Context: an optimization exercise on an open-source flow, tuned for small area. The choices shown serve that exercise and are no tape-out recipe.
RTL that was checked went through simulation tests only; none was proved equivalent to the original.
Some runs may be left out. An edit can pass the tests and still lose a function that they never use.
No functional check of the RTL was part of run 9.

==> design/flow/design.v <==
`default_nettype none
package uart_pkg;
  localparam logic [1:0] UART_PARITY_NONE = 2'd0;
  localparam logic [1:0] UART_PARITY_EVEN = 2'd1;
  localparam logic [1:0] UART_PARITY_ODD  = 2'd2;
  localparam logic [1:0] UART_PARITY_RSVD = 2'd3;
  localparam logic [1:0] UART_STOP_1     = 2'd0;
  localparam logic [1:0] UART_STOP_2     = 2'd1;
  localparam logic [1:0] UART_STOP_RSVD0 = 2'd2;
  localparam logic [1:0] UART_STOP_RSVD1 = 2'd3;
  localparam logic [1:0] UART_DATA_5 = 2'd0;
  localparam logic [1:0] UART_DATA_6 = 2'd1;
  localparam logic [1:0] UART_DATA_7 = 2'd2;
  localparam logic [1:0] UART_DATA_8 = 2'd3;
endpackage
`default_nettype none
module uart_rx_sync #(
  parameter bit RTL_DBG = 1'b1
) (
  input  wire clk,
  input  wire rst_n,
  input  wire uart_rx_i,
  output wire rx_sync_o
);
  localparam int unsigned SYNC_STAGES = 3;
  logic [SYNC_STAGES-1:0] rx_sync_q;
  always_ff @(posedge clk) begin
    if (!rst_n) begin
      rx_sync_q <= {SYNC_STAGES{1'b1}};
    end else begin
      rx_sync_q <= {rx_sync_q[SYNC_STAGES-2:0], uart_rx_i};
    end
  end
  assign rx_sync_o = rx_sync_q[SYNC_STAGES-1];
endmodule
`default_nettype none
module uart_baud_gen #(
  parameter int unsigned BAUD_ACC_W = 32,
  parameter int unsigned OVERSAMPLE = 16,
  parameter bit RTL_DBG = 1'b1
) (
  input  wire                  clk,
  input  wire                  rst_n,
  input  wire                  cfg_enable,
  input  wire [BAUD_ACC_W-1:0] cfg_baud_inc,
  output wire                  oversample_tick,
  output wire                  baud_tick
);
  localparam int unsigned OS_COUNT_W = (OVERSAMPLE <= 1) ? 1 : $clog2(OVERSAMPLE);
  localparam int unsigned OS_LAST_INT = (OVERSAMPLE <= 1) ? 0 : OVERSAMPLE - 1;
  logic [BAUD_ACC_W-1:0]  baud_acc_q;
  logic [BAUD_ACC_W:0]    baud_sum;
  logic [OS_COUNT_W-1:0]  oversample_count_q;
  logic                   oversample_tick_q;
  logic                   baud_tick_q;
  assign baud_sum = {1'b0, baud_acc_q} + {1'b0, cfg_baud_inc};
  always_ff @(posedge clk) begin
    if (!rst_n) begin
      baud_acc_q         <= '0;
      oversample_count_q <= '0;
      oversample_tick_q  <= 1'b0;
      baud_tick_q        <= 1'b0;
    end else begin
      oversample_tick_q <= 1'b0;
      baud_tick_q       <= 1'b0;
      if (!cfg_enable) begin
        baud_acc_q         <= '0;
        oversample_count_q <= '0;
      end else begin
        baud_acc_q <= baud_sum[BAUD_ACC_W-1:0];
        if (baud_sum[BAUD_ACC_W]) begin
          oversample_tick_q <= 1'b1;
          if (int'(oversample_count_q) == OS_LAST_INT) begin
            oversample_count_q <= '0;
            baud_tick_q        <= 1'b1;
          end else begin
            oversample_count_q <= oversample_count_q + 1'b1;
          end
        end
      end
    end
  end
  assign oversample_tick = oversample_tick_q;
  assign baud_tick       = baud_tick_q;
endmodule
`default_nettype none
module uart_rx #(
  parameter int unsigned OVERSAMPLE = 16,
  parameter bit RTL_DBG = 1'b1
) (
  input  wire       clk,
  input  wire       rst_n,
  input  wire       cfg_enable,
  input  wire       cfg_rx_enable,
  input  wire [1:0] cfg_parity_mode,
  input  wire [1:0] cfg_stop_bits,
  input  wire [1:0] cfg_data_bits,
  input  wire       oversample_tick,
  input  wire       rx_sync_i,
  output wire       rx_char_valid,
  output wire [7:0] rx_char_data,
  output wire       rx_char_frame_error,
  output wire       rx_char_parity_error,
  output wire       rx_char_break_detect,
  output wire       rx_busy,
  output wire       event_rx_frame_error,
  output wire       event_rx_parity_error,
  output wire       event_rx_break_detect
);
  typedef enum logic [2:0] {
    S_IDLE,
    S_START,
    S_DATA,
    S_PARITY,
    S_STOP,
    S_DONE
  } uart_rx_state_t;
  localparam int unsigned OS_COUNT_W       = (OVERSAMPLE <= 1) ? 1 : $clog2(OVERSAMPLE);
  localparam int unsigned BIT_LAST_INT     = (OVERSAMPLE <= 1) ? 0 : OVERSAMPLE - 1;
  localparam int unsigned HALF_LAST_INT    = (OVERSAMPLE <= 2) ? 0 : (OVERSAMPLE / 2) - 1;
  uart_rx_state_t s_current;
  logic [OS_COUNT_W-1:0] sample_count_q;
  logic [3:0]            data_bit_index_q;
  logic [3:0]            stop_bit_index_q;
  logic [3:0]            active_data_bits_q;
  logic [3:0]            active_stop_bits_q;
  logic [1:0]            active_parity_mode_q;
  logic [7:0]            data_q;
  logic                  all_data_zero_q;
  logic                  stop_low_seen_q;
  logic                  frame_error_q;
  logic                  parity_error_q;
  logic                  break_detect_q;
  logic                  start_armed_q;
  logic                  rx_char_valid_q;
  logic                  event_rx_frame_error_q;
  logic                  event_rx_parity_error_q;
  logic                  event_rx_break_detect_q;
  function automatic logic [3:0] decode_data_bits(input logic [1:0] data_bits);
    begin
      case (data_bits)
        uart_pkg::UART_DATA_5: decode_data_bits = 4'd5;
        uart_pkg::UART_DATA_6: decode_data_bits = 4'd6;
        uart_pkg::UART_DATA_7: decode_data_bits = 4'd7;
        uart_pkg::UART_DATA_8: decode_data_bits = 4'd8;
        default:     decode_data_bits = 4'd8;
      endcase
    end
  endfunction
  function automatic logic [3:0] decode_stop_bits(input logic [1:0] stop_bits);
    begin
      case (stop_bits)
        uart_pkg::UART_STOP_1: decode_stop_bits = 4'd1;
        uart_pkg::UART_STOP_2: decode_stop_bits = 4'd2;
        uart_pkg::UART_STOP_RSVD0,
        uart_pkg::UART_STOP_RSVD1: decode_stop_bits = 4'd1;
        default:         decode_stop_bits = 4'd1;
      endcase
    end
  endfunction
  function automatic logic parity_is_enabled(input logic [1:0] parity_mode);
    begin
      case (parity_mode)
        uart_pkg::UART_PARITY_EVEN,
        uart_pkg::UART_PARITY_ODD: parity_is_enabled = 1'b1;
        uart_pkg::UART_PARITY_NONE,
        uart_pkg::UART_PARITY_RSVD: parity_is_enabled = 1'b0;
        default:          parity_is_enabled = 1'b0;
      endcase
    end
  endfunction
  function automatic logic calc_parity_error(
    input logic [7:0] data,
    input logic [1:0] parity_mode,
    input logic       parity_bit
  );
    begin
      case (parity_mode)
        uart_pkg::UART_PARITY_EVEN: calc_parity_error = (^data) ^ parity_bit;
        uart_pkg::UART_PARITY_ODD:  calc_parity_error = !((^data) ^ parity_bit);
        default:          calc_parity_error = 1'b0;
      endcase
    end
  endfunction
  always_ff @(posedge clk) begin
    if (!rst_n) begin
      s_current                <= S_IDLE;
      sample_count_q           <= '0;
      data_bit_index_q         <= '0;
      stop_bit_index_q         <= '0;
      active_data_bits_q       <= 4'd8;
      active_stop_bits_q       <= 4'd1;
      active_parity_mode_q     <= uart_pkg::UART_PARITY_NONE;
      data_q                   <= 8'h00;
      all_data_zero_q          <= 1'b1;
      stop_low_seen_q          <= 1'b0;
      frame_error_q            <= 1'b0;
      parity_error_q           <= 1'b0;
      break_detect_q           <= 1'b0;
      start_armed_q            <= 1'b1;
      rx_char_valid_q          <= 1'b0;
      event_rx_frame_error_q   <= 1'b0;
      event_rx_parity_error_q  <= 1'b0;
      event_rx_break_detect_q  <= 1'b0;
    end else begin
      rx_char_valid_q         <= 1'b0;
      event_rx_frame_error_q  <= 1'b0;
      event_rx_parity_error_q <= 1'b0;
      event_rx_break_detect_q <= 1'b0;
      case (s_current)
        S_IDLE: begin
          sample_count_q       <= '0;
          data_bit_index_q     <= '0;
          stop_bit_index_q     <= '0;
          stop_low_seen_q      <= 1'b0;
          frame_error_q        <= 1'b0;
          parity_error_q       <= 1'b0;
          break_detect_q       <= 1'b0;
          if (rx_sync_i) begin
            start_armed_q <= 1'b1;
          end else if (start_armed_q) begin
            start_armed_q <= 1'b0;
            if (cfg_enable && cfg_rx_enable) begin
              s_current            <= S_START;
              active_data_bits_q   <= decode_data_bits(cfg_data_bits);
              active_stop_bits_q   <= decode_stop_bits(cfg_stop_bits);
              active_parity_mode_q <= cfg_parity_mode;
              data_q               <= 8'h00;
              all_data_zero_q      <= 1'b1;
            end
          end
        end
        S_START: begin
          if (oversample_tick) begin
            if (int'(sample_count_q) == HALF_LAST_INT) begin
              sample_count_q <= '0;
              if (!rx_sync_i) begin
                s_current <= S_DATA;
              end else begin
                s_current <= S_IDLE;
              end
            end else begin
              sample_count_q <= sample_count_q + 1'b1;
            end
          end
        end
        S_DATA: begin
          if (oversample_tick) begin
            if (int'(sample_count_q) == BIT_LAST_INT) begin
              sample_count_q                  <= '0;
              data_q[data_bit_index_q[2:0]]   <= rx_sync_i;
              all_data_zero_q                 <= all_data_zero_q && !rx_sync_i;
              if (data_bit_index_q == (active_data_bits_q - 4'd1)) begin
                data_bit_index_q <= '0;
                if (parity_is_enabled(active_parity_mode_q)) begin
                  s_current <= S_PARITY;
                end else begin
                  s_current <= S_STOP;
                end
              end else begin
                data_bit_index_q <= data_bit_index_q + 4'd1;
              end
            end else begin
              sample_count_q <= sample_count_q + 1'b1;
            end
          end
        end
        S_PARITY: begin
          if (oversample_tick) begin
            if (int'(sample_count_q) == BIT_LAST_INT) begin
              sample_count_q <= '0;
              parity_error_q <= calc_parity_error(data_q,
                                                   active_parity_mode_q,
                                                   rx_sync_i);
              s_current <= S_STOP;
            end else begin
              sample_count_q <= sample_count_q + 1'b1;
            end
          end
        end
        S_STOP: begin
          if (oversample_tick) begin
            if (int'(sample_count_q) == BIT_LAST_INT) begin
              sample_count_q <= '0;
              if (!rx_sync_i) begin
                frame_error_q   <= 1'b1;
                stop_low_seen_q <= 1'b1;
              end
              if (stop_bit_index_q == (active_stop_bits_q - 4'd1)) begin
                break_detect_q <= (frame_error_q || !rx_sync_i) &&
                                  all_data_zero_q &&
                                  (stop_low_seen_q || !rx_sync_i);
                stop_bit_index_q <= '0;
                s_current        <= S_DONE;
              end else begin
                stop_bit_index_q <= stop_bit_index_q + 4'd1;
              end
            end else begin
              sample_count_q <= sample_count_q + 1'b1;
            end
          end
        end
        S_DONE: begin
          rx_char_valid_q         <= 1'b1;
          event_rx_frame_error_q  <= frame_error_q;
          event_rx_parity_error_q <= parity_error_q;
          event_rx_break_detect_q <= break_detect_q;
          s_current               <= S_IDLE;
        end
        default: begin
          s_current <= S_IDLE;
        end
      endcase
    end
  end
  assign rx_char_valid        = rx_char_valid_q;
  assign rx_char_data         = data_q;
  assign rx_char_frame_error  = frame_error_q;
  assign rx_char_parity_error = parity_error_q;
  assign rx_char_break_detect = break_detect_q;
  assign rx_busy              = (s_current != S_IDLE);
  assign event_rx_frame_error = event_rx_frame_error_q;
  assign event_rx_parity_error = event_rx_parity_error_q;
  assign event_rx_break_detect = event_rx_break_detect_q;
endmodule
`default_nettype none
module uart_byte_fifo #(
  parameter int unsigned DATA_W = 8,
  parameter int unsigned DEPTH  = 16,
  parameter bit RTL_DBG = 1'b1
) (
  input  wire                             clk,
  input  wire                             rst_n,
  input  wire                             clear,
  input  wire                             push_valid,
  output wire                             push_ready,
  input  wire [DATA_W-1:0]                push_data,
  output wire                             pop_valid,
  input  wire                             pop_ready,
  output wire [DATA_W-1:0]                pop_data,
  output wire [$clog2(DEPTH + 1)-1:0]     level,
  output wire                             empty,
  output wire                             full
);
  localparam int unsigned LEVEL_W = $clog2(DEPTH + 1);
  localparam int unsigned PTR_W   = (DEPTH <= 2) ? 1 : $clog2(DEPTH);
  logic [DATA_W-1:0]  mem_q [0:DEPTH-1];
  logic [PTR_W-1:0]   wr_ptr_q;
  logic [PTR_W-1:0]   rd_ptr_q;
  logic [LEVEL_W-1:0] level_q;
  logic push_fire;
  logic pop_fire;
  assign empty = (level_q == '0);
  assign full  = (int'(level_q) == DEPTH);
  assign pop_valid  = !empty;
  assign pop_fire   = pop_valid && pop_ready;
  assign push_ready = !full || pop_fire;
  assign push_fire  = push_valid && push_ready;
  assign pop_data = mem_q[rd_ptr_q];
  assign level    = level_q;
  always_ff @(posedge clk) begin
    if (!rst_n) begin
      wr_ptr_q <= '0;
      rd_ptr_q <= '0;
      level_q  <= '0;
    end else if (clear) begin
      wr_ptr_q <= '0;
      rd_ptr_q <= '0;
      level_q  <= '0;
    end else begin
      if (push_fire) begin
        mem_q[wr_ptr_q] <= push_data;
        if (int'(wr_ptr_q) == (DEPTH - 1)) begin
          wr_ptr_q <= '0;
        end else begin
          wr_ptr_q <= wr_ptr_q + 1'b1;
        end
      end
      if (pop_fire) begin
        if (int'(rd_ptr_q) == (DEPTH - 1)) begin
          rd_ptr_q <= '0;
        end else begin
          rd_ptr_q <= rd_ptr_q + 1'b1;
        end
      end
      case ({push_fire, pop_fire})
        2'b10: begin
          level_q <= level_q + 1'b1;
        end
        2'b01: begin
          level_q <= level_q - 1'b1;
        end
        default: begin
          level_q <= level_q;
        end
      endcase
    end
  end
endmodule
`default_nettype none
module uart_tx #(
  parameter bit RTL_DBG = 1'b1
) (
  input  wire       clk,
  input  wire       rst_n,
  input  wire       cfg_enable,
  input  wire       cfg_tx_enable,
  input  wire [1:0] cfg_parity_mode,
  input  wire [1:0] cfg_stop_bits,
  input  wire [1:0] cfg_data_bits,
  input  wire       baud_tick,
  input  wire       tx_start,
  input  wire [7:0] tx_data,
  output wire       tx_ready_for_start,
  output wire       tx_busy,
  output wire       uart_tx_o,
  output wire       event_tx_done
);
  typedef enum logic [2:0] {
    S_IDLE,
    S_START,
    S_DATA,
    S_PARITY,
    S_STOP
  } uart_tx_state_t;
  uart_tx_state_t s_current;
  logic [7:0] data_q;
  logic [3:0] bit_index_q;
  logic [3:0] stop_bit_index_q;
  logic [3:0] active_data_bits_q;
  logic [3:0] active_stop_bits_q;
  logic [1:0] active_parity_mode_q;
  logic       parity_bit_q;
  logic       uart_tx_q;
  logic       event_tx_done_q;
  logic [2:0] next_bit_index;
  assign next_bit_index = bit_index_q[2:0] + 3'd1;
  function automatic logic [3:0] decode_data_bits(input logic [1:0] data_bits);
    begin
      case (data_bits)
        uart_pkg::UART_DATA_5: decode_data_bits = 4'd5;
        uart_pkg::UART_DATA_6: decode_data_bits = 4'd6;
        uart_pkg::UART_DATA_7: decode_data_bits = 4'd7;
        uart_pkg::UART_DATA_8: decode_data_bits = 4'd8;
        default:     decode_data_bits = 4'd8;
      endcase
    end
  endfunction
  function automatic logic [3:0] decode_stop_bits(input logic [1:0] stop_bits);
    begin
      case (stop_bits)
        uart_pkg::UART_STOP_1: decode_stop_bits = 4'd1;
        uart_pkg::UART_STOP_2: decode_stop_bits = 4'd2;
        uart_pkg::UART_STOP_RSVD0,
        uart_pkg::UART_STOP_RSVD1: decode_stop_bits = 4'd1;
        default:         decode_stop_bits = 4'd1;
      endcase
    end
  endfunction
  function automatic logic parity_is_enabled(input logic [1:0] parity_mode);
    begin
      case (parity_mode)
        uart_pkg::UART_PARITY_EVEN,
        uart_pkg::UART_PARITY_ODD: parity_is_enabled = 1'b1;
        uart_pkg::UART_PARITY_NONE,
        uart_pkg::UART_PARITY_RSVD: parity_is_enabled = 1'b0;
        default:          parity_is_enabled = 1'b0;
      endcase
    end
  endfunction
  function automatic logic data_parity(
    input logic [7:0] data,
    input logic [3:0] data_bits
  );
    begin
      case (data_bits)
        4'd5:    data_parity = ^data[4:0];
        4'd6:    data_parity = ^data[5:0];
        4'd7:    data_parity = ^data[6:0];
        default: data_parity = ^data[7:0];
      endcase
    end
  endfunction
  function automatic logic calc_parity_bit(
    input logic [7:0] data,
    input logic [3:0] data_bits,
    input logic [1:0] parity_mode
  );
    logic data_ones_odd;
    begin
      data_ones_odd = data_parity(data, data_bits);
      case (parity_mode)
        uart_pkg::UART_PARITY_EVEN: calc_parity_bit = data_ones_odd;
        uart_pkg::UART_PARITY_ODD:  calc_parity_bit = !data_ones_odd;
        default:          calc_parity_bit = 1'b0;
      endcase
    end
  endfunction
  always_ff @(posedge clk) begin
    if (!rst_n) begin
      s_current            <= S_IDLE;
      data_q               <= 8'h00;
      bit_index_q          <= '0;
      stop_bit_index_q     <= '0;
      active_data_bits_q   <= 4'd8;
      active_stop_bits_q   <= 4'd1;
      active_parity_mode_q <= uart_pkg::UART_PARITY_NONE;
      parity_bit_q         <= 1'b0;
      uart_tx_q            <= 1'b1;
      event_tx_done_q      <= 1'b0;
    end else begin
      event_tx_done_q <= 1'b0;
      case (s_current)
        S_IDLE: begin
          uart_tx_q        <= 1'b1;
          bit_index_q      <= '0;
          stop_bit_index_q <= '0;
          if (tx_start && cfg_enable && cfg_tx_enable) begin
            s_current            <= S_START;
            data_q               <= tx_data;
            active_data_bits_q   <= decode_data_bits(cfg_data_bits);
            active_stop_bits_q   <= decode_stop_bits(cfg_stop_bits);
            active_parity_mode_q <= cfg_parity_mode;
            parity_bit_q         <= calc_parity_bit(tx_data,
                                                    decode_data_bits(cfg_data_bits),
                                                    cfg_parity_mode);
            uart_tx_q            <= 1'b0;
          end else if (tx_start) begin
          end
        end
        S_START: begin
          if (baud_tick) begin
            s_current   <= S_DATA;
            bit_index_q <= '0;
            uart_tx_q   <= data_q[0];
          end
        end
        S_DATA: begin
          if (baud_tick) begin
            if (bit_index_q == (active_data_bits_q - 4'd1)) begin
              bit_index_q <= '0;
              if (parity_is_enabled(active_parity_mode_q)) begin
                s_current <= S_PARITY;
                uart_tx_q <= parity_bit_q;
              end else begin
                s_current        <= S_STOP;
                stop_bit_index_q <= '0;
                uart_tx_q        <= 1'b1;
              end
            end else begin
              bit_index_q <= bit_index_q + 4'd1;
              uart_tx_q   <= data_q[next_bit_index];
            end
          end
        end
        S_PARITY: begin
          if (baud_tick) begin
            s_current        <= S_STOP;
            stop_bit_index_q <= '0;
            uart_tx_q        <= 1'b1;
          end
        end
        S_STOP: begin
          uart_tx_q <= 1'b1;
          if (baud_tick) begin
            if (stop_bit_index_q == (active_stop_bits_q - 4'd1)) begin
              event_tx_done_q <= 1'b1;
              s_current       <= S_IDLE;
            end else begin
              stop_bit_index_q <= stop_bit_index_q + 4'd1;
            end
          end
        end
        default: begin
          s_current <= S_IDLE;
        end
      endcase
    end
  end
  assign tx_ready_for_start = (s_current == S_IDLE);
  assign tx_busy            = (s_current != S_IDLE);
  assign uart_tx_o          = uart_tx_q;
  assign event_tx_done      = event_tx_done_q;
endmodule
`default_nettype none
module uart_hw_flow_ctrl #(
  parameter int unsigned RX_LEVEL_W         = 5,
  parameter bit          RTS_ACTIVE_LOW     = 1'b1,
  parameter bit          CTS_ACTIVE_LOW     = 1'b1,
  parameter int unsigned RTS_DEASSERT_LEVEL = 14,
  parameter int unsigned RTS_ASSERT_LEVEL   = 8,
  parameter bit RTL_DBG = 1'b1
) (
  input  wire                    clk,
  input  wire                    rst_n,
  input  wire                    cfg_enable,
  input  wire                    cfg_rx_enable,
  input  wire                    cfg_hw_flow_enable,
  input  wire                    uart_cts_i,
  input  wire [RX_LEVEL_W-1:0]   rx_fifo_level,
  input  wire                    tx_launch_wanted,
  output wire                    tx_start_allowed,
  output wire                    uart_rts_o,
  output wire                    cts_active,
  output wire                    rts_active,
  output wire                    cts_blocked
);
  localparam int unsigned CTS_SYNC_STAGES = 3;
  localparam logic CTS_RESET_LEVEL = CTS_ACTIVE_LOW ? 1'b0 : 1'b1;
  logic [CTS_SYNC_STAGES-1:0] cts_sync_q;
  logic                       rts_active_q;
  logic                       cts_active_raw;
  logic                       rts_active_selected;
  always_ff @(posedge clk) begin
    if (!rst_n) begin
      cts_sync_q <= {CTS_SYNC_STAGES{CTS_RESET_LEVEL}};
    end else begin
      cts_sync_q <= {cts_sync_q[CTS_SYNC_STAGES-2:0], uart_cts_i};
    end
  end
  always_ff @(posedge clk) begin
    if (!rst_n) begin
      rts_active_q <= 1'b1;
    end else if (!cfg_enable || !cfg_rx_enable) begin
      rts_active_q <= 1'b0;
    end else if (!cfg_hw_flow_enable) begin
      rts_active_q <= 1'b1;
    end else if (rts_active_q && (int'(rx_fifo_level) >= RTS_DEASSERT_LEVEL)) begin
      rts_active_q <= 1'b0;
    end else if (!rts_active_q && (int'(rx_fifo_level) <= RTS_ASSERT_LEVEL)) begin
      rts_active_q <= 1'b1;
    end
  end
  assign cts_active_raw = CTS_ACTIVE_LOW ? !cts_sync_q[CTS_SYNC_STAGES-1] :
                                           cts_sync_q[CTS_SYNC_STAGES-1];
  assign cts_active      = cfg_hw_flow_enable ? cts_active_raw : 1'b1;
  assign tx_start_allowed = !cfg_hw_flow_enable || cts_active_raw;
  assign cts_blocked     = cfg_hw_flow_enable && tx_launch_wanted && !cts_active_raw;
  assign rts_active_selected = cfg_hw_flow_enable ? rts_active_q :
                                                    (cfg_enable && cfg_rx_enable);
  assign rts_active = rts_active_selected;
  assign uart_rts_o = RTS_ACTIVE_LOW ? !rts_active_selected : rts_active_selected;
endmodule
`default_nettype none
module uart_core #(
    parameter int unsigned BAUD_ACC_W         = 32,  
    parameter int unsigned OVERSAMPLE = 16,
    parameter int unsigned RX_FIFO_DEPTH = 16,
    parameter int unsigned TX_FIFO_DEPTH = 16,
    parameter bit HAS_RTS_CTS = 1'b1,
    parameter bit RTS_ACTIVE_LOW = 1'b1,
    parameter bit CTS_ACTIVE_LOW = 1'b1,
    parameter int unsigned RTS_DEASSERT_LEVEL = RX_FIFO_DEPTH - 2,
    parameter int unsigned RTS_ASSERT_LEVEL = RX_FIFO_DEPTH / 2,
    parameter bit RTL_DBG = 1'b1
) (
    input wire clk,
    input wire rst_n,
    input  wire uart_rx_i,
    output wire uart_tx_o,
    input  wire uart_cts_i,
    output wire uart_rts_o,
    input wire                  cfg_enable,           
    input wire                  cfg_rx_enable,        
    input wire                  cfg_tx_enable,        
    input wire [BAUD_ACC_W-1:0] cfg_baud_inc,         
    input wire [           1:0] cfg_parity_mode,      
    input wire [           1:0] cfg_stop_bits,        
    input wire [           1:0] cfg_data_bits,        
    input wire                  cfg_hw_flow_enable,   
    input wire                  ctrl_rx_fifo_clear,   
    input wire                  ctrl_tx_fifo_clear,   
    input  wire       tx_byte_valid,   
    output wire       tx_byte_ready,   
    input  wire [7:0] tx_byte_data,    
    output wire       rx_byte_valid,   
    input  wire       rx_byte_ready,   
    output wire [7:0] rx_byte_data,    
    output wire rx_byte_frame_error,    
    output wire rx_byte_parity_error,   
    output wire rx_byte_break_detect,   
    output wire [$clog2(RX_FIFO_DEPTH + 1)-1:0] rx_fifo_level,   
    output wire [$clog2(TX_FIFO_DEPTH + 1)-1:0] tx_fifo_level,   
    output wire rx_fifo_empty,   
    output wire rx_fifo_full,   
    output wire tx_fifo_empty,   
    output wire tx_fifo_full,   
    output wire rx_busy,      
    output wire tx_busy,      
    output wire cts_active,   
    output wire rts_active,   
    output wire cts_blocked,  
    output wire event_rx_overrun,        
    output wire event_rx_frame_error,    
    output wire event_rx_parity_error,   
    output wire event_rx_break_detect,   
    output wire event_tx_done            
);
  localparam int unsigned RX_LEVEL_W = $clog2(RX_FIFO_DEPTH + 1);
  localparam int unsigned TX_LEVEL_W = $clog2(TX_FIFO_DEPTH + 1);
  localparam int unsigned RX_FIFO_DATA_W = 11;
  localparam int unsigned TX_FIFO_DATA_W = 8;
  logic                      rx_sync;
  logic                      oversample_tick;
  logic                      baud_tick;
  logic                      rx_char_valid;
  logic [               7:0] rx_char_data;
  logic                      rx_char_frame_error;
  logic                      rx_char_parity_error;
  logic                      rx_char_break_detect;
  logic                      rx_fifo_push_valid;
  logic                      rx_fifo_push_ready;
  logic [RX_FIFO_DATA_W-1:0] rx_fifo_push_data;
  logic                      rx_fifo_pop_valid;
  logic [RX_FIFO_DATA_W-1:0] rx_fifo_pop_data;
  logic [    RX_LEVEL_W-1:0] rx_fifo_level_w;
  logic                      rx_fifo_empty_w;
  logic                      rx_fifo_full_w;
  logic                      tx_fifo_push_valid;
  logic                      tx_fifo_push_ready;
  logic                      tx_fifo_pop_ready;
  logic                      tx_fifo_pop_valid;
  logic [TX_FIFO_DATA_W-1:0] tx_fifo_pop_data;
  logic [    TX_LEVEL_W-1:0] tx_fifo_level_w;
  logic                      tx_fifo_empty_w;
  logic                      tx_fifo_full_w;
  logic                      tx_ready_for_start;
  logic                      tx_launch_wanted;
  logic                      tx_start_allowed;
  logic                      tx_start;
  logic                      flow_uart_rts;
  logic                      flow_cts_active;
  logic                      flow_rts_active;
  logic                      flow_cts_blocked;
  uart_rx_sync #(
      .RTL_DBG(RTL_DBG)
  ) u_rx_sync (
      .clk      (clk),
      .rst_n    (rst_n),
      .uart_rx_i(uart_rx_i),
      .rx_sync_o(rx_sync)
  );
  uart_baud_gen #(
      .BAUD_ACC_W     (BAUD_ACC_W),
      .OVERSAMPLE     (OVERSAMPLE),
      .RTL_DBG        (RTL_DBG)
  ) u_baud_gen (
      .clk            (clk),
      .rst_n          (rst_n),
      .cfg_enable     (cfg_enable),
      .cfg_baud_inc   (cfg_baud_inc),
      .oversample_tick(oversample_tick),
      .baud_tick      (baud_tick)
  );
  uart_rx #(
      .OVERSAMPLE     (OVERSAMPLE),
      .RTL_DBG        (RTL_DBG)
  ) u_rx (
      .clk                  (clk),
      .rst_n                (rst_n),
      .cfg_enable           (cfg_enable),
      .cfg_rx_enable        (cfg_rx_enable),
      .cfg_parity_mode      (cfg_parity_mode),
      .cfg_stop_bits        (cfg_stop_bits),
      .cfg_data_bits        (cfg_data_bits),
      .oversample_tick      (oversample_tick),
      .rx_sync_i            (rx_sync),
      .rx_char_valid        (rx_char_valid),
      .rx_char_data         (rx_char_data),
      .rx_char_frame_error  (rx_char_frame_error),
      .rx_char_parity_error (rx_char_parity_error),
      .rx_char_break_detect (rx_char_break_detect),
      .rx_busy              (rx_busy),
      .event_rx_frame_error (event_rx_frame_error),
      .event_rx_parity_error(event_rx_parity_error),
      .event_rx_break_detect(event_rx_break_detect)
  );
  assign rx_fifo_push_valid = rx_char_valid && !ctrl_rx_fifo_clear;
  assign rx_fifo_push_data = {
    rx_char_break_detect, rx_char_parity_error, rx_char_frame_error, rx_char_data
  };
  uart_byte_fifo #(
      .DATA_W         (RX_FIFO_DATA_W),
      .DEPTH          (RX_FIFO_DEPTH),
      .RTL_DBG        (RTL_DBG)
  ) u_rx_fifo (
      .clk       (clk),
      .rst_n     (rst_n),
      .clear     (ctrl_rx_fifo_clear),
      .push_valid(rx_fifo_push_valid),
      .push_ready(rx_fifo_push_ready),
      .push_data (rx_fifo_push_data),
      .pop_valid (rx_fifo_pop_valid),
      .pop_ready (rx_byte_ready),
      .pop_data  (rx_fifo_pop_data),
      .level     (rx_fifo_level_w),
      .empty     (rx_fifo_empty_w),
      .full      (rx_fifo_full_w)
  );
  assign event_rx_overrun     = rx_char_valid && !ctrl_rx_fifo_clear && !rx_fifo_push_ready;
  assign rx_byte_valid        = rx_fifo_pop_valid;
  assign rx_byte_data         = rx_fifo_pop_data[7:0];
  assign rx_byte_frame_error  = rx_fifo_pop_data[8];
  assign rx_byte_parity_error = rx_fifo_pop_data[9];
  assign rx_byte_break_detect = rx_fifo_pop_data[10];
  assign rx_fifo_level        = rx_fifo_level_w;
  assign rx_fifo_empty        = rx_fifo_empty_w;
  assign rx_fifo_full         = rx_fifo_full_w;
  assign tx_fifo_push_valid   = tx_byte_valid && !ctrl_tx_fifo_clear;
  assign tx_byte_ready        = tx_fifo_push_ready && !ctrl_tx_fifo_clear;
  uart_byte_fifo #(
      .DATA_W         (TX_FIFO_DATA_W),
      .DEPTH          (TX_FIFO_DEPTH),
      .RTL_DBG        (RTL_DBG)
  ) u_tx_fifo (
      .clk       (clk),
      .rst_n     (rst_n),
      .clear     (ctrl_tx_fifo_clear),
      .push_valid(tx_fifo_push_valid),
      .push_ready(tx_fifo_push_ready),
      .push_data (tx_byte_data),
      .pop_valid (tx_fifo_pop_valid),
      .pop_ready (tx_fifo_pop_ready),
      .pop_data  (tx_fifo_pop_data),
      .level     (tx_fifo_level_w),
      .empty     (tx_fifo_empty_w),
      .full      (tx_fifo_full_w)
  );
  assign tx_launch_wanted  = cfg_enable && cfg_tx_enable && tx_fifo_pop_valid && tx_ready_for_start;
  assign tx_start          = tx_launch_wanted && tx_start_allowed && baud_tick;
  assign tx_fifo_pop_ready = tx_start;
  uart_tx #(
      .RTL_DBG(RTL_DBG)
  ) u_tx (
      .clk               (clk),
      .rst_n             (rst_n),
      .cfg_enable        (cfg_enable),
      .cfg_tx_enable     (cfg_tx_enable),
      .cfg_parity_mode   (cfg_parity_mode),
      .cfg_stop_bits     (cfg_stop_bits),
      .cfg_data_bits     (cfg_data_bits),
      .baud_tick         (baud_tick),
      .tx_start          (tx_start),
      .tx_data           (tx_fifo_pop_data),
      .tx_ready_for_start(tx_ready_for_start),
      .tx_busy           (tx_busy),
      .uart_tx_o         (uart_tx_o),
      .event_tx_done     (event_tx_done)
  );
  generate
    if (HAS_RTS_CTS) begin : g_hw_flow_ctrl
      uart_hw_flow_ctrl #(
          .RX_LEVEL_W        (RX_LEVEL_W),
          .RTS_ACTIVE_LOW    (RTS_ACTIVE_LOW),
          .CTS_ACTIVE_LOW    (CTS_ACTIVE_LOW),
          .RTS_DEASSERT_LEVEL(RTS_DEASSERT_LEVEL),
          .RTS_ASSERT_LEVEL  (RTS_ASSERT_LEVEL),
          .RTL_DBG           (RTL_DBG)
      ) u_hw_flow_ctrl (
          .clk               (clk),
          .rst_n             (rst_n),
          .cfg_enable        (cfg_enable),
          .cfg_rx_enable     (cfg_rx_enable),
          .cfg_hw_flow_enable(cfg_hw_flow_enable),
          .uart_cts_i        (uart_cts_i),
          .rx_fifo_level     (rx_fifo_level_w),
          .tx_launch_wanted  (tx_launch_wanted),
          .tx_start_allowed  (tx_start_allowed),
          .uart_rts_o        (flow_uart_rts),
          .cts_active        (flow_cts_active),
          .rts_active        (flow_rts_active),
          .cts_blocked       (flow_cts_blocked)
      );
    end else begin : g_no_hw_flow_ctrl
      assign tx_start_allowed = 1'b1;
      assign flow_uart_rts    = RTS_ACTIVE_LOW ? 1'b1 : 1'b0;
      assign flow_cts_active  = 1'b1;
      assign flow_rts_active  = 1'b0;
      assign flow_cts_blocked = 1'b0;
    end
  endgenerate
  assign uart_rts_o  = flow_uart_rts;
  assign cts_active  = flow_cts_active;
  assign rts_active  = flow_rts_active;
  assign cts_blocked = flow_cts_blocked;
  assign tx_fifo_level = tx_fifo_level_w;
  assign tx_fifo_empty = tx_fifo_empty_w;
  assign tx_fifo_full  = tx_fifo_full_w;
endmodule
==> design/flow/run.sh <==
#!/bin/bash
# synth_recipe.tcl (not shown) runs the flow's synth.tcl, then flattens the netlist and writes it again
# the make line also repeats each setting of config.mk as NAME=value (left out here)
make -C /OpenROAD-flow-scripts/flow DESIGN_CONFIG=/design/flow/config.mk WORK_HOME=/design/flow/orfs CLKGATE_MAP_FILE= SYNTH_SCRIPT=/design/flow/synth_recipe.tcl finish
==> design/flow/config.mk <==
export PLATFORM = sky130hd
export DESIGN_NAME = uart_core
export DESIGN_NICKNAME = uart_core
export VERILOG_FILES = /design/flow/design.v
export SDC_FILE = /design/flow/constraint.sdc
export NUM_CORES = 4
export LEC_CHECK = 0
export CAP_MARGIN = 20
export CORE_MARGIN = 2
export CORE_UTILIZATION = 40
export SLEW_MARGIN = 20
==> design/flow/constraint.sdc <==
create_clock -name core_clock -period 10.0 [get_ports {clk}]
set_input_delay 2.0000 -clock core_clock [delete_from_list [all_inputs] [get_ports {clk}]]
set_output_delay 2.0000 -clock core_clock [all_outputs]
set_load 0.01 [all_outputs]
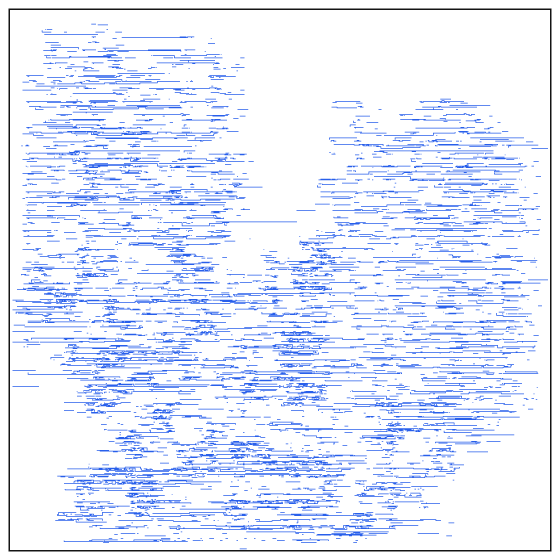
Figure 1: run 1, metal 1.
longest straight run: 62.6 um
wire length on this layer: 18100 um
nets with wire on the layer: 1651
DR vias: 12010
GR Layer Usage met1: 21.17%
WL final: 40530 um

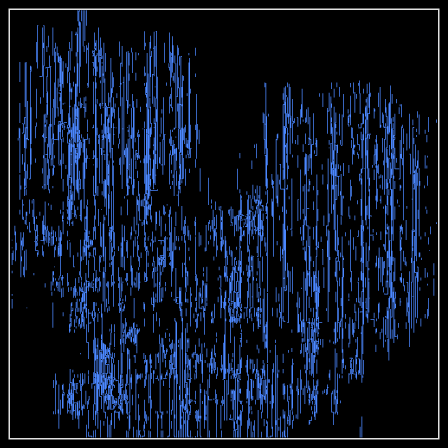
Figure 2: run 1, metal 2.
nets with wire on the layer: 1455
wire length on this layer: 19900 um
share of all routed wire: 49%
main direction: vertical

==> flow_summary_export.csv, run 1 <==
group,metric,value,unit
run_status,status,"finished clean",
min_path,min_path_type,"flop to flop",
route,drt_first_pass_iters,5,
floorplanning,core,49150,um2
cells_and_area,layout-drive-gt1-share,11.60,%
global_route,grt_pass1_wl,65160,um
sta,fmax,0.1481,GHz
sta,hold_viol_final,0,
logic_synthesis,synth-warning-count,7,
floorplanning,chipHeight,227.4,um
clock_network,ctsResizeCount,0,
min_path,holdPathEnd,"u_rx_sync.rx_sync_q[2]",
logic_synthesis,synthArstFlopShare,0,%
clock_network,cts_hold_buf,0,
critical_path,reg2reg_from,"u_tx.s_current[2]",
global_route,antenna_found_initial,1,
global_route,grt_pass1_vias,12000,
cells_and_area,final_nets,1740,
sta,grt_setup_unrepaired,"false",
cells_and_area,fin_cells,2311,
logic_synthesis,syn_area,19970,um2
place,io_buffers,96,
logic_synthesis,ys_types,71,
clock_network,clockBufferDepth,3,
critical_path,path_max_fanout,20,
floorplanning,start_util,40.62,%
floorplanning,ios,97,
route,drc_errors,0,
min_path,worstHoldPathCells,1,
route,vias_per_cell,5.198,
critical_path,critPathCapture,"tx_byte_ready",
route,ant_nets,0,
sta,relSlewSlack,27.48,%
cells_and_area,area_growth,15.85,%
clock_network,ctsHtreeMaxLevel,2,
route,drtIter0Drc,688,
logic_synthesis,syn_inst,1513,
logic_synthesis,synth.avg_cell_area,13.20,um2
clock_network,cts.sinks,453,
critical_path,r2r_cells,15,
place,hpwl,27130,um
logic_synthesis,synth_enable_flop_cells,304,
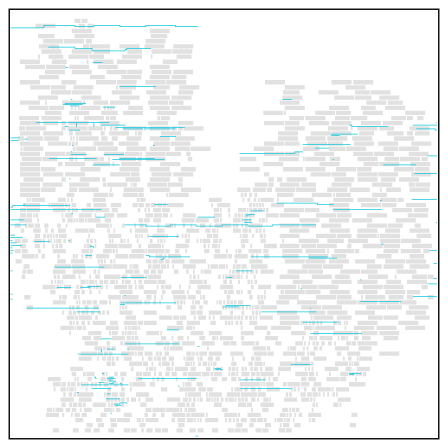
Figure 3: run 1, signal wires on met3.
Cells faint in the background.
main direction: horizontal
wire length on this layer: 1620 um
nets with wire on the layer: 97
met3 Usage GRT: 2.543%

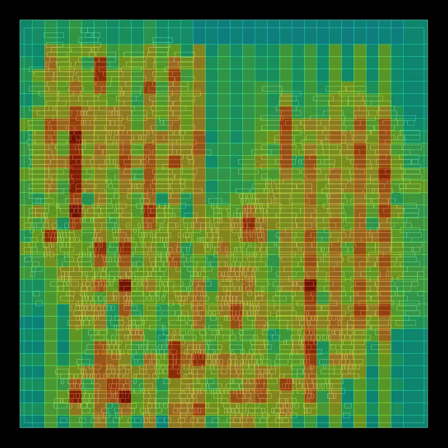
Figure 4: run 1, routing congestion map.
Routed WL per cell: 17.54 um
routing usage on met2: 27.16%
layer with the highest usage: met2
fin util: 47.06%

[run 1: Yosys cell counts (all sizes together), types with 6 or more instances]
master	instances	area share [%]
ha	72	4.5
buf	17	0.51
mux2i	14	0.70
a22oi	15	0.56
and2	12	0.38
nand2	127	2.4
nor2b	12	0.38
nand4	8	0.25
xor2	43	1.9
or3	19	0.60
a21boi	6	0.23
and3	7	0.22
mux4	90	10
nor2	144	2.7
a21o	14	0.53
a31oi	11	0.34
xnor2	34	1.6
nor3	24	0.60
a211oi	9	0.36
dfxtp	149	15
nand3	31	0.78
inv	51	0.96
o211ai	7	0.26
a21oi	104	2.6
nand2b	14	0.44
o21bai	10	0.38
or2	6	0.19
o21ai	47	1.2
edfxtp	304	46
clkbuf	49	0.92
[run 1: state kept, by name (all words and copies together) (netlist names), 5 cells and up, named ones only]
register,cells
u_tx_fifo.level_q,5
u_baud_gen.baud_acc_q,32
u_rx.data_q,8
u_rx_fifo.level_q,5
u_rx_fifo.mem_q,176
u_tx_fifo.mem_q,128
u_tx.data_q,8
[run 1: cell families (layout without fill, tap and decap cells)]
| family | after synthesis | count (layout) | share of synthesized area (%) |
|---|---|---|---|
| buffers and inverters | 118 | 252 | 2.406 |
| adder cells (fa/ha/maj) | 74 | 74 | 4.713 |
| AND/OR/NAND/NOR | 430 | 430 | 9.989 |
| flip-flops | 453 | 453 | 60.66 |
| AO/OA/AOI/OAI | 257 | 257 | 7.884 |
| XOR/XNOR | 77 | 77 | 3.491 |
| multiplexers | 104 | 104 | 10.85 |
[run 1: final cells by class]
class	count	area, um2
Inverter	52	195.2
Sequential cell	453	12120
Timing Repair Buffer	110	1061
Tap cell	664	830.8
Multi-Input combinational cell	942	7396
Clock buffer	75	1384
Fill cell	4322	26020
Clock inverter	15	148.9
[run 1: worst max-delay path, stage by stage]
cell	delay, ps
clkdlybuf4s50_1	690
nand2_1	190
nor3_1	200
nand3_1	620
a21oi_1	460
clkdlybuf4s50_1	590
[run 1: per-layer routing]
layer	share of wire [%]	GRT usage, %	up-vias	wire length (um)
met3	4.0	2.543	64	1621
met1	45	21.17	5880	18100
met5	0.032	0	-	13
met4	2.3	5.461	2	935
li1	-	-	5827	-
met2	49	27.16	239	19860
==> run 2: a larger rewrite; changed files in full <==
==> design/flow/design.v <==
`default_nettype none
package uart_pkg;
  localparam logic [1:0] UART_PARITY_NONE = 2'd0;
  localparam logic [1:0] UART_PARITY_EVEN = 2'd1;
  localparam logic [1:0] UART_PARITY_ODD  = 2'd2;
  localparam logic [1:0] UART_PARITY_RSVD = 2'd3;
  localparam logic [1:0] UART_STOP_1     = 2'd0;
  localparam logic [1:0] UART_STOP_2     = 2'd1;
  localparam logic [1:0] UART_STOP_RSVD0 = 2'd2;
  localparam logic [1:0] UART_STOP_RSVD1 = 2'd3;
  localparam logic [1:0] UART_DATA_5 = 2'd0;
  localparam logic [1:0] UART_DATA_6 = 2'd1;
  localparam logic [1:0] UART_DATA_7 = 2'd2;
  localparam logic [1:0] UART_DATA_8 = 2'd3;
endpackage
`default_nettype none
module uart_core (
    input wire clk,
    input wire rst_n,
    input  wire uart_rx_i,
    output wire uart_tx_o,
    input  wire uart_cts_i,
    output wire uart_rts_o,
    input wire        cfg_enable,
    input wire        cfg_rx_enable,
    input wire        cfg_tx_enable,
    input wire [31:0] cfg_baud_inc,
    input wire [ 1:0] cfg_parity_mode,
    input wire [ 1:0] cfg_stop_bits,
    input wire [ 1:0] cfg_data_bits,
    input wire        cfg_hw_flow_enable,
    input wire        ctrl_rx_fifo_clear,
    input wire        ctrl_tx_fifo_clear,
    input  wire       tx_byte_valid,
    output wire       tx_byte_ready,
    input  wire [7:0] tx_byte_data,
    output wire       rx_byte_valid,
    input  wire       rx_byte_ready,
    output wire [7:0] rx_byte_data,
    output wire rx_byte_frame_error,
    output wire rx_byte_parity_error,
    output wire rx_byte_break_detect,
    output wire [4:0] rx_fifo_level,
    output wire [4:0] tx_fifo_level,
    output wire rx_fifo_empty,
    output wire rx_fifo_full,
    output wire tx_fifo_empty,
    output wire tx_fifo_full,
    output wire rx_busy,
    output wire tx_busy,
    output wire cts_active,
    output wire rts_active,
    output wire cts_blocked,
    output wire event_rx_overrun,
    output wire event_rx_frame_error,
    output wire event_rx_parity_error,
    output wire event_rx_break_detect,
    output wire event_tx_done
);
  logic [31:0] acc_q;
  logic [ 3:0] os_cnt_q;
  logic        ot_q;   
  logic        bt_q;   
  logic [32:0] acc_c;
  logic [31:0] acc_s;
  logic        nco_run;
  assign nco_run  = rst_n & cfg_enable;
  assign acc_c[0] = 1'b0;
  for (genvar i = 0; i < 32; i++) begin : g_acc
    assign acc_s[i]   = acc_q[i] ^ cfg_baud_inc[i] ^ acc_c[i];
    assign acc_c[i+1] = (acc_q[i] & cfg_baud_inc[i]) | (acc_c[i] & (acc_q[i] ^ cfg_baud_inc[i]));
  end
  always_ff @(posedge clk) begin
    acc_q <= nco_run ? acc_s : 32'd0;
    ot_q  <= nco_run & acc_c[32];
    bt_q  <= nco_run & acc_c[32] & (&os_cnt_q);
    if (!nco_run) os_cnt_q <= 4'd0;
    else if (acc_c[32]) os_cnt_q <= os_cnt_q + 4'd1;
  end
  logic [2:0] rx_sync_q;
  logic [2:0] cts_sync_q;
  logic       rx;
  always_ff @(posedge clk) begin
    if (!rst_n) begin
      rx_sync_q  <= 3'b111;
      cts_sync_q <= 3'b000;
    end else begin
      rx_sync_q  <= {rx_sync_q[1:0], uart_rx_i};
      cts_sync_q <= {cts_sync_q[1:0], uart_cts_i};
    end
  end
  assign rx = rx_sync_q[2];
  localparam logic [2:0] R_IDLE = 3'd0, R_IDLEV = 3'd1, R_START = 3'd2, R_DATA = 3'd3,
                         R_PAR = 3'd4, R_STOP = 3'd5, R_DONE = 3'd6;
  logic [2:0] r_st_q;
  logic [3:0] r_cnt_q;
  logic [2:0] r_bi_q;
  logic [1:0] r_nd_q;     
  logic       r_ns_q;     
  logic       r_pen_q;    
  logic       r_podd_q;   
  logic [7:0] r_data_q;
  logic       r_fe_q;
  logic       r_pe_q;
  logic       r_armed_q;
  logic       r_idle;
  logic       r_valid;
  logic       r_brk;
  logic       r_full_tick;
  logic [7:0] r_data_shift;
  assign r_idle      = (r_st_q == R_IDLE) || (r_st_q == R_IDLEV);
  assign r_valid     = (r_st_q == R_IDLEV);
  assign r_full_tick = ot_q && (r_cnt_q == 4'd15);
  assign r_brk       = r_fe_q && (r_data_q == 8'd0);
  for (genvar j = 0; j < 8; j++) begin : g_rsh
    if (j < 4) begin : g_lo
      assign r_data_shift[j] = r_data_q[j+1];
    end else if (j < 7) begin : g_mid
      assign r_data_shift[j] = (r_nd_q == 2'(j - 4)) ? rx : r_data_q[j+1];
    end else begin : g_top
      assign r_data_shift[j] = (r_nd_q == 2'd3) ? rx : 1'b0;
    end
  end
  always_ff @(posedge clk) begin
    if (!rst_n) begin
      r_st_q    <= R_IDLE;
      r_armed_q <= 1'b1;
    end else begin
      case (r_st_q)
        R_IDLE, R_IDLEV: begin
          r_cnt_q <= 4'd0;
          r_bi_q  <= 3'd0;
          r_st_q  <= R_IDLE;
          if (rx) begin
            r_armed_q <= 1'b1;
          end else if (r_armed_q) begin
            r_armed_q <= 1'b0;
            if (cfg_enable && cfg_rx_enable) begin
              r_st_q   <= R_START;
              r_nd_q   <= cfg_data_bits;
              r_ns_q   <= (cfg_stop_bits == 2'd1);
              r_pen_q  <= cfg_parity_mode[0] ^ cfg_parity_mode[1];
              r_podd_q <= cfg_parity_mode[1];
            end
          end
        end
        R_START: begin
          if (ot_q) begin
            if (r_cnt_q == 4'd7) begin
              r_cnt_q <= 4'd0;
              r_st_q  <= rx ? R_IDLE : R_DATA;
            end else begin
              r_cnt_q <= r_cnt_q + 4'd1;
            end
          end
        end
        R_DATA: begin
          if (ot_q) r_cnt_q <= r_cnt_q + 4'd1;
          if (r_full_tick) begin
            r_data_q <= r_data_shift;
            r_pe_q   <= r_pen_q & (((r_bi_q == 3'd0) ? r_podd_q : r_pe_q) ^ rx);
            if (r_bi_q == {1'b1, r_nd_q}) begin
              r_bi_q <= 3'd0;
              r_st_q <= r_pen_q ? R_PAR : R_STOP;
            end else begin
              r_bi_q <= r_bi_q + 3'd1;
            end
          end
        end
        R_PAR: begin
          if (ot_q) r_cnt_q <= r_cnt_q + 4'd1;
          if (r_full_tick) begin
            r_pe_q <= r_pe_q ^ rx;
            r_st_q <= R_STOP;
          end
        end
        R_STOP: begin
          if (ot_q) r_cnt_q <= r_cnt_q + 4'd1;
          if (r_full_tick) begin
            r_fe_q <= !rx || (r_bi_q[0] && r_fe_q);
            if (r_bi_q[0] == r_ns_q) r_st_q <= R_DONE;
            else r_bi_q[0] <= 1'b1;
          end
        end
        R_DONE: begin
          r_st_q <= R_IDLEV;
        end
        default: begin
          r_st_q <= R_IDLE;
        end
      endcase
    end
  end
  logic [9:0] ring_q [0:15];
  logic [3:0] r_head_q;
  logic       r_pend_q;
  logic [4:0] r_lev_q;
  logic [9:0] r_din;
  logic [9:0] r_dout;
  logic       r_empty;
  logic       r_full;
  logic       r_pop;
  logic       r_push_ready;
  logic       r_push;
  logic [3:0] r_tail_pos;
  logic       r_wr;
  assign r_din        = {r_pe_q, r_fe_q, r_data_q};
  assign r_empty      = (r_lev_q == 5'd0);
  assign r_full       = r_lev_q[4];
  assign r_pop        = !r_empty && rx_byte_ready;
  assign r_push_ready = !r_full || r_pop;
  assign r_push       = r_valid && !ctrl_rx_fifo_clear && r_push_ready;
  assign r_tail_pos   = r_head_q - r_lev_q[3:0] + 4'd1;
  assign r_wr         = r_pend_q && (r_tail_pos == 4'd15);
  assign r_dout       = (r_pend_q && (r_lev_q == 5'd1)) ? r_din : ring_q[r_head_q];
  always_ff @(posedge clk) begin
    ring_q[0] <= r_wr ? r_din : ring_q[15];
    for (int k = 1; k < 16; k++) ring_q[k] <= ring_q[k-1];
    r_head_q <= r_head_q + {3'd0, !r_pop};
  end
  always_ff @(posedge clk) begin
    if (!rst_n) begin
      r_pend_q <= 1'b0;
      r_lev_q  <= 5'd0;
    end else begin
      if (r_push) r_pend_q <= 1'b1;
      else if (r_wr) r_pend_q <= 1'b0;
      if (ctrl_rx_fifo_clear) r_lev_q <= 5'd0;
      else if (r_push && !r_pop) r_lev_q <= r_lev_q + 5'd1;
      else if (r_pop && !r_push) r_lev_q <= r_lev_q - 5'd1;
    end
  end
  assign rx_byte_valid        = !r_empty;
  assign rx_byte_data         = r_dout[7:0];
  assign rx_byte_frame_error  = r_dout[8];
  assign rx_byte_parity_error = r_dout[9];
  assign rx_byte_break_detect = r_dout[8] && (r_dout[7:0] == 8'd0);
  assign rx_fifo_level        = r_lev_q;
  assign rx_fifo_empty        = r_empty;
  assign rx_fifo_full         = r_full;
  assign event_rx_overrun     = r_valid && !ctrl_rx_fifo_clear && !r_push_ready;
  assign event_rx_frame_error = r_valid && r_fe_q;
  assign event_rx_parity_error = r_valid && r_pe_q;
  assign event_rx_break_detect = r_valid && r_brk;
  assign rx_busy              = !r_idle;
  logic [7:0] tm_q [0:15];
  logic [4:0] t_lev_q;
  logic       t_empty;
  logic       t_full;
  logic       t_push_ready;
  logic       t_push;
  logic [7:0] t_head;
  logic       tx_start;
  assign t_empty      = (t_lev_q == 5'd0);
  assign t_full       = t_lev_q[4];
  assign t_push_ready = !t_full || tx_start;
  assign t_push       = tx_byte_valid && !ctrl_tx_fifo_clear && t_push_ready;
  assign t_head       = tm_q[t_lev_q[3:0] - 4'd1];
  always_ff @(posedge clk) begin
    if (t_push) begin
      tm_q[0] <= tx_byte_data;
      for (int k = 1; k < 16; k++) tm_q[k] <= tm_q[k-1];
    end
  end
  always_ff @(posedge clk) begin
    if (!rst_n || ctrl_tx_fifo_clear) t_lev_q <= 5'd0;
    else if (t_push && !tx_start) t_lev_q <= t_lev_q + 5'd1;
    else if (tx_start && !t_push) t_lev_q <= t_lev_q - 5'd1;
  end
  assign tx_byte_ready = t_push_ready && !ctrl_tx_fifo_clear;
  assign tx_fifo_level = t_lev_q;
  assign tx_fifo_empty = t_empty;
  assign tx_fifo_full  = t_full;
  localparam logic [2:0] T_IDLE = 3'd0, T_IDLED = 3'd1, T_START = 3'd2, T_DATA = 3'd3,
                         T_PAR = 3'd4, T_STOP = 3'd5;
  logic [2:0] t_st_q;
  logic [7:0] t_data_q;
  logic [2:0] t_bi_q;
  logic [1:0] t_nd_q;
  logic       t_ns_q;
  logic       t_pen_q;
  logic       t_par_q;
  logic       t_idle;
  logic       t_bit;
  logic       launch_wanted;
  logic       cts_ok;
  assign t_idle = (t_st_q == T_IDLE) || (t_st_q == T_IDLED);
  assign t_bit  = t_data_q[t_bi_q];
  always_ff @(posedge clk) begin
    if (!rst_n) begin
      t_st_q <= T_IDLE;
    end else begin
      case (t_st_q)
        T_IDLE, T_IDLED: begin
          t_bi_q <= 3'd0;
          t_st_q <= T_IDLE;
          if (tx_start) begin
            t_st_q   <= T_START;
            t_data_q <= t_head;
            t_nd_q   <= cfg_data_bits;
            t_ns_q   <= (cfg_stop_bits == 2'd1);
            t_pen_q  <= cfg_parity_mode[0] ^ cfg_parity_mode[1];
            t_par_q  <= cfg_parity_mode[1];
          end
        end
        T_START: begin
          if (bt_q) t_st_q <= T_DATA;
        end
        T_DATA: begin
          if (bt_q) begin
            t_par_q <= t_par_q ^ t_bit;
            if (t_bi_q == {1'b1, t_nd_q}) begin
              t_bi_q <= 3'd0;
              t_st_q <= t_pen_q ? T_PAR : T_STOP;
            end else begin
              t_bi_q <= t_bi_q + 3'd1;
            end
          end
        end
        T_PAR: begin
          if (bt_q) t_st_q <= T_STOP;
        end
        T_STOP: begin
          if (bt_q) begin
            if (t_bi_q[0] == t_ns_q) t_st_q <= T_IDLED;
            else t_bi_q[0] <= 1'b1;
          end
        end
        default: begin
          t_st_q <= T_IDLE;
        end
      endcase
    end
  end
  assign uart_tx_o     = (t_st_q == T_START) ? 1'b0 :
                         (t_st_q == T_DATA)  ? t_bit :
                         (t_st_q == T_PAR)   ? t_par_q : 1'b1;
  assign tx_busy       = !t_idle;
  assign event_tx_done = (t_st_q == T_IDLED);
  logic rts_q;
  assign cts_ok        = !cts_sync_q[2];
  assign launch_wanted = cfg_enable && cfg_tx_enable && !t_empty && t_idle;
  assign tx_start      = launch_wanted && (!cfg_hw_flow_enable || cts_ok) && bt_q;
  always_ff @(posedge clk) begin
    if (!rst_n) rts_q <= 1'b1;
    else if (!cfg_enable || !cfg_rx_enable) rts_q <= 1'b0;
    else if (!cfg_hw_flow_enable) rts_q <= 1'b1;
    else if (rts_q && (r_lev_q >= 5'd14)) rts_q <= 1'b0;
    else if (!rts_q && (r_lev_q <= 5'd8)) rts_q <= 1'b1;
  end
  assign cts_active  = !cfg_hw_flow_enable || cts_ok;
  assign cts_blocked = cfg_hw_flow_enable && launch_wanted && !cts_ok;
  assign rts_active  = cfg_hw_flow_enable ? rts_q : (cfg_enable && cfg_rx_enable);
  assign uart_rts_o  = !rts_active;
endmodule
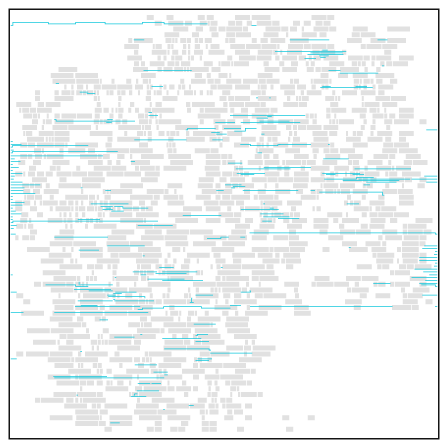
Figure 5: run 2, signal wires on met3.
Cells faint in the background.
main direction: horizontal
share of all routed wire: 6.4%
longest straight run: 86.9 um
wire length on this layer: 2270 um
nets with wire on the layer: 145

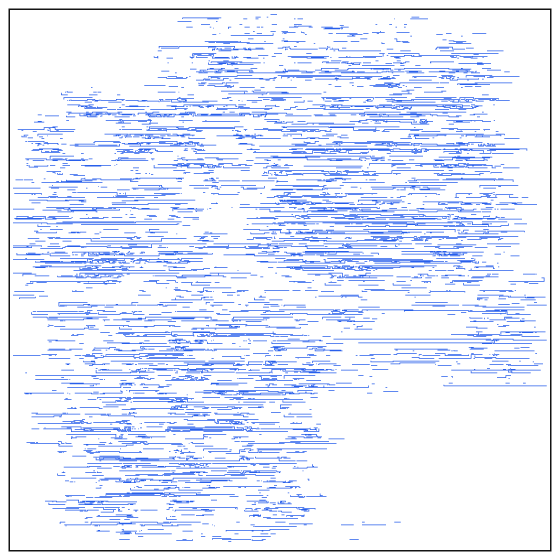
Figure 6: run 2, metal 1.
main direction: horizontal
longest straight run: 58.4 um
nets with wire on the layer: 1334
share of all routed wire: 48%
WL final: 35720 um
GR Layer Usage met1: 26.07%
DR vias: 9976

==> flow_summary_export.csv, run 2 <==
group,metric,value,unit
run_status,failed_checks,"setup timing",
logic_synthesis,synth.avg_cell_area,12.65,um2
sta,setup_viol,15,
global_route,grt_pass1_wl,56590,um
logic_synthesis,yosys-top-cells-area,"edfxtp_1 32%, dfxtp_1 29%, fa_1 4.3%, mux2i_1 2.5%, nor2_1 2.1%",
logic_synthesis,synthTopCellsByCount,"227 x dfxtp_1, 166 x edfxtp_1, 85 x nor2_1",
cells_and_area,area_growth,18.81,%
sta,relSlewSlack,23.71,%
floorplanning,core,38380,um2
clock_network,ctsHtreeMaxLevel,2,
floorplanning,start_util,40.31,%
logic_synthesis,synth_top_area_share,32.22,%
cells_and_area,layout-drive-gt1-share,13.24,%
global_route,antenna_found_initial,0,
logic_synthesis,synth_enable_flop_cells,166,
logic_synthesis,syn_area,15470,um2
logic_synthesis,synthArstFlopShare,0,%
place,hpwl,23070,um
route,drc_errors,0,
run_status,status,"finished with violations",
clock_network,cts.sinks,393,
route,drt_first_pass_iters,5,
clock_network,clockBufferDepth,3,
route,drtIter0Drc,745,
logic_synthesis,ys_types,87,
cells_and_area,final_nets,1424,
clock_network,cts_hold_buf,0,
min_path,min_path_type,"flop to flop",
logic_synthesis,syn-num-nets,1335,
route,vias_per_cell,5.358,
cells_and_area,fin_util,47.89,%
sta,hold_viol_final,0,
sta,worst_slack,-2776,ps
global_route,grt_pass1_vias,9826,
cells_and_area,largest_reg_flops,160,
sta,fmax,0.07827,GHz
critical_path,path_max_fanout,5,
place,io_buffers,96,
route,routedWlPerCell,19.19,um
critical_path,end_kind,"flop",
route,ant_nets,0,
floorplanning,chipHeight,200.7,um
logic_synthesis,synth_ff_type,"dfxtp_1",
floorplanning,ios,97,
logic_synthesis,yosysMostFrequentCell,"dfxtp_1",
cells_and_area,fin_cells,1862,
logic_synthesis,syn_inst,1223,
## run 2: stage by stage
stage	area, um2	hold slack, ps	worst slack (ps)
after floorplan	15560	322.1	-2888
after global placement	16950	326.2	-3618
after detailed placement	16950	328.7	-3784
after CTS	18380	337.0	-2836
after global routing	18380	349.2	-3063
final	18380	334.2	-2776
## run 2: logic make-up (layout without fill, tap and decap cells)
| kind of cell | Yosys count | after routing | share of synthesized area (%) |
|---|---|---|---|
| AO/OA/AOI/OAI | 238 | 238 | 10.75 |
| XOR/XNOR | 30 | 30 | 1.698 |
| adder cells (fa/ha/maj) | 55 | 55 | 6.034 |
| buffers and inverters | 105 | 226 | 3.146 |
| flip-flops | 393 | 393 | 61.60 |
| multiplexers | 73 | 73 | 5.370 |
| AND/OR/NAND/NOR | 329 | 329 | 11.40 |
## run 2: final timing paths
check | startpoint | to | slack [ps] | cells past startpoint
setup / recovery | cfg_baud_inc[0] | os_cnt_q[3] | -2780 | 37
hold / removal | ring_q[12][9] | ring_q[13][9] | 330 | 0
setup reg to reg | acc_q[0] | os_cnt_q[3] | -1540 | 36
hold reg to reg | ring_q[12][9] | ring_q[13][9] | 330 | 0
## run 2: final cells by class
type | instances | area [um2]
clock inverters | 14 | 168.9
multi-input cells | 725 | 5557
clock buffers | 62 | 1247
inverters | 37 | 138.9
flip-flops and latches | 393 | 9533
fillers | 3476 | 20000
repair buffers | 113 | 1087
well taps | 518 | 648.1
## run 2: worst max-delay path, delay by kind of cell
family,cells,cell delay (ps)
xor gates and xnor gates,1,160
buffers and inverters,2,160
and+or+nand+nor,2,190
adders and majority gates,32,10670
## run 2: what timing repair did
action	CTS	global route
resized for setup	7	0
endpoints found under the setup margin	16	15
hold endpoints to repair	0	0
pin swaps	5	3
setup buffers	2	0
## run 2: per-layer routing
metal  wire [um]  track usage, %
met3        2272           3.425
met5           0               0
met2       15660           26.33
met1       16980           26.07
met4         818           5.370
Figure 7. M4 wires (run 2).
Scale bar: 50 um.
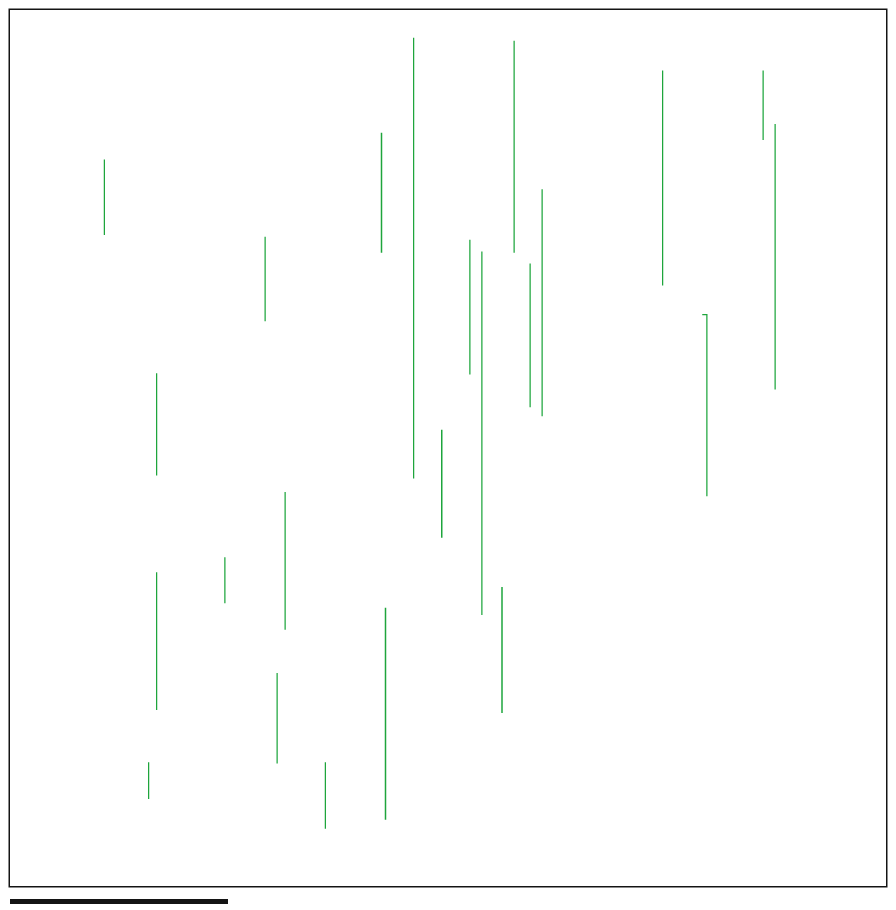

==> run 3: changes to the inputs <==
--- a/design/flow/design.v
+++ b/design/flow/design.v
@@ -63,4 +63,8 @@
   logic        bt_q;   
-  logic [32:0] acc_c;
+  logic [16:0] acc_c;    
+  logic [32:16] acc_d;   
+  logic [32:16] acc_k;   
+  logic [31:16] acc_x;   
   logic [31:0] acc_s;
+  logic        acc_co;
   logic        nco_run;
@@ -68,3 +72,3 @@
   assign acc_c[0] = 1'b0;
-  for (genvar i = 0; i < 32; i++) begin : g_acc
+  for (genvar i = 0; i < 16; i++) begin : g_lo
     assign acc_s[i]   = acc_q[i] ^ cfg_baud_inc[i] ^ acc_c[i];
@@ -72,8 +76,17 @@
   end
+  assign acc_d[16] = 1'b0;
+  assign acc_k[16] = 1'b1;
+  for (genvar i = 16; i < 32; i++) begin : g_hi
+    assign acc_x[i]   = acc_q[i] ^ cfg_baud_inc[i] ^ acc_d[i];
+    assign acc_d[i+1] = (acc_q[i] & cfg_baud_inc[i]) | (acc_d[i] & (acc_q[i] ^ cfg_baud_inc[i]));
+    assign acc_k[i+1] = acc_k[i] & acc_x[i];
+    assign acc_s[i]   = acc_x[i] ^ (acc_c[16] & acc_k[i]);
+  end
+  assign acc_co = acc_d[32] | (acc_c[16] & acc_k[32]);
   always_ff @(posedge clk) begin
     acc_q <= nco_run ? acc_s : 32'd0;
-    ot_q  <= nco_run & acc_c[32];
-    bt_q  <= nco_run & acc_c[32] & (&os_cnt_q);
+    ot_q  <= nco_run & acc_co;
+    bt_q  <= nco_run & acc_co & (&os_cnt_q);
     if (!nco_run) os_cnt_q <= 4'd0;
-    else if (acc_c[32]) os_cnt_q <= os_cnt_q + 4'd1;
+    else if (acc_co) os_cnt_q <= os_cnt_q + 4'd1;
   end
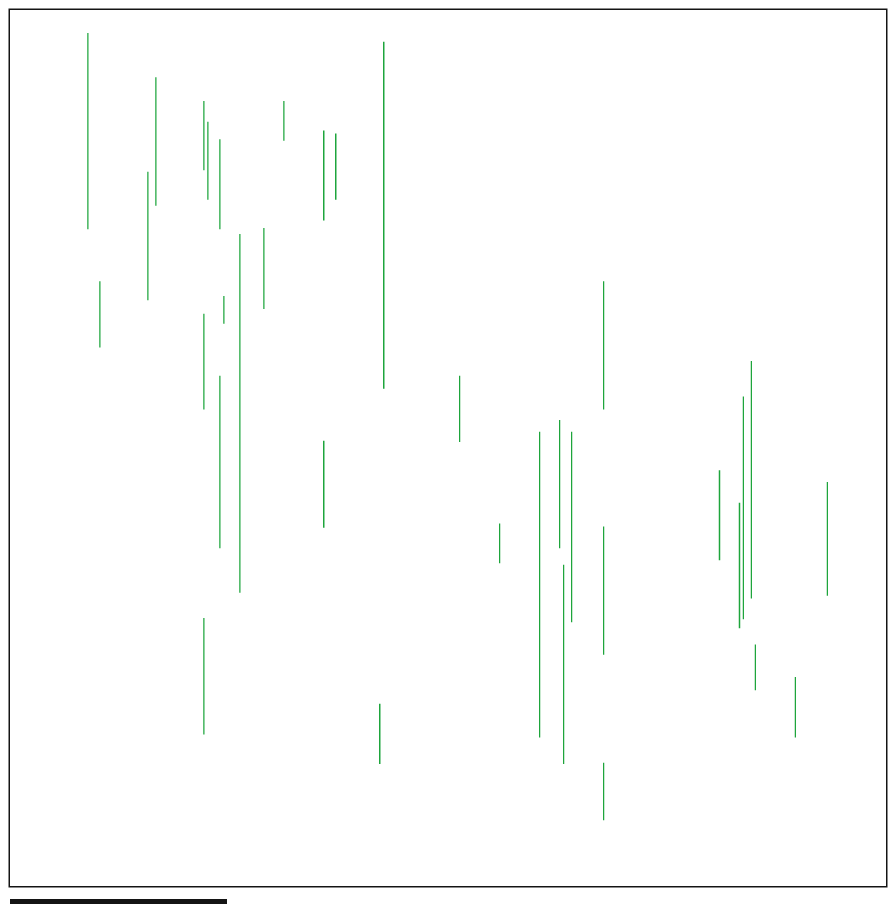
Figure 8: run 3, M4 wires.
Scale bar: 50 um.
wire length on this layer: 1010 um
nets with wire on the layer: 20
longest straight run: 82.3 um

==> flow_summary_export.csv, run 3 <==
group,metric,value,unit
run_status,status,"finished clean",
critical_path,path_max_fanout,5,
sta,grt_setup_unrepaired,"false",
floorplanning,ios,97,
critical_path,r2r_setup_slack,2350,ps
critical_path,r2r_cells,21,
critical_path,max_stage_delay,520,ps
logic_synthesis,synth_enable_flop_cells,166,
global_route,grt_pass1_vias,10260,
logic_synthesis,yosys-top-cells-area,"edfxtp_1 32%, dfxtp_1 29%, fa_1 4.1%, nor2_1 2.2%, ha_1 1.8%",
floorplanning,chipHeight,201.6,um
route,vias_per_cell,5.327,
critical_path,reg2reg_from,"acc_q[16]",
logic_synthesis,synth_top_area_share,31.91,%
route,drt_first_pass_iters,6,
cells_and_area,largest_reg_flops,160,
cells_and_area,fin_util,47.69,%
logic_synthesis,synth.avg_cell_area,12.37,um2
cells_and_area,layout-drive-gt1-share,9.314,%
cells_and_area,fillers,3500,
global_route,grt_pass1_wl,57040,um
logic_synthesis,synth_ff_type,"dfxtp_1",
floorplanning,start_util,40.52,%
logic_synthesis,yosysTopAreaCell,"edfxtp_1",
min_path,min_from,"ring_q[5][5]",
logic_synthesis,syn-num-nets,1376,
place,dp_slack,174.9,ps
cells_and_area,final_nets,1465,
critical_path,end_kind,"flop",
logic_synthesis,synthArstFlopShare,0,%
place,io_buffers,96,
route,drc_errors,0,
critical_path,crit_start,"cfg_baud_inc[16]",
clock_network,cts.sinks,393,
min_path,holdPathEnd,"ring_q[6][5]",
clock_network,ctsResizeCount,0,
logic_synthesis,synth-warning-count,3,
sta,worst_slack,739.2,ps
critical_path,cpMaxStageDelayCell,"fa_1",
place,hpwl,23550,um
clock_network,cts_hold_buf,0,
logic_synthesis,synthTopCellsByCount,"227 x dfxtp_1, 166 x edfxtp_1, 91 x nor2_1",
logic_synthesis,syn_inst,1263,
route,routedWlPerCell,18.79,um
cells_and_area,reg_top3,"ring_q: 160 flops, tm_q: 128 flops, acc_q: 32 flops",
min_path,min_path_type,"flop to flop",
route,ant_nets,0,
floorplanning,core,38560,um2
route,drtIter0Drc,701,
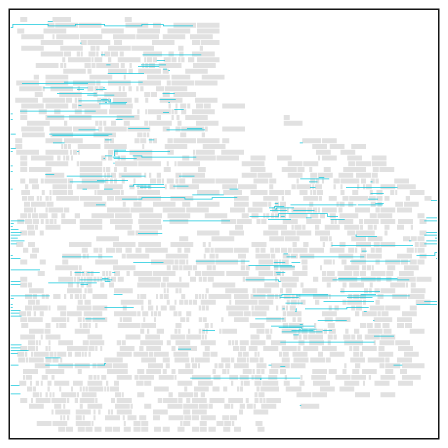
Figure 9: run 3, signal wires on met3.
Cells faint in the background.
DR vias: 10140
met3 Usage GRT: 3.126%
WL final: 35760 um

-- run 3: layout make-up --
class                           instances  area, um2  area share (%)
Multi-Input combinational cell        746       5565           30.27
Inverter                               59      221.5           1.204
Tap cell                              518      648.1           3.525
Clock buffer                           55       1152           6.267
Timing Repair Buffer                  110       1066           5.798
Sequential cell                       393       9532           51.84
Clock inverter                         22      201.4           1.096
-- run 3: worst max-delay path by stage --
stage	endpoint	slack, ps	cells after the start
floorplan	os_cnt_q[3]	1100	21
global placement	os_cnt_q[3]	410	22
detailed placement	os_cnt_q[3]	170	22
CTS	os_cnt_q[3]	730	22
global route	os_cnt_q[3]	440	22
finish	os_cnt_q[3]	740	22
-- run 3: kinds of logic (layout without fill, tap and decap cells) --
family	Yosys count	in the layout	synth area share (%)
xor gates and xnor gates	37	37	2.074
buffers and inverters	124	246	3.396
AOI/OAI and AO/OA	254	254	11.45
adders and majority gates	56	56	6.007
and+or+nand+nor	340	340	11.54
muxes	59	59	4.541
DFF	393	393	61.00
-- run 3: layer usage --
| metal | track usage (%) | wire length (um) |
|---|---|---|
| met1 | 25.06 | 16520 |
| met2 | 27.23 | 16120 |
| met3 | 3.126 | 2114 |
| met4 | 6.723 | 1011 |
| met5 | 0 | 0 |
-- run 3: critical path: cells and delay by family --
kind	cells	cell delay, ps
AOI/OAI and AO/OA	1	510
adders and majority gates	16	6230
xor gates and xnor gates	1	180
buffers and inverters	2	510
and+or+nand+nor	2	240
-- run 3: metrics by stage --
| stage | hold slack, ps | instance area [um2] |
|---|---|---|
| final | 344.9 | 18390 |
| after global routing | 350.0 | 18390 |
| after CTS | 343.6 | 18390 |
| after detailed placement | 332.2 | 17030 |
| after global placement | 326.1 | 17030 |
| after floorplan | 322.6 | 15620 |
Figure 10. Routing congestion map (run 3).
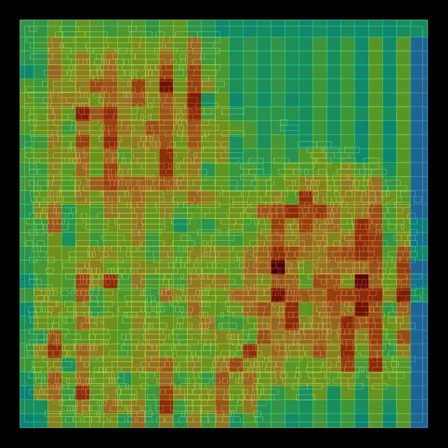

==> run 4: changes to the inputs <==
--- a/design/flow/config.mk
+++ b/design/flow/config.mk
@@ -7,2 +7,3 @@
 export LEC_CHECK = 0
+export ABC_AREA = 1
 export CAP_MARGIN = 20
@@ -10,2 +11,3 @@
 export CORE_UTILIZATION = 40
+export CTS_BUF_LIST = sky130_fd_sc_hd__clkbuf_4
 export SLEW_MARGIN = 20
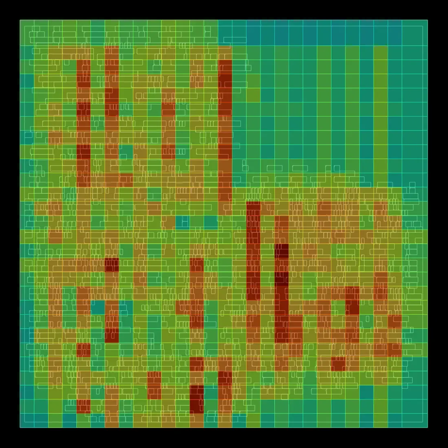
Figure 11: run 4, routing congestion map.
fin util: 47.95%
total track usage: 17.00%

==> flow_summary_export.csv, run 4 <==
group,metric,value,unit
run_status,status,"finished clean",
clock_network,ctsHtreeMaxLevel,3,
sta,hold_viol_final,0,
floorplanning,ios,97,
sta,setup_viol,0,
global_route,grt_pass1_vias,10460,
logic_synthesis,synth.avg_cell_area,10.51,um2
floorplanning,core,37490,um2
logic_synthesis,synth_top_area_share,32.84,%
sta,worst_slack,1194,ps
logic_synthesis,syn_inst,1445,
cells_and_area,largest_reg_flops,160,
logic_synthesis,yosys-top-cells-area,"edfxtp_1 33%, dfxtp_1 30%, nand2_1 7.6%, inv_1 4.5%, fa_1 4.2%",
logic_synthesis,synth_ff_type,"dfxtp_1",
critical_path,cpMaxStageDelayCell,"clkdlybuf4s50_1",
critical_path,cp_common_cell,"fa_1",
route,vias,10500,
sta,holdWs,306.8,ps
cells_and_area,area_growth,18.42,%
place,io_buffers,96,
cells_and_area,top_register,"ring_q",
cells_and_area,fin_cells,2210,
logic_synthesis,synthArstFlopShare,0,%
route,routedWlPerCell,14.83,um
logic_synthesis,yosysTopAreaCell,"edfxtp_1",
route,drt_first_pass_iters,5,
route,drtIter0Drc,686,
cells_and_area,final_area,17980,um2
logic_synthesis,ys_types,53,
floorplanning,chipHeight,198.8,um
place,dp_slack,402.9,ps
cells_and_area,final_nets,1743,
global_route,antenna_found_initial,1,
logic_synthesis,syn_area,15180,um2
logic_synthesis,yosysMostFrequentCell,"nand2_1",
critical_path,end_kind,"flop",
route,ant_nets,0,
critical_path,max_stage_delay,410,ps
cells_and_area,layout-drive-gt1-share,12.37,%
cells_and_area,reg_top3,"ring_q: 160 flops, tm_q: 128 flops, acc_q: 32 flops",
min_path,min_path_type,"flop to flop",
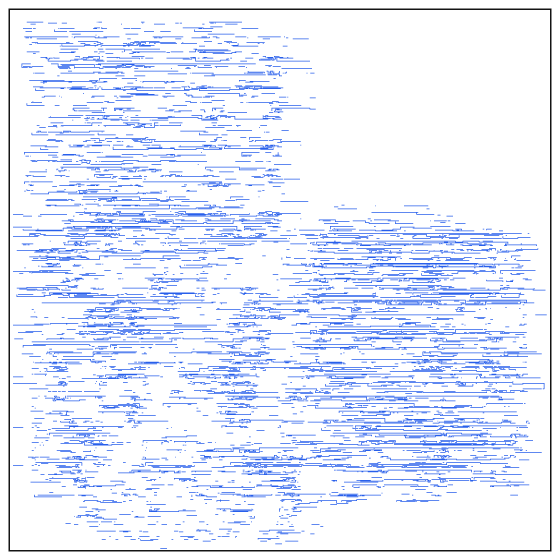
Figure 12: run 4, metal 1.
main direction: horizontal
nets with wire on the layer: 1644
wire length on this layer: 15400 um
longest straight run: 59.3 um
share of all routed wire: 47%

## run 4: cell count changes after synthesis, sizes merged, moves of 26 or more
cell   delta
and3     -29
inv     +128
mux2i    -26
nand2   +253
nand3    +29
nand4    +54
nor2     +57
o21ai    +27
## run 4: critical path: cells and delay by family
kind | cells | cell delay [ps]
buf+inv | 1 | 410
fa+ha+maj | 16 | 6100
simple gates | 12 | 950
## run 4: cell type report
type / instances / area, um2
Antenna cell: 1 / 2.502
Clock buffer: 144 / 1081
Clock inverter: 27 / 170.2
Fill cell: 3572 / 19510
Inverter: 191 / 716.9
Multi-Input combinational cell: 844 / 4855
Sequential cell: 393 / 9529
Tap cell: 511 / 639.4
Timing Repair Buffer: 99 / 983.4
## run 4: metal layers
layer	global-route usage, %	routed length, um	vias to the layer above
met5	0	0	-
met4	7.214	704	0
met3	3.883	1765	49
met2	26.15	14930	276
met1	23.10	15380	4927
li1	-	-	5248
## run 4: logic make-up after synthesis
kind of cell / after synthesis / share of synthesized area, %
mux: 1 / 0.06594
fa+ha+maj: 55 / 6.116
compound gates: 170 / 6.701
xor+xnor: 18 / 1.038
flops: 393 / 62.77
simple gates: 600 / 18.01
buf+inv: 208 / 5.300
## run 4: final timing paths
check                                     start             to  slack, ps  cells after the start
worst max-delay path            cfg_baud_inc[0]    os_cnt_q[1]       1190                     29
worst min-delay path               ring_q[9][8]  ring_q[10][8]        310                      0
worst max register to register         acc_q[0]    os_cnt_q[1]       2560                     28
worst min register to register     ring_q[9][8]  ring_q[10][8]        310                      0
Figure 13. Signal wires on met3 (run 4).
Cells faint in the background.
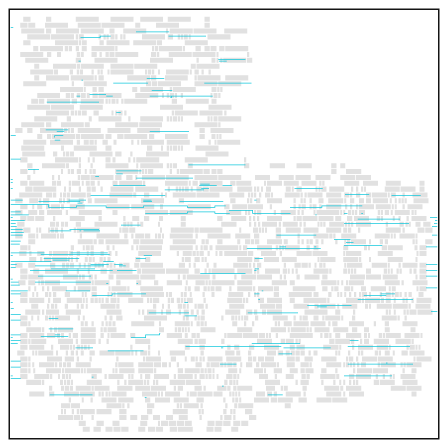

==> run 5: changes to the inputs <==
--- a/design/flow/config.mk
+++ b/design/flow/config.mk
@@ -11,3 +11,2 @@
 export CORE_UTILIZATION = 40
-export CTS_BUF_LIST = sky130_fd_sc_hd__clkbuf_4
 export SLEW_MARGIN = 20
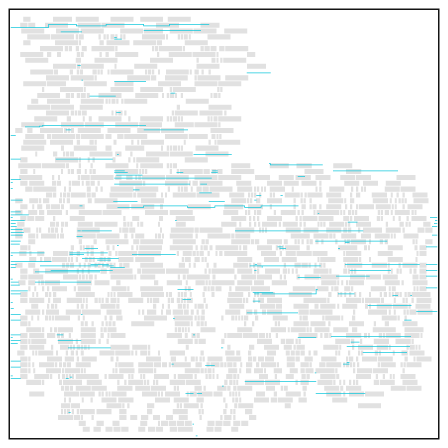
Figure 14: run 5, signal wires on met3.
Cells faint in the background.
wire length on this layer: 1550 um
longest straight run: 59.3 um
main direction: horizontal
WL final: 32220 um
met3 Usage GRT: 2.747%

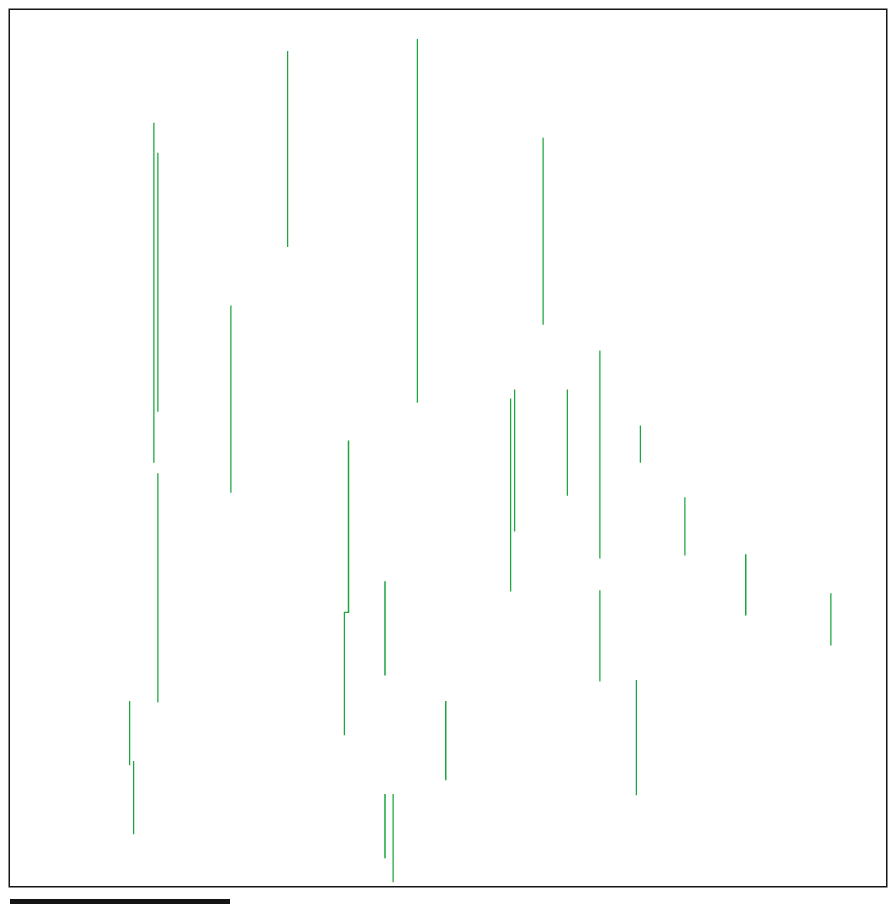
Figure 15: run 5, M4 wires.
Scale bar: 50 um.
nets with wire on the layer: 16
longest straight run: 82.3 um
main direction: vertical

==> flow_summary_export.csv, run 5 <==
group,metric,value,unit
logic_synthesis,synth_enable_flop_cells,166,
logic_synthesis,syn-num-nets,1558,
critical_path,path_buf_inv,1,
critical_path,cp.depth,29,
run_status,status,"finished clean",
cells_and_area,area_growth,19.68,%
clock_network,clockBufferDepth,3,
floorplanning,chipHeight,198.8,um
cells_and_area,n_antenna_cell,0,
cells_and_area,largest_reg_flops,160,
logic_synthesis,yosysMostFrequentCell,"nand2_1",
critical_path,r2r_cells,28,
clock_network,ctsResizeCount,0,
logic_synthesis,synth.avg_cell_area,10.51,um2
sta,grt_setup_unrepaired,"false",
global_route,grt_pass1_vias,9954,
logic_synthesis,synthTopCellsByCount,"306 x nand2_1, 227 x dfxtp_1, 182 x inv_1",
logic_synthesis,synth_top_area_share,32.84,%
logic_synthesis,synthArstFlopShare,0,%
critical_path,cp_common_cell,"fa_1",
place,hpwl,21850,um
logic_synthesis,syn_area,15180,um2
critical_path,path_max_fanout,10,
clock_network,cts_setup_buffers,0,
critical_path,crit_family,"adder cells",
sta,hold_viol_final,0,
logic_synthesis,synth-warning-count,3,
route,ant_nets,0,
cells_and_area,fillers,3492,
sta,setup_viol,0,
critical_path,max_stage_delay,410,ps
critical_path,cpMaxStageDelayCell,"clkdlybuf4s50_1",
route,drc_errors,0,
global_route,met1_usage,23.44,%
min_path,worstHoldPathCells,0,
cells_and_area,fin_cells,2113,
## run 5: cell types whose count changed in the layout (fill, tap and decap cells not counted), sizes merged
cell,previous run,this run
bufinv,2,4
clkbuf,144,54
clkinv,26,18
diode,1,0
## run 5: cells by family after synthesis
family | Yosys count | synth area share, %
AND/OR/NAND/NOR | 600 | 18.01
flip-flops | 393 | 62.77
buffers and inverters | 208 | 5.300
AO/OA/AOI/OAI | 170 | 6.701
adder cells (fa/ha/maj) | 55 | 6.116
XOR/XNOR | 18 | 1.038
multiplexers | 1 | 0.06594
## run 5: final cells by class
class	count	share of cell area [%]
sequential	393	52.45
inverter	191	3.946
clock inverter	21	1.474
multi-input combinational	844	26.72
tap	511	3.519
clock buffer	54	6.480
timing repair buffer	99	5.413
## run 5: layer usage
metal / wire (um) / vias up
li1: - / 5067
met1: 15380 / 4815
met2: 14480 / 230
met3: 1550 / 59
met4: 807 / 0
met5: 0 / -
## run 5: worst paths after layout
check | slack (ps) | to | from
setup reg to reg | 2560 | os_cnt_q[2] | acc_q[0]
setup / recovery | 970 | os_cnt_q[2] | cfg_baud_inc[0]
hold reg to reg | 340 | ring_q[10][8] | ring_q[9][8]
hold / removal | 340 | ring_q[10][8] | ring_q[9][8]
## run 5: worst reg2reg max path, delay by kind of cell, from the launching register on
| kind | cells | cell delay [ps] |
|---|---|---|
| adder cells (fa/ha/maj) | 16 | 6070 |
| flip-flops | 1 | 300 |
| AND/OR/NAND/NOR | 12 | 970 |
## run 5: per-stage QoR
| stage | hold slack [ps] | utilization [%] | instance area, um2 |
|---|---|---|---|
| 2_1_floorplan | 323.7 | - | 15180 |
| 4_1_cts | 342.1 | 48.45 | 18160 |
| 3_3_place_gp | 324.7 | 44.60 | 16720 |
| 5_1_grt | 351.7 | 48.46 | 18170 |
| 6_report | 341.1 | 48.46 | 18170 |
| 3_5_place_dp | 329.5 | 44.60 | 16720 |
Figure 16. Metal 1 (run 5).
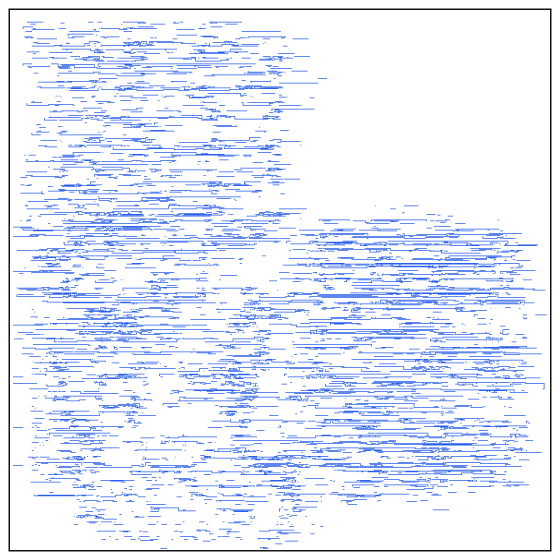

==> run 6: changes to the inputs <==
--- a/design/flow/config.mk
+++ b/design/flow/config.mk
@@ -10,3 +10,3 @@
 export CORE_MARGIN = 2
-export CORE_UTILIZATION = 40
+export CORE_UTILIZATION = 60
 export SLEW_MARGIN = 20
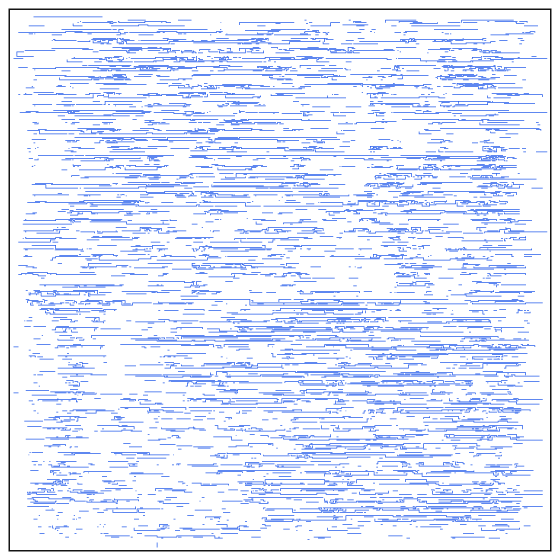
Figure 17: run 6, metal 1.
DR vias: 10430
GR Layer Usage met1: 37.09%

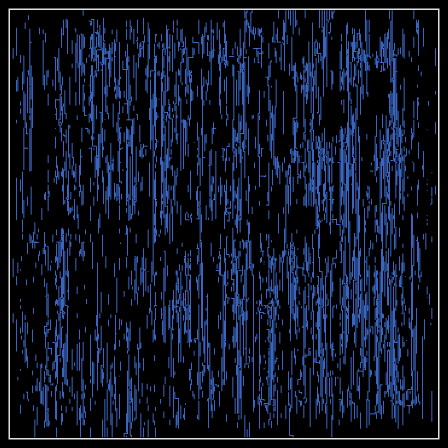
Figure 18: run 6, metal 2.
nets with wire on the layer: 1338
longest straight run: 76.7 um
wire length on this layer: 14300 um
main direction: vertical
share of all routed wire: 44%

==> flow_summary_export.csv, run 6 <==
group,metric,value,unit
run_status,status,"finished clean",
logic_synthesis,synth_ff_type,"dfxtp_1",
logic_synthesis,yosys-top-cells-area,"edfxtp_1 33%, dfxtp_1 30%, nand2_1 7.6%, inv_1 4.5%, fa_1 4.2%",
cells_and_area,layout-drive-gt1-share,7.129,%
route,ant_nets,0,
logic_synthesis,synthArstFlopShare,0,%
critical_path,path_max_fanout,10,
cells_and_area,area_growth,17.65,%
sta,fmax,0.1109,GHz
cells_and_area,top_register,"ring_q",
cells_and_area,fillers,1834,
clock_network,clockBufferDepth,3,
route,drc_errors,0,
critical_path,crit_family,"adder cells",
logic_synthesis,synthTopCellsByCount,"306 x nand2_1, 227 x dfxtp_1, 182 x inv_1",
logic_synthesis,synth.avg_cell_area,10.51,um2
logic_synthesis,ys_types,53,
min_path,min_path_type,"flop to flop",
logic_synthesis,synth_enable_flop_cells,166,
logic_synthesis,syn-num-nets,1558,
floorplanning,ios,97,
global_route,grt_use_total,24.76,%
route,drt_first_pass_iters,5,
route,finalWirelength,32240,um
place,dp_slack,448.4,ps
-- run 6: cell counts after synthesis --
Identical to the previous run, type by type.
-- run 6: logic make-up (layout without fill, tap and decap cells) --
group	after synthesis	in the layout	synth area share, %
simple gates	600	600	18.01
flops	393	393	62.77
buf+inv	208	362	5.300
compound gates	170	170	6.701
fa+ha+maj	55	55	6.116
xor+xnor	18	18	1.038
mux	1	1	0.06594
-- run 6: layout make-up --
class / instances / area (um2) / share of cell area, %
multi-input combinational: 844 / 4850 / 27.15
timing repair buffer: 98 / 975.9 / 5.464
sequential: 393 / 9529 / 53.36
tap: 330 / 412.9 / 2.312
clock buffer: 56 / 1144 / 6.403
clock inverter: 17 / 231.5 / 1.296
inverter: 191 / 716.9 / 4.014
-- run 6: routing by layer --
layer / wire length [um] / track usage (%) / vias up / share of wire (%)
li1: - / - / 5065 / -
met1: 15000 / 37.09 / 4954 / 47
met2: 14260 / 37.29 / 346 / 44
met3: 2245 / 4.317 / 66 / 7.0
met4: 740 / 7.281 / 0 / 2.3
met5: 0 / 0 / - / 0
-- run 6: per-stage QoR --
step | hold WS [ps] | utilization (%) | instance area, um2 | std cells
after global placement | 328.8 | 65.84 | 16480 | 1856
after CTS | 337.6 | 71.33 | 17860 | 1929
after floorplan | 323.7 | - | 15180 | 1445
after detailed placement | 332.4 | 65.84 | 16480 | 1856
final | 327.8 | 71.33 | 17860 | 1929
after global routing | 338.2 | 71.33 | 17860 | 1929
-- run 6: worst paths after layout --
check,startpoint,to,slack [ps],cells past startpoint
worst min register to register,ring_q[14][1],ring_q[15][1],330,0
worst min-delay path,ring_q[14][1],ring_q[15][1],330,0
worst max-delay path,cfg_baud_inc[0],bt_q,980,29
worst max register to register,acc_q[0],bt_q,2600,28
Figure 19. Routing congestion map (run 6).
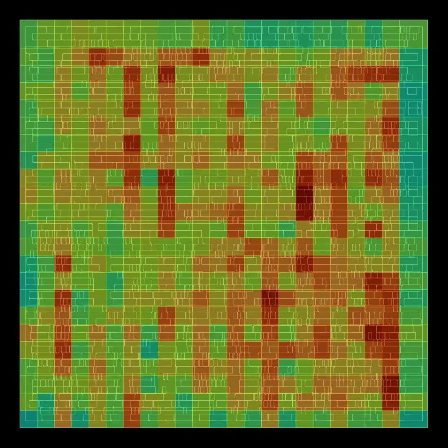

==> run 7: changes to the inputs <==
--- a/design/flow/config.mk
+++ b/design/flow/config.mk
@@ -10,3 +10,6 @@
 export CORE_MARGIN = 2
-export CORE_UTILIZATION = 60
+export CORE_UTILIZATION = 40
+export CTS_BUF_LIST = sky130_fd_sc_hd__clkbuf_16
+export CTS_CLUSTER_DIAMETER = 100
+export CTS_CLUSTER_SIZE = 30
 export SLEW_MARGIN = 20
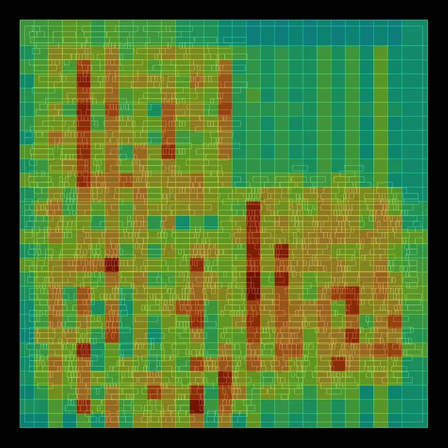
Figure 20: run 7, routing congestion map.
GR Layer Usage met1: 23.26%
met3 Usage GRT: 1.848%
Routed WL per cell: 15.19 um

==> flow_summary_export.csv, run 7 <==
group,metric,value,unit
min_path,holdPathEnd,"ring_q[1][3]",
global_route,antenna_found_initial,0,
cells_and_area,fin_cells,2065,
logic_synthesis,syn_area,15180,um2
logic_synthesis,synthArstFlopShare,0,%
sta,hold_viol_final,0,
min_path,worstHoldPathCells,0,
place,placedCellCount,2038,
sta,fmax,0.1107,GHz
logic_synthesis,yosysMostFrequentCell,"nand2_1",
critical_path,cpMaxStageDelayCell,"clkdlybuf4s50_1",
route,drc_errors,0,
logic_synthesis,yosysTopAreaCell,"edfxtp_1",
logic_synthesis,synth-warning-count,3,
floorplanning,chipHeight,198.8,um
global_route,grt_use_total,16.03,%
logic_synthesis,syn_inst,1445,
min_path,min_from,"ring_q[0][3]",
cells_and_area,reg_top3,"ring_q: 160 flops, tm_q: 128 flops, acc_q: 32 flops",
place,dp_slack,402.9,ps
global_route,grt_pass1_vias,9661,
critical_path,max_stage_delay,410,ps
floorplanning,start_util,40.49,%
route,ant_nets,0,
logic_synthesis,synth.avg_cell_area,10.51,um2
sta,setup_viol,0,
sta,worst_slack,964.1,ps
place,io_buffers,96,
run_status,status,"finished clean",
cells_and_area,fin_util,45.93,%
global_route,grt_pass1_wl,50380,um
place,hpwl,21850,um
critical_path,worstReg2RegEnd,"os_cnt_q[0]",
clock_network,cts.sinks,393,
cells_and_area,area_growth,13.43,%
critical_path,end_kind,"flop",
logic_synthesis,synth_enable_flop_cells,166,
critical_path,path_max_fanout,10,
clock_network,cts_setup_buffers,0,
logic_synthesis,yosys-top-cells-area,"edfxtp_1 33%, dfxtp_1 30%, nand2_1 7.6%, inv_1 4.5%, fa_1 4.2%",
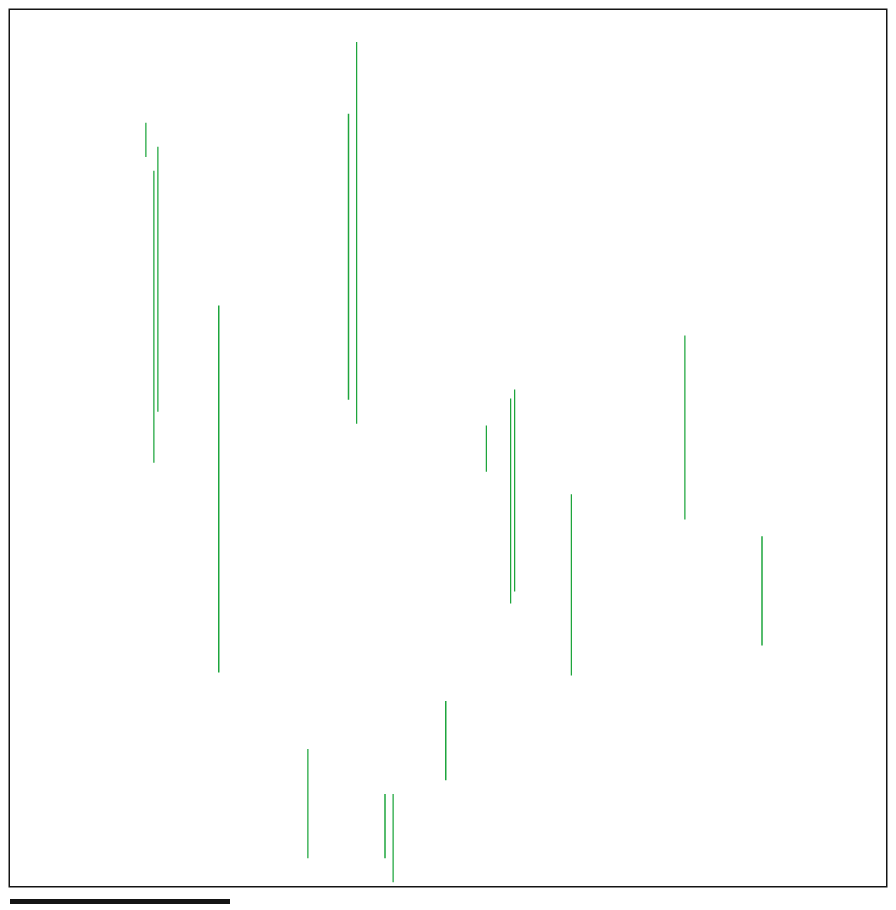
Figure 21: run 7, M4 wires.
Scale bar: 50 um.
DR vias: 9963
WL final: 31370 um

run 7: cell counts after synthesis:
No cell type changed its count.
run 7: routing by layer:
metal | GRT usage [%] | vias up | wire (um) | share of wire, %
li1 | - | 4995 | - | -
met1 | 23.26 | 4742 | 15340 | 49
met2 | 25.69 | 187 | 14180 | 45
met3 | 1.848 | 39 | 1193 | 3.8
met4 | 3.842 | 0 | 652 | 2.1
met5 | 0 | - | 0 | 0
run 7: how the worst max path moves through the flow:
stage / endpoint / cells after the start / slack (ps) / from
3_3_place_gp: os_cnt_q[0] / 29 / 600 / cfg_baud_inc[0]
3_5_place_dp: os_cnt_q[1] / 29 / 400 / cfg_baud_inc[0]
4_1_cts: os_cnt_q[0] / 29 / 960 / cfg_baud_inc[0]
6_report: os_cnt_q[0] / 29 / 960 / cfg_baud_inc[0]
5_1_grt: os_cnt_q[0] / 29 / 580 / cfg_baud_inc[0]
2_1_floorplan: os_cnt_q[0] / 28 / 1190 / cfg_baud_inc[0]
run 7: area by class of cell:
class,count,area [um2]
Clock buffer,17,425.4
Clock inverter,10,71.32
Fill cell,3570,20270
Inverter,191,716.9
Multi-Input combinational cell,844,4855
Sequential cell,393,9529
Tap cell,511,639.4
Timing Repair Buffer,99,983.4
run 7: through the flow:
stage / cell area, um2 / hold WS, ps
after global placement: 16720 / 324.7
after global routing: 17220 / 360.4
after detailed placement: 16720 / 329.5
after CTS: 17220 / 351.4
final: 17220 / 352.3
after floorplan: 15180 / 323.7
run 7: logic make-up (layout without fill, tap and decap cells):
family | after synthesis | in the layout | share of synthesized area (%)
mux | 1 | 1 | 0.06594
xor+xnor | 18 | 18 | 1.038
flops | 393 | 393 | 62.77
simple gates | 600 | 600 | 18.01
buf+inv | 208 | 317 | 5.300
fa+ha+maj | 55 | 55 | 6.116
compound gates | 170 | 170 | 6.701
run 7: worst max-delay path, delay by kind of cell:
kind | cells | cell delay, ps
AND/OR/NAND/NOR | 12 | 940
buffers and inverters | 1 | 410
adder cells (fa/ha/maj) | 16 | 6090
Figure 22. Metal 1 (run 7).
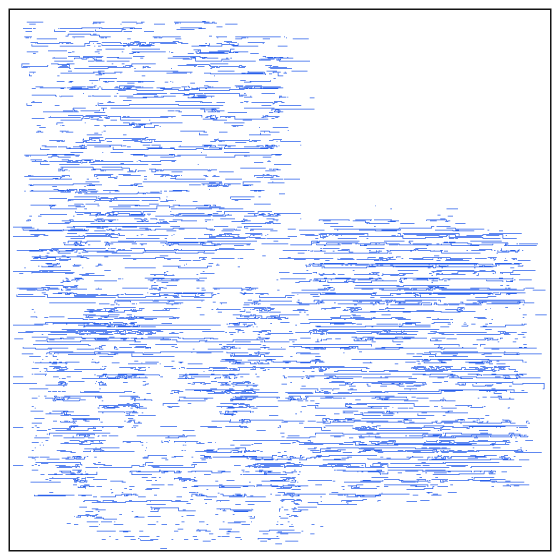

==> run 8: changes to the inputs <==
--- a/design/flow/config.mk
+++ b/design/flow/config.mk
@@ -12,4 +12,4 @@
 export CTS_BUF_LIST = sky130_fd_sc_hd__clkbuf_16
-export CTS_CLUSTER_DIAMETER = 100
-export CTS_CLUSTER_SIZE = 30
+export CTS_CLUSTER_DIAMETER = 80
+export CTS_CLUSTER_SIZE = 22
 export SLEW_MARGIN = 20
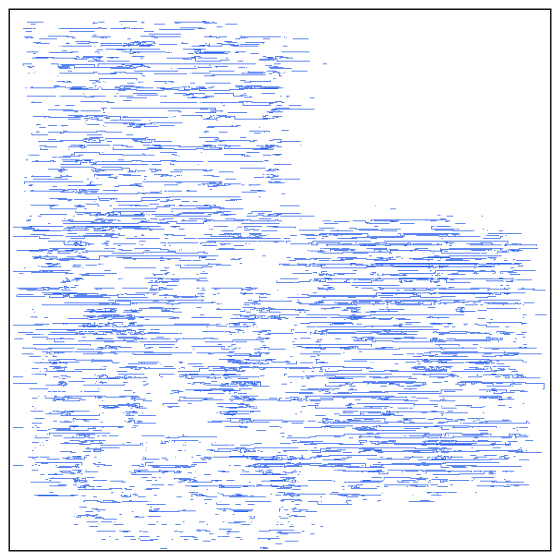
Figure 23: run 8, metal 1.
longest straight run: 58.0 um
wire length on this layer: 15200 um
main direction: horizontal
share of all routed wire: 48%
WL final: 31580 um
DR vias: 10070

==> flow_summary_export.csv, run 8 <==
group,metric,value,unit
run_status,status,"finished clean",
sta,relSlewSlack,33.94,%
cells_and_area,reg_top3,"ring_q: 160 flops, tm_q: 128 flops, acc_q: 32 flops",
min_path,min_path_type,"flop to flop",
floorplanning,core,37490,um2
critical_path,path_max_fanout,10,
clock_network,clockBufferDepth,3,
logic_synthesis,yosysTopAreaCell,"edfxtp_1",
route,drc_errors,0,
route,drtIter0Drc,645,
global_route,grt_pass1_wl,50910,um
logic_synthesis,ys_types,53,
floorplanning,start_util,40.49,%
global_route,grt_use_total,16.21,%
logic_synthesis,synth_ff_type,"dfxtp_1",
route,ant_nets,0,
logic_synthesis,syn_area,15180,um2
cells_and_area,largest_reg_flops,160,
logic_synthesis,syn_inst,1445,
logic_synthesis,synth_enable_flop_cells,166,
clock_network,cts_setup_buffers,0,
logic_synthesis,yosys-top-cells-area,"edfxtp_1 33%, dfxtp_1 30%, nand2_1 7.6%, inv_1 4.5%, fa_1 4.2%",
cells_and_area,layout-drive-gt1-share,5.552,%
route,routedWlPerCell,15.20,um
critical_path,end_kind,"flop",
cells_and_area,fillers,3547,
cells_and_area,regArea,9529,um2
floorplanning,ios,97,
logic_synthesis,synth_top_area_share,32.84,%
global_route,grt_pass1_vias,9785,
critical_path,max_stage_delay,410,ps
route,vias_per_cell,4.844,
cells_and_area,n_antenna_cell,0,
logic_synthesis,synth-warning-count,3,
sta,grt_setup_unrepaired,"false",
logic_synthesis,syn-num-nets,1558,
logic_synthesis,synth.avg_cell_area,10.51,um2
clock_network,cts_hold_buf,0,
critical_path,cp_common_cell,"fa_1",
clock_network,ctsHtreeMaxLevel,1,
sta,setup_viol,0,
cells_and_area,final_nets,1666,
place,hpwl,21850,um
route,drt_first_pass_iters,7,
logic_synthesis,synthArstFlopShare,0,%
cells_and_area,fin_util,46.63,%
clock_network,cts.sinks,393,
cells_and_area,area_growth,15.14,%
sta,fmax,0.1109,GHz
floorplanning,chipHeight,198.8,um
clock_network,ctsResizeCount,0,
critical_path,cpMaxStageDelayCell,"clkdlybuf4s50_1",
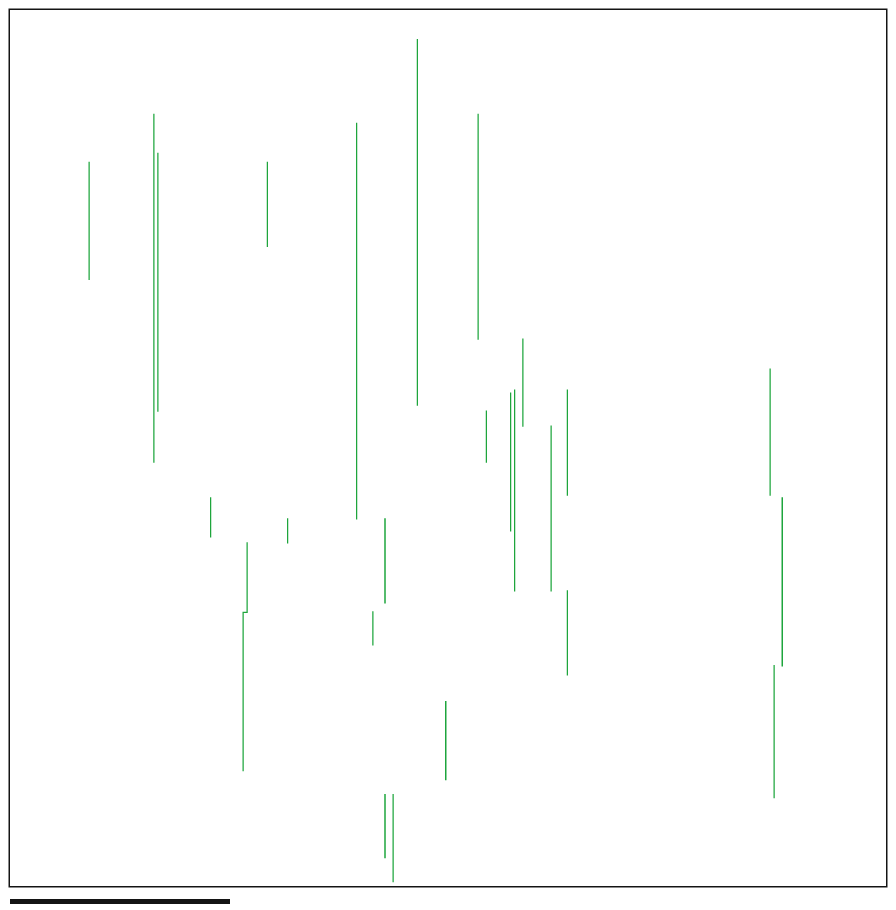
Figure 24: run 8, M4 wires.
Scale bar: 50 um.
longest straight run: 89.8 um
main direction: vertical

## run 8: cells by family (layout without fill, tap and decap cells)
group,count (synthesis),in the layout,share of synthesized area (%)
DFF,393,393,62.77
muxes,1,1,0.06594
xor gates and xnor gates,18,18,1.038
buffers and inverters,208,330,5.300
adders and majority gates,55,55,6.116
AOI/OAI and AO/OA,170,170,6.701
and+or+nand+nor,600,600,18.01
## run 8: cell type report
| type | instances | area share (%) |
|---|---|---|
| clock inverter | 14 | 0.6013 |
| clock buffer | 26 | 3.722 |
| inverter | 191 | 4.102 |
| tap | 511 | 3.658 |
| timing repair buffer | 99 | 5.626 |
| multi-input combinational | 844 | 27.77 |
| sequential | 393 | 54.52 |
## run 8: worst max-delay path, delay by kind of cell
kind,cells,cell delay (ps)
adders and majority gates,16,6090
and+or+nand+nor,11,880
buffers and inverters,2,460
## run 8: per-stage QoR
step	instance area (um2)	cells	setup WS, ps	hold WS, ps
after floorplan	15180	1445	1186	323.7
after detailed placement	16720	2038	402.9	329.5
after CTS	17470	2078	987.3	349.2
after global placement	16720	2038	603.2	324.7
final	17480	2078	982.4	345.4
after global routing	17480	2078	606.8	354.2
## run 8: layer usage
layer  vias up  wire length, um  track usage, %
li1       5014                -               -
met1      4773            15150           23.29
met2       223            14210           25.84
met3        56             1377           1.916
met4         0              836           4.671
met5         -                0               0
## run 8: final timing paths
kind	from	cells after the start	slack, ps	end
hold reg to reg	ring_q[12][0]	0	350	ring_q[13][0]
hold / removal	ring_q[12][0]	0	350	ring_q[13][0]
setup reg to reg	acc_q[0]	28	2560	ot_q
setup / recovery	cfg_baud_inc[0]	29	980	ot_q
Figure 25. Metal 2 (run 8).
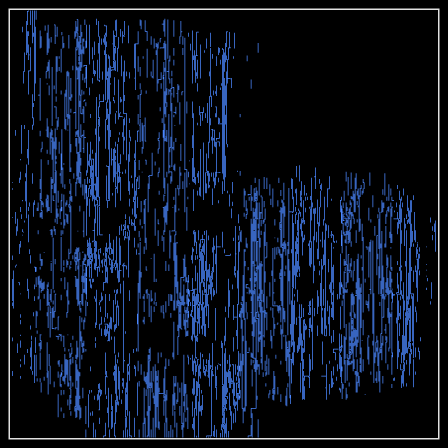

==> run 9: changes to the inputs <==
--- a/design/flow/design.v
+++ b/design/flow/design.v
@@ -265,2 +265,3 @@
   logic [7:0] t_head;
+  logic [7:0] t_by_lev [0:15];   
   logic       tx_start;
@@ -270,3 +271,6 @@
   assign t_push       = tx_byte_valid && !ctrl_tx_fifo_clear && t_push_ready;
-  assign t_head       = tm_q[t_lev_q[3:0] - 4'd1];
+  for (genvar k = 0; k < 16; k++) begin : g_tsel
+    assign t_by_lev[k] = tm_q[(k + 15) % 16];
+  end
+  assign t_head       = t_by_lev[t_lev_q[3:0]];
   always_ff @(posedge clk) begin
==> design/flow/flow/run.sh (new file) <==
#!/bin/bash
# Own layout flow: the standard synthesis, then the combinational logic of its netlist
# re-mapped by ABC with an area-oriented script (registers, full and half adders untouched, so
# every register keeps its name and cell), then the standard layout steps, with the port
# buffers made from the smallest buffer cell. Each tool's output goes to a log file here.
set -euo pipefail
W=$PWD
R=$W/orfs/results/$FLOW_PLATFORM/uart_core/base
LIB=$FLOW_HOME/platforms/$FLOW_PLATFORM/lib/sky130_fd_sc_hd__tt_025C_1v80.lib
YOSYS=$(command -v yosys || echo "$FLOW_HOME/../tools/install/yosys/bin/yosys")

bash standard.sh synth > "$W/log_1_standard_synth.txt" 2>&1

mkdir -p "$W/reabc"
python3 flow/split_lib.py "$LIB" "$W/reabc" > "$W/log_2_split_lib.txt" 2>&1
cp "$R/1_2_yosys.v" "$W/reabc/standard_1_2_yosys.v"
cat > "$W/reabc/reabc.ys" <<YS
read_liberty -lib $W/reabc/keep.lib
read_liberty -ignore_miss_func $W/reabc/comb.lib
read_verilog $W/reabc/standard_1_2_yosys.v
hierarchy -check -top $FLOW_TOP
flatten
opt_clean
abc -liberty $LIB $(for c in sky130_fd_sc_hd__probe_p_8 sky130_fd_sc_hd__probec_p_8 '*lpflow*'; do printf -- '-dont_use %s ' "$c"; done) -script $W/flow/area.abc
read_liberty -lib -ignore_redef $LIB
opt_clean -purge
hilomap -singleton -hicell sky130_fd_sc_hd__conb_1 HI -locell sky130_fd_sc_hd__conb_1 LO
splitnets
opt_clean -purge
insbuf -buf sky130_fd_sc_hd__buf_4 A X
check -assert
stat -liberty $LIB
write_verilog -noattr -nohex -nodec $W/reabc/1_2_yosys.v
YS
"$YOSYS" -s "$W/reabc/reabc.ys" > "$W/log_3_reabc.txt" 2>&1
cp "$W/reabc/1_2_yosys.v" "$R/1_2_yosys.v"

bash standard.sh BUFFER_PORTS_ARGS="-buffer_cell sky130_fd_sc_hd__buf_1" finish > "$W/log_4_standard_layout.txt" 2>&1
==> design/flow/flow/area.abc (new file) <==
&get -n
&st
&dch
&nf -R 1000
&put
topo
dnsize -c
==> design/flow/flow/split_lib.py (new file) <==
#!/usr/bin/env python3
"""Split the platform liberty into keep.lib (sequential cells, full and half adders: left as
they are) and comb.lib (other cells: read with their functions so ABC can re-map them)."""
import re, sys
src, out = sys.argv[1], sys.argv[2]
txt = open(src).read()
idx = [m.start() for m in re.finditer(r'\n\s*cell\s*\(', txt)]
head = txt[:idx[0]]
cells = []
for i, s in enumerate(idx):
    e = idx[i + 1] if i + 1 < len(idx) else txt.rfind('}')
    cells.append(txt[s:e])
def name(c):
    return re.search(r'cell\s*\(\s*"?(\w+)', c).group(1)
def keep(c):
    return re.search(r'\b(ff|latch|statetable)\s*\(', c) or re.search(r'__(fa|ha)_\d', name(c))
open(out + '/keep.lib', 'w').write(head + ''.join(c for c in cells if keep(c)) + '\n}\n')
open(out + '/comb.lib', 'w').write(head + ''.join(c for c in cells if not keep(c)) + '\n}\n')
==> design/flow/standard.sh (new file) <==
#!/bin/bash
# synth_recipe.tcl (not shown) runs the flow's synth.tcl, then flattens the netlist and writes it again
# the make line also repeats each setting of config.mk as NAME=value (left out here)
make -C /OpenROAD-flow-scripts/flow DESIGN_CONFIG=/design/flow/config.mk WORK_HOME=/design/flow/orfs CLKGATE_MAP_FILE= SYNTH_SCRIPT=/design/flow/synth_recipe.tcl "${@:-finish}"
--- a/design/flow/config.mk
+++ b/design/flow/config.mk
@@ -11,5 +11,2 @@
 export CORE_UTILIZATION = 40
-export CTS_BUF_LIST = sky130_fd_sc_hd__clkbuf_16
-export CTS_CLUSTER_DIAMETER = 80
-export CTS_CLUSTER_SIZE = 22
 export SLEW_MARGIN = 20
removed: design/flow/run.sh
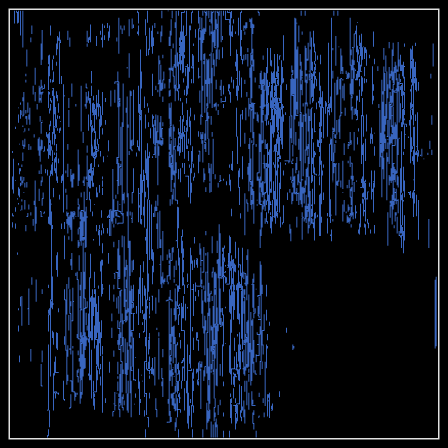
Figure 26: run 9, metal 2.
WL final: 32120 um
routing usage on met2: 26.54%

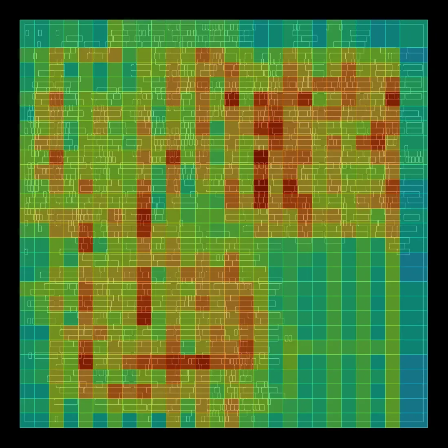
Figure 27: run 9, routing congestion map.
met3 Usage GRT: 3.855%
fin util: 46.92%

==> flow_summary_export.csv, run 9 <==
group,metric,value,unit
cells_and_area,n_antenna_cell,0,
route,drt_first_pass_iters,5,
place,placed_cell_area,15180,um2
route,drtIter0Drc,869,
global_route,antenna_found_initial,0,
cells_and_area,largest_reg_flops,160,
clock_network,clockBufferDepth,3,
run_status,status,"finished clean",
sta,hold_viol_final,0,
clock_network,ctsResizeCount,0,
cells_and_area,reg_top3,"ring_q: 160 flops, tm_q: 128 flops, acc_q: 32 flops",
cells_and_area,fillers,3161,
sta,setup_viol,0,
logic_synthesis,syn_inst,1063,
critical_path,end_kind,"flop",
clock_network,cts_setup_buffers,0,
critical_path,reg2reg_from,"acc_q[0]",
min_path,holdPathEnd,"ring_q[7][9]",
clock_network,cts.sinks,393,
route,drc_errors,0,
floorplanning,chipHeight,192.5,um
min_path,worstHoldPathCells,0,
cells_and_area,top_register,"ring_q",
place,io_buffers,96,
clock_network,cts_hold_buf,0,
cells_and_area,final_area,16570,um2
[run 9: layout make-up]
type                       instances  area (um2)  area share [%]
tap                              461       576.8           3.482
timing repair buffer             114       500.5           3.021
inverter                          57       214.0           1.291
clock inverter                    10       102.6          0.6193
sequential                       393        9529           57.52
multi-input combinational        595        4378           26.43
clock buffer                      69        1266           7.643
[run 9: metal layers]
metal	routed length [um]	GRT usage (%)	vias up	share of wire (%)
met5	0	0	-	0
met4	698	4.874	0	2.2
met3	2415	3.855	52	7.5
met2	14070	26.54	294	44
met1	14940	25.24	4416	47
li1	-	-	4288	-
[run 9: critical path: cells and delay by family]
family                     cells  cell delay [ps]
AOI/OAI and AO/OA              2              240
adders and majority gates     16             6030
buffers and inverters          1               80
and+or+nand+nor               10             1480
[run 9: worst max path at each step]
stage                  end  depth (start not counted)  slack [ps]            start
3_3_place_gp   os_cnt_q[3]                         29         180  cfg_baud_inc[0]
4_1_cts        os_cnt_q[0]                         29         530  cfg_baud_inc[0]
2_1_floorplan  os_cnt_q[3]                         28         470  cfg_baud_inc[0]
6_report       os_cnt_q[0]                         29         550  cfg_baud_inc[0]
3_5_place_dp   os_cnt_q[0]                         29         -30  cfg_baud_inc[0]
5_1_grt        os_cnt_q[1]                         29          20  cfg_baud_inc[0]
[run 9: per-stage QoR]
step	setup WS [ps]	std cells	utilization (%)	TNS, ps	hold slack (ps)
2_1_floorplan	473.4	1063	-	0	325.9
3_3_place_gp	181.1	1618	42.97	0	331.8
3_5_place_dp	-28.45	1619	43.00	-94.66	334.5
4_1_cts	529.8	1698	46.88	0	339.1
5_1_grt	17.86	1699	46.92	0	350.1
6_report	548.5	1699	46.92	0	346.7
Figure 28. Metal 1 (run 9).
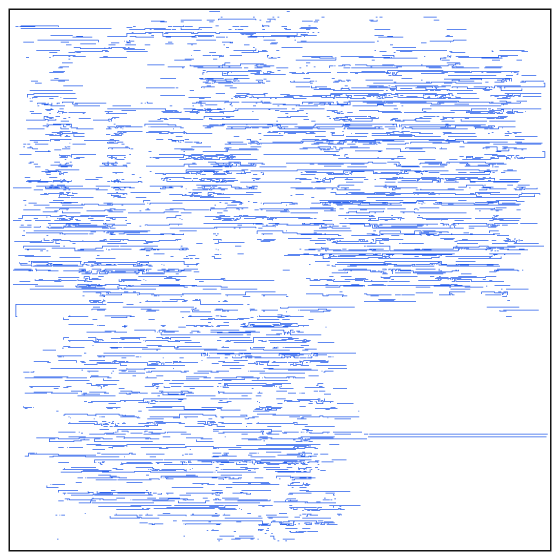

==> run 10: changes to the inputs <==
--- a/design/flow/design.v
+++ b/design/flow/design.v
@@ -85,2 +85,3 @@
   assign acc_co = acc_d[32] | (acc_c[16] & acc_k[32]);
+  assign bt_q = ot_q && (os_cnt_q == 4'd0);
   always_ff @(posedge clk) begin
@@ -88,3 +89,2 @@
     ot_q  <= nco_run & acc_co;
-    bt_q  <= nco_run & acc_co & (&os_cnt_q);
     if (!nco_run) os_cnt_q <= 4'd0;
@@ -143,3 +143,3 @@
         R_IDLE, R_IDLEV: begin
-          r_cnt_q <= 4'd0;
+          r_cnt_q <= 4'd8;   
           r_bi_q  <= 3'd0;
@@ -160,10 +160,4 @@
         R_START: begin
-          if (ot_q) begin
-            if (r_cnt_q == 4'd7) begin
-              r_cnt_q <= 4'd0;
-              r_st_q  <= rx ? R_IDLE : R_DATA;
-            end else begin
-              r_cnt_q <= r_cnt_q + 4'd1;
-            end
-          end
+          if (ot_q) r_cnt_q <= r_cnt_q + 4'd1;
+          if (r_full_tick) r_st_q <= rx ? R_IDLE : R_DATA;
         end
--- a/design/flow/config.mk
+++ b/design/flow/config.mk
@@ -11,2 +11,5 @@
 export CORE_UTILIZATION = 40
+export CTS_BUF_LIST = sky130_fd_sc_hd__clkbuf_8
+export CTS_CLUSTER_DIAMETER = 60
+export CTS_CLUSTER_SIZE = 16
 export SLEW_MARGIN = 20
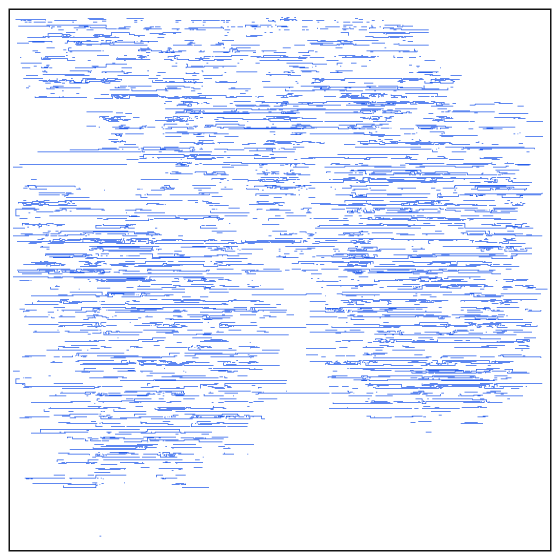
Figure 29: run 10, metal 1.
GR Layer Usage met1: 24.63%
DR vias: 9002
WL final: 31630 um

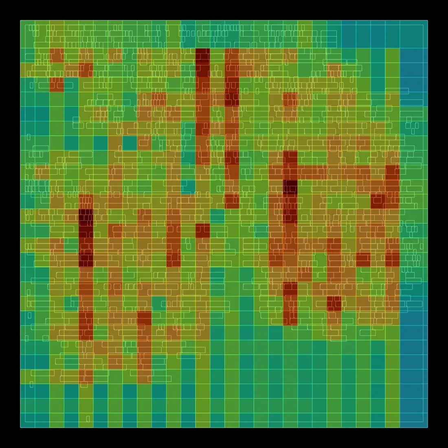
Figure 30: run 10, routing congestion map.
routing usage on met2: 26.13%
total track usage: 16.97%
met3 Usage GRT: 2.891%
fin util: 44.59%

==> flow_summary_export.csv, run 10 <==
group,metric,value,unit
run_status,status,"finished clean",
floorplanning,start_util,40.27,%
critical_path,path_max_fanout,5,
critical_path,end_kind,"flop",
route,drtIter0Drc,877,
critical_path,max_stage_delay,400,ps
cells_and_area,largest_reg_flops,160,
sta,setup_viol,0,
sta,fmax,0.1096,GHz
route,ant_nets,0,
place,hpwl,21010,um
floorplanning,ios,97,
critical_path,cpMaxStageDelayCell,"fa_1",
sta,finalSetupTns,0,ps
clock_network,ctsResizeCount,0,
clock_network,cts_hold_buf,0,
route,vias_per_cell,5.368,
cells_and_area,final_nets,1313,
critical_path,crit_family,"adder cells",
sta,relSlewSlack,24.09,%
floorplanning,core,35310,um2
place,dp_slack,204.0,ps
sta,hold_viol_final,0,
global_route,antenna_found_initial,0,
logic_synthesis,syn-num-nets,1185,
route,drc_errors,0,
global_route,grt_pass1_vias,8605,
route,routedWlPerCell,18.86,um
clock_network,clockBufferDepth,3,
clock_network,ctsHtreeMaxLevel,1,
cells_and_area,top_register,"ring_q",
global_route,grt_pass1_wl,48620,um
min_path,min_path_type,"flop to flop",
place,io_buffers,96,
clock_network,cts.sinks,392,
critical_path,cp_common_cell,"fa_1",
floorplanning,chipHeight,192.5,um
cells_and_area,layout-drive-gt1-share,5.757,%
cells_and_area,reg_top3,"ring_q: 160 flops, tm_q: 128 flops, acc_q: 32 flops",
cells_and_area,n_antenna_cell,0,
route,drt_first_pass_iters,6,
logic_synthesis,syn_inst,1070,
critical_path,path_buf_inv,2,
logic_synthesis,syn_area,14220,um2
cells_and_area,area_growth,10.73,%
-- run 10: metrics by stage --
stage | area [um2] | instances
floorplan | 14220 | 1070
global placement | 15200 | 1627
detailed placement | 15200 | 1627
CTS | 15730 | 1677
global route | 15740 | 1677
finish | 15740 | 1677
-- run 10: final timing paths --
kind | start | to | slack (ps) | cells after the start
worst min-delay path | ring_q[14][4] | ring_q[15][4] | 350 | 0
worst max-delay path | cfg_baud_inc[0] | os_cnt_q[3] | 870 | 31
worst max register to register | acc_q[0] | os_cnt_q[3] | 2050 | 30
worst min register to register | ring_q[14][4] | ring_q[15][4] | 350 | 0
-- run 10: area by class of cell --
type	count	area, um2
timing repair buffer	114	495.5
fill	3196	19570
clock buffer	31	426.7
clock inverter	19	101.3
tap	461	576.8
sequential	392	9509
multi-input combinational	596	4394
inverter	64	240.2
-- run 10: metal layers --
layer / track usage, % / share of wire (%) / vias up
met5: 0 / 0 / -
met4: 4.962 / 2.9 / 0
met3: 2.891 / 5.4 / 68
met2: 26.13 / 45 / 261
met1: 24.63 / 47 / 4426
li1: - / - / 4247

==> gallery <==
Signal wires on met3.
Cells faint in the background.
(a)
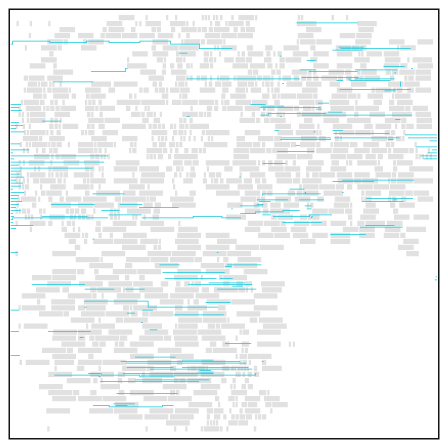
(b)
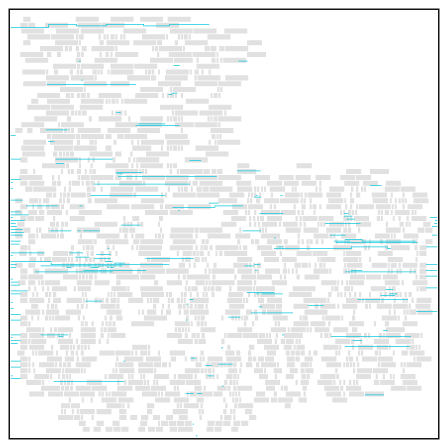
(c)
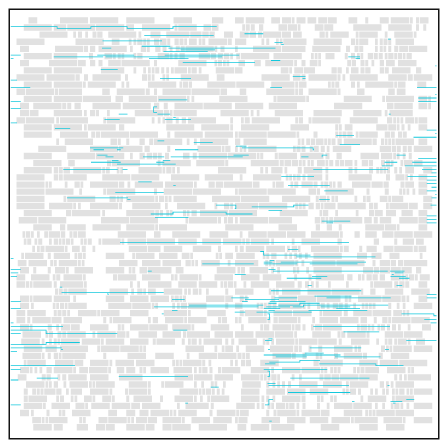
(d)
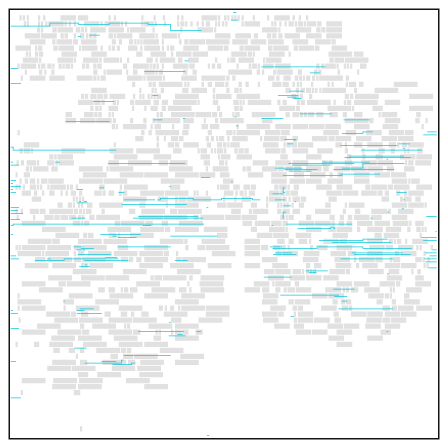
run 8 -> (b)
run 10 -> (d)
run 9 -> (a)
run 6 -> (c)

Key to (a):
wire length on this layer: 2420 um
main direction: horizontal


==> notes/layouts.md <==
Pictures saved along the way, in no particular order.

Metal 2.
panel A
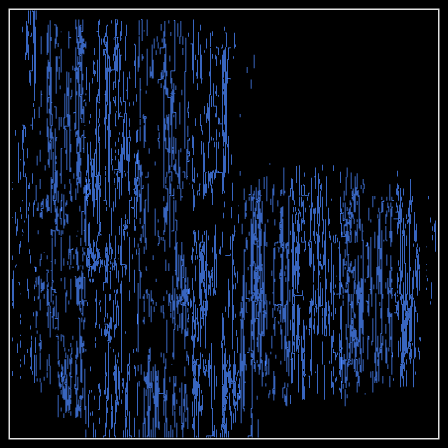
panel B
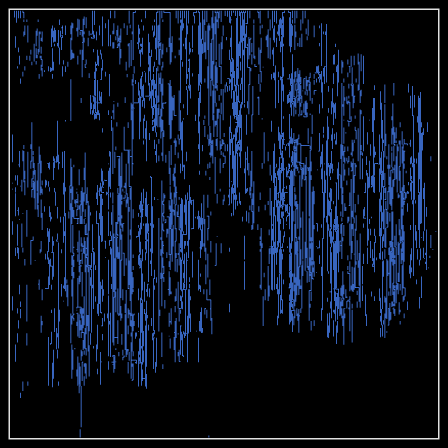
Run 10 is panel B.
Run 5 is panel A.

Key to panel B:
nets with wire on the layer: 1138
main direction: vertical

==> re-timing with driven ports <==
The results above use ideal ports. As a check the final layouts listed here were re-extracted and re-timed, cells and wires unchanged.
Step 1 (the two cells are an assumption about what drives the block):
set clk [get_ports {clk}]
set_driving_cell -lib_cell sky130_fd_sc_hd__clkbuf_16 $clk
set_driving_cell -lib_cell sky130_fd_sc_hd__buf_2 [delete_from_list [all_inputs] $clk]
Step 2 moves the port delays by t, midway between the first and last clock arrival at a register: inputs arrive t later, outputs are due t later. That takes back most of the time a late clock gives input paths.
Three values: ideal, step 1, step 2; two values: the first two.
run | shift t [ns] | setup slack, ns | latest minus earliest clock arrival (ns)
run 1 | 0.629 | 3.246 / 3.224 / 3.224 | 0.036 / 0.036
run 2 | 0.600 | -2.776 / -2.758 / -3.358 | 0.026 / 0.026
run 3 | 0.599 | 0.739 / 0.766 / 0.167 | 0.016 / 0.016
run 4 | 0.784 | 1.194 / 1.216 / 0.432 | 0.061 / 0.061
run 5 | 0.595 | 0.971 / 1.002 / 0.407 | 0.026 / 0.026
run 6 | 0.574 | 0.979 / 1.008 / 0.434 | 0.027 / 0.027
run 7 | 0.568 | 0.964 / 0.993 / 0.425 | 0.028 / 0.028
run 8 | 0.582 | 0.982 / 1.012 / 0.430 | 0.032 / 0.032
run 9 | 0.587 | 0.549 / 0.575 / -0.013 | 0.029 / 0.029
run 10 | 0.652 | 0.872 / 0.899 / 0.247 | 0.026 / 0.026
Met with ideal ports but missed after step 2: setup timing in run 9. For run 4, which loses most, drivers alone change the setup slack by +0.022 ns; drivers and shift together by -0.762 ns.
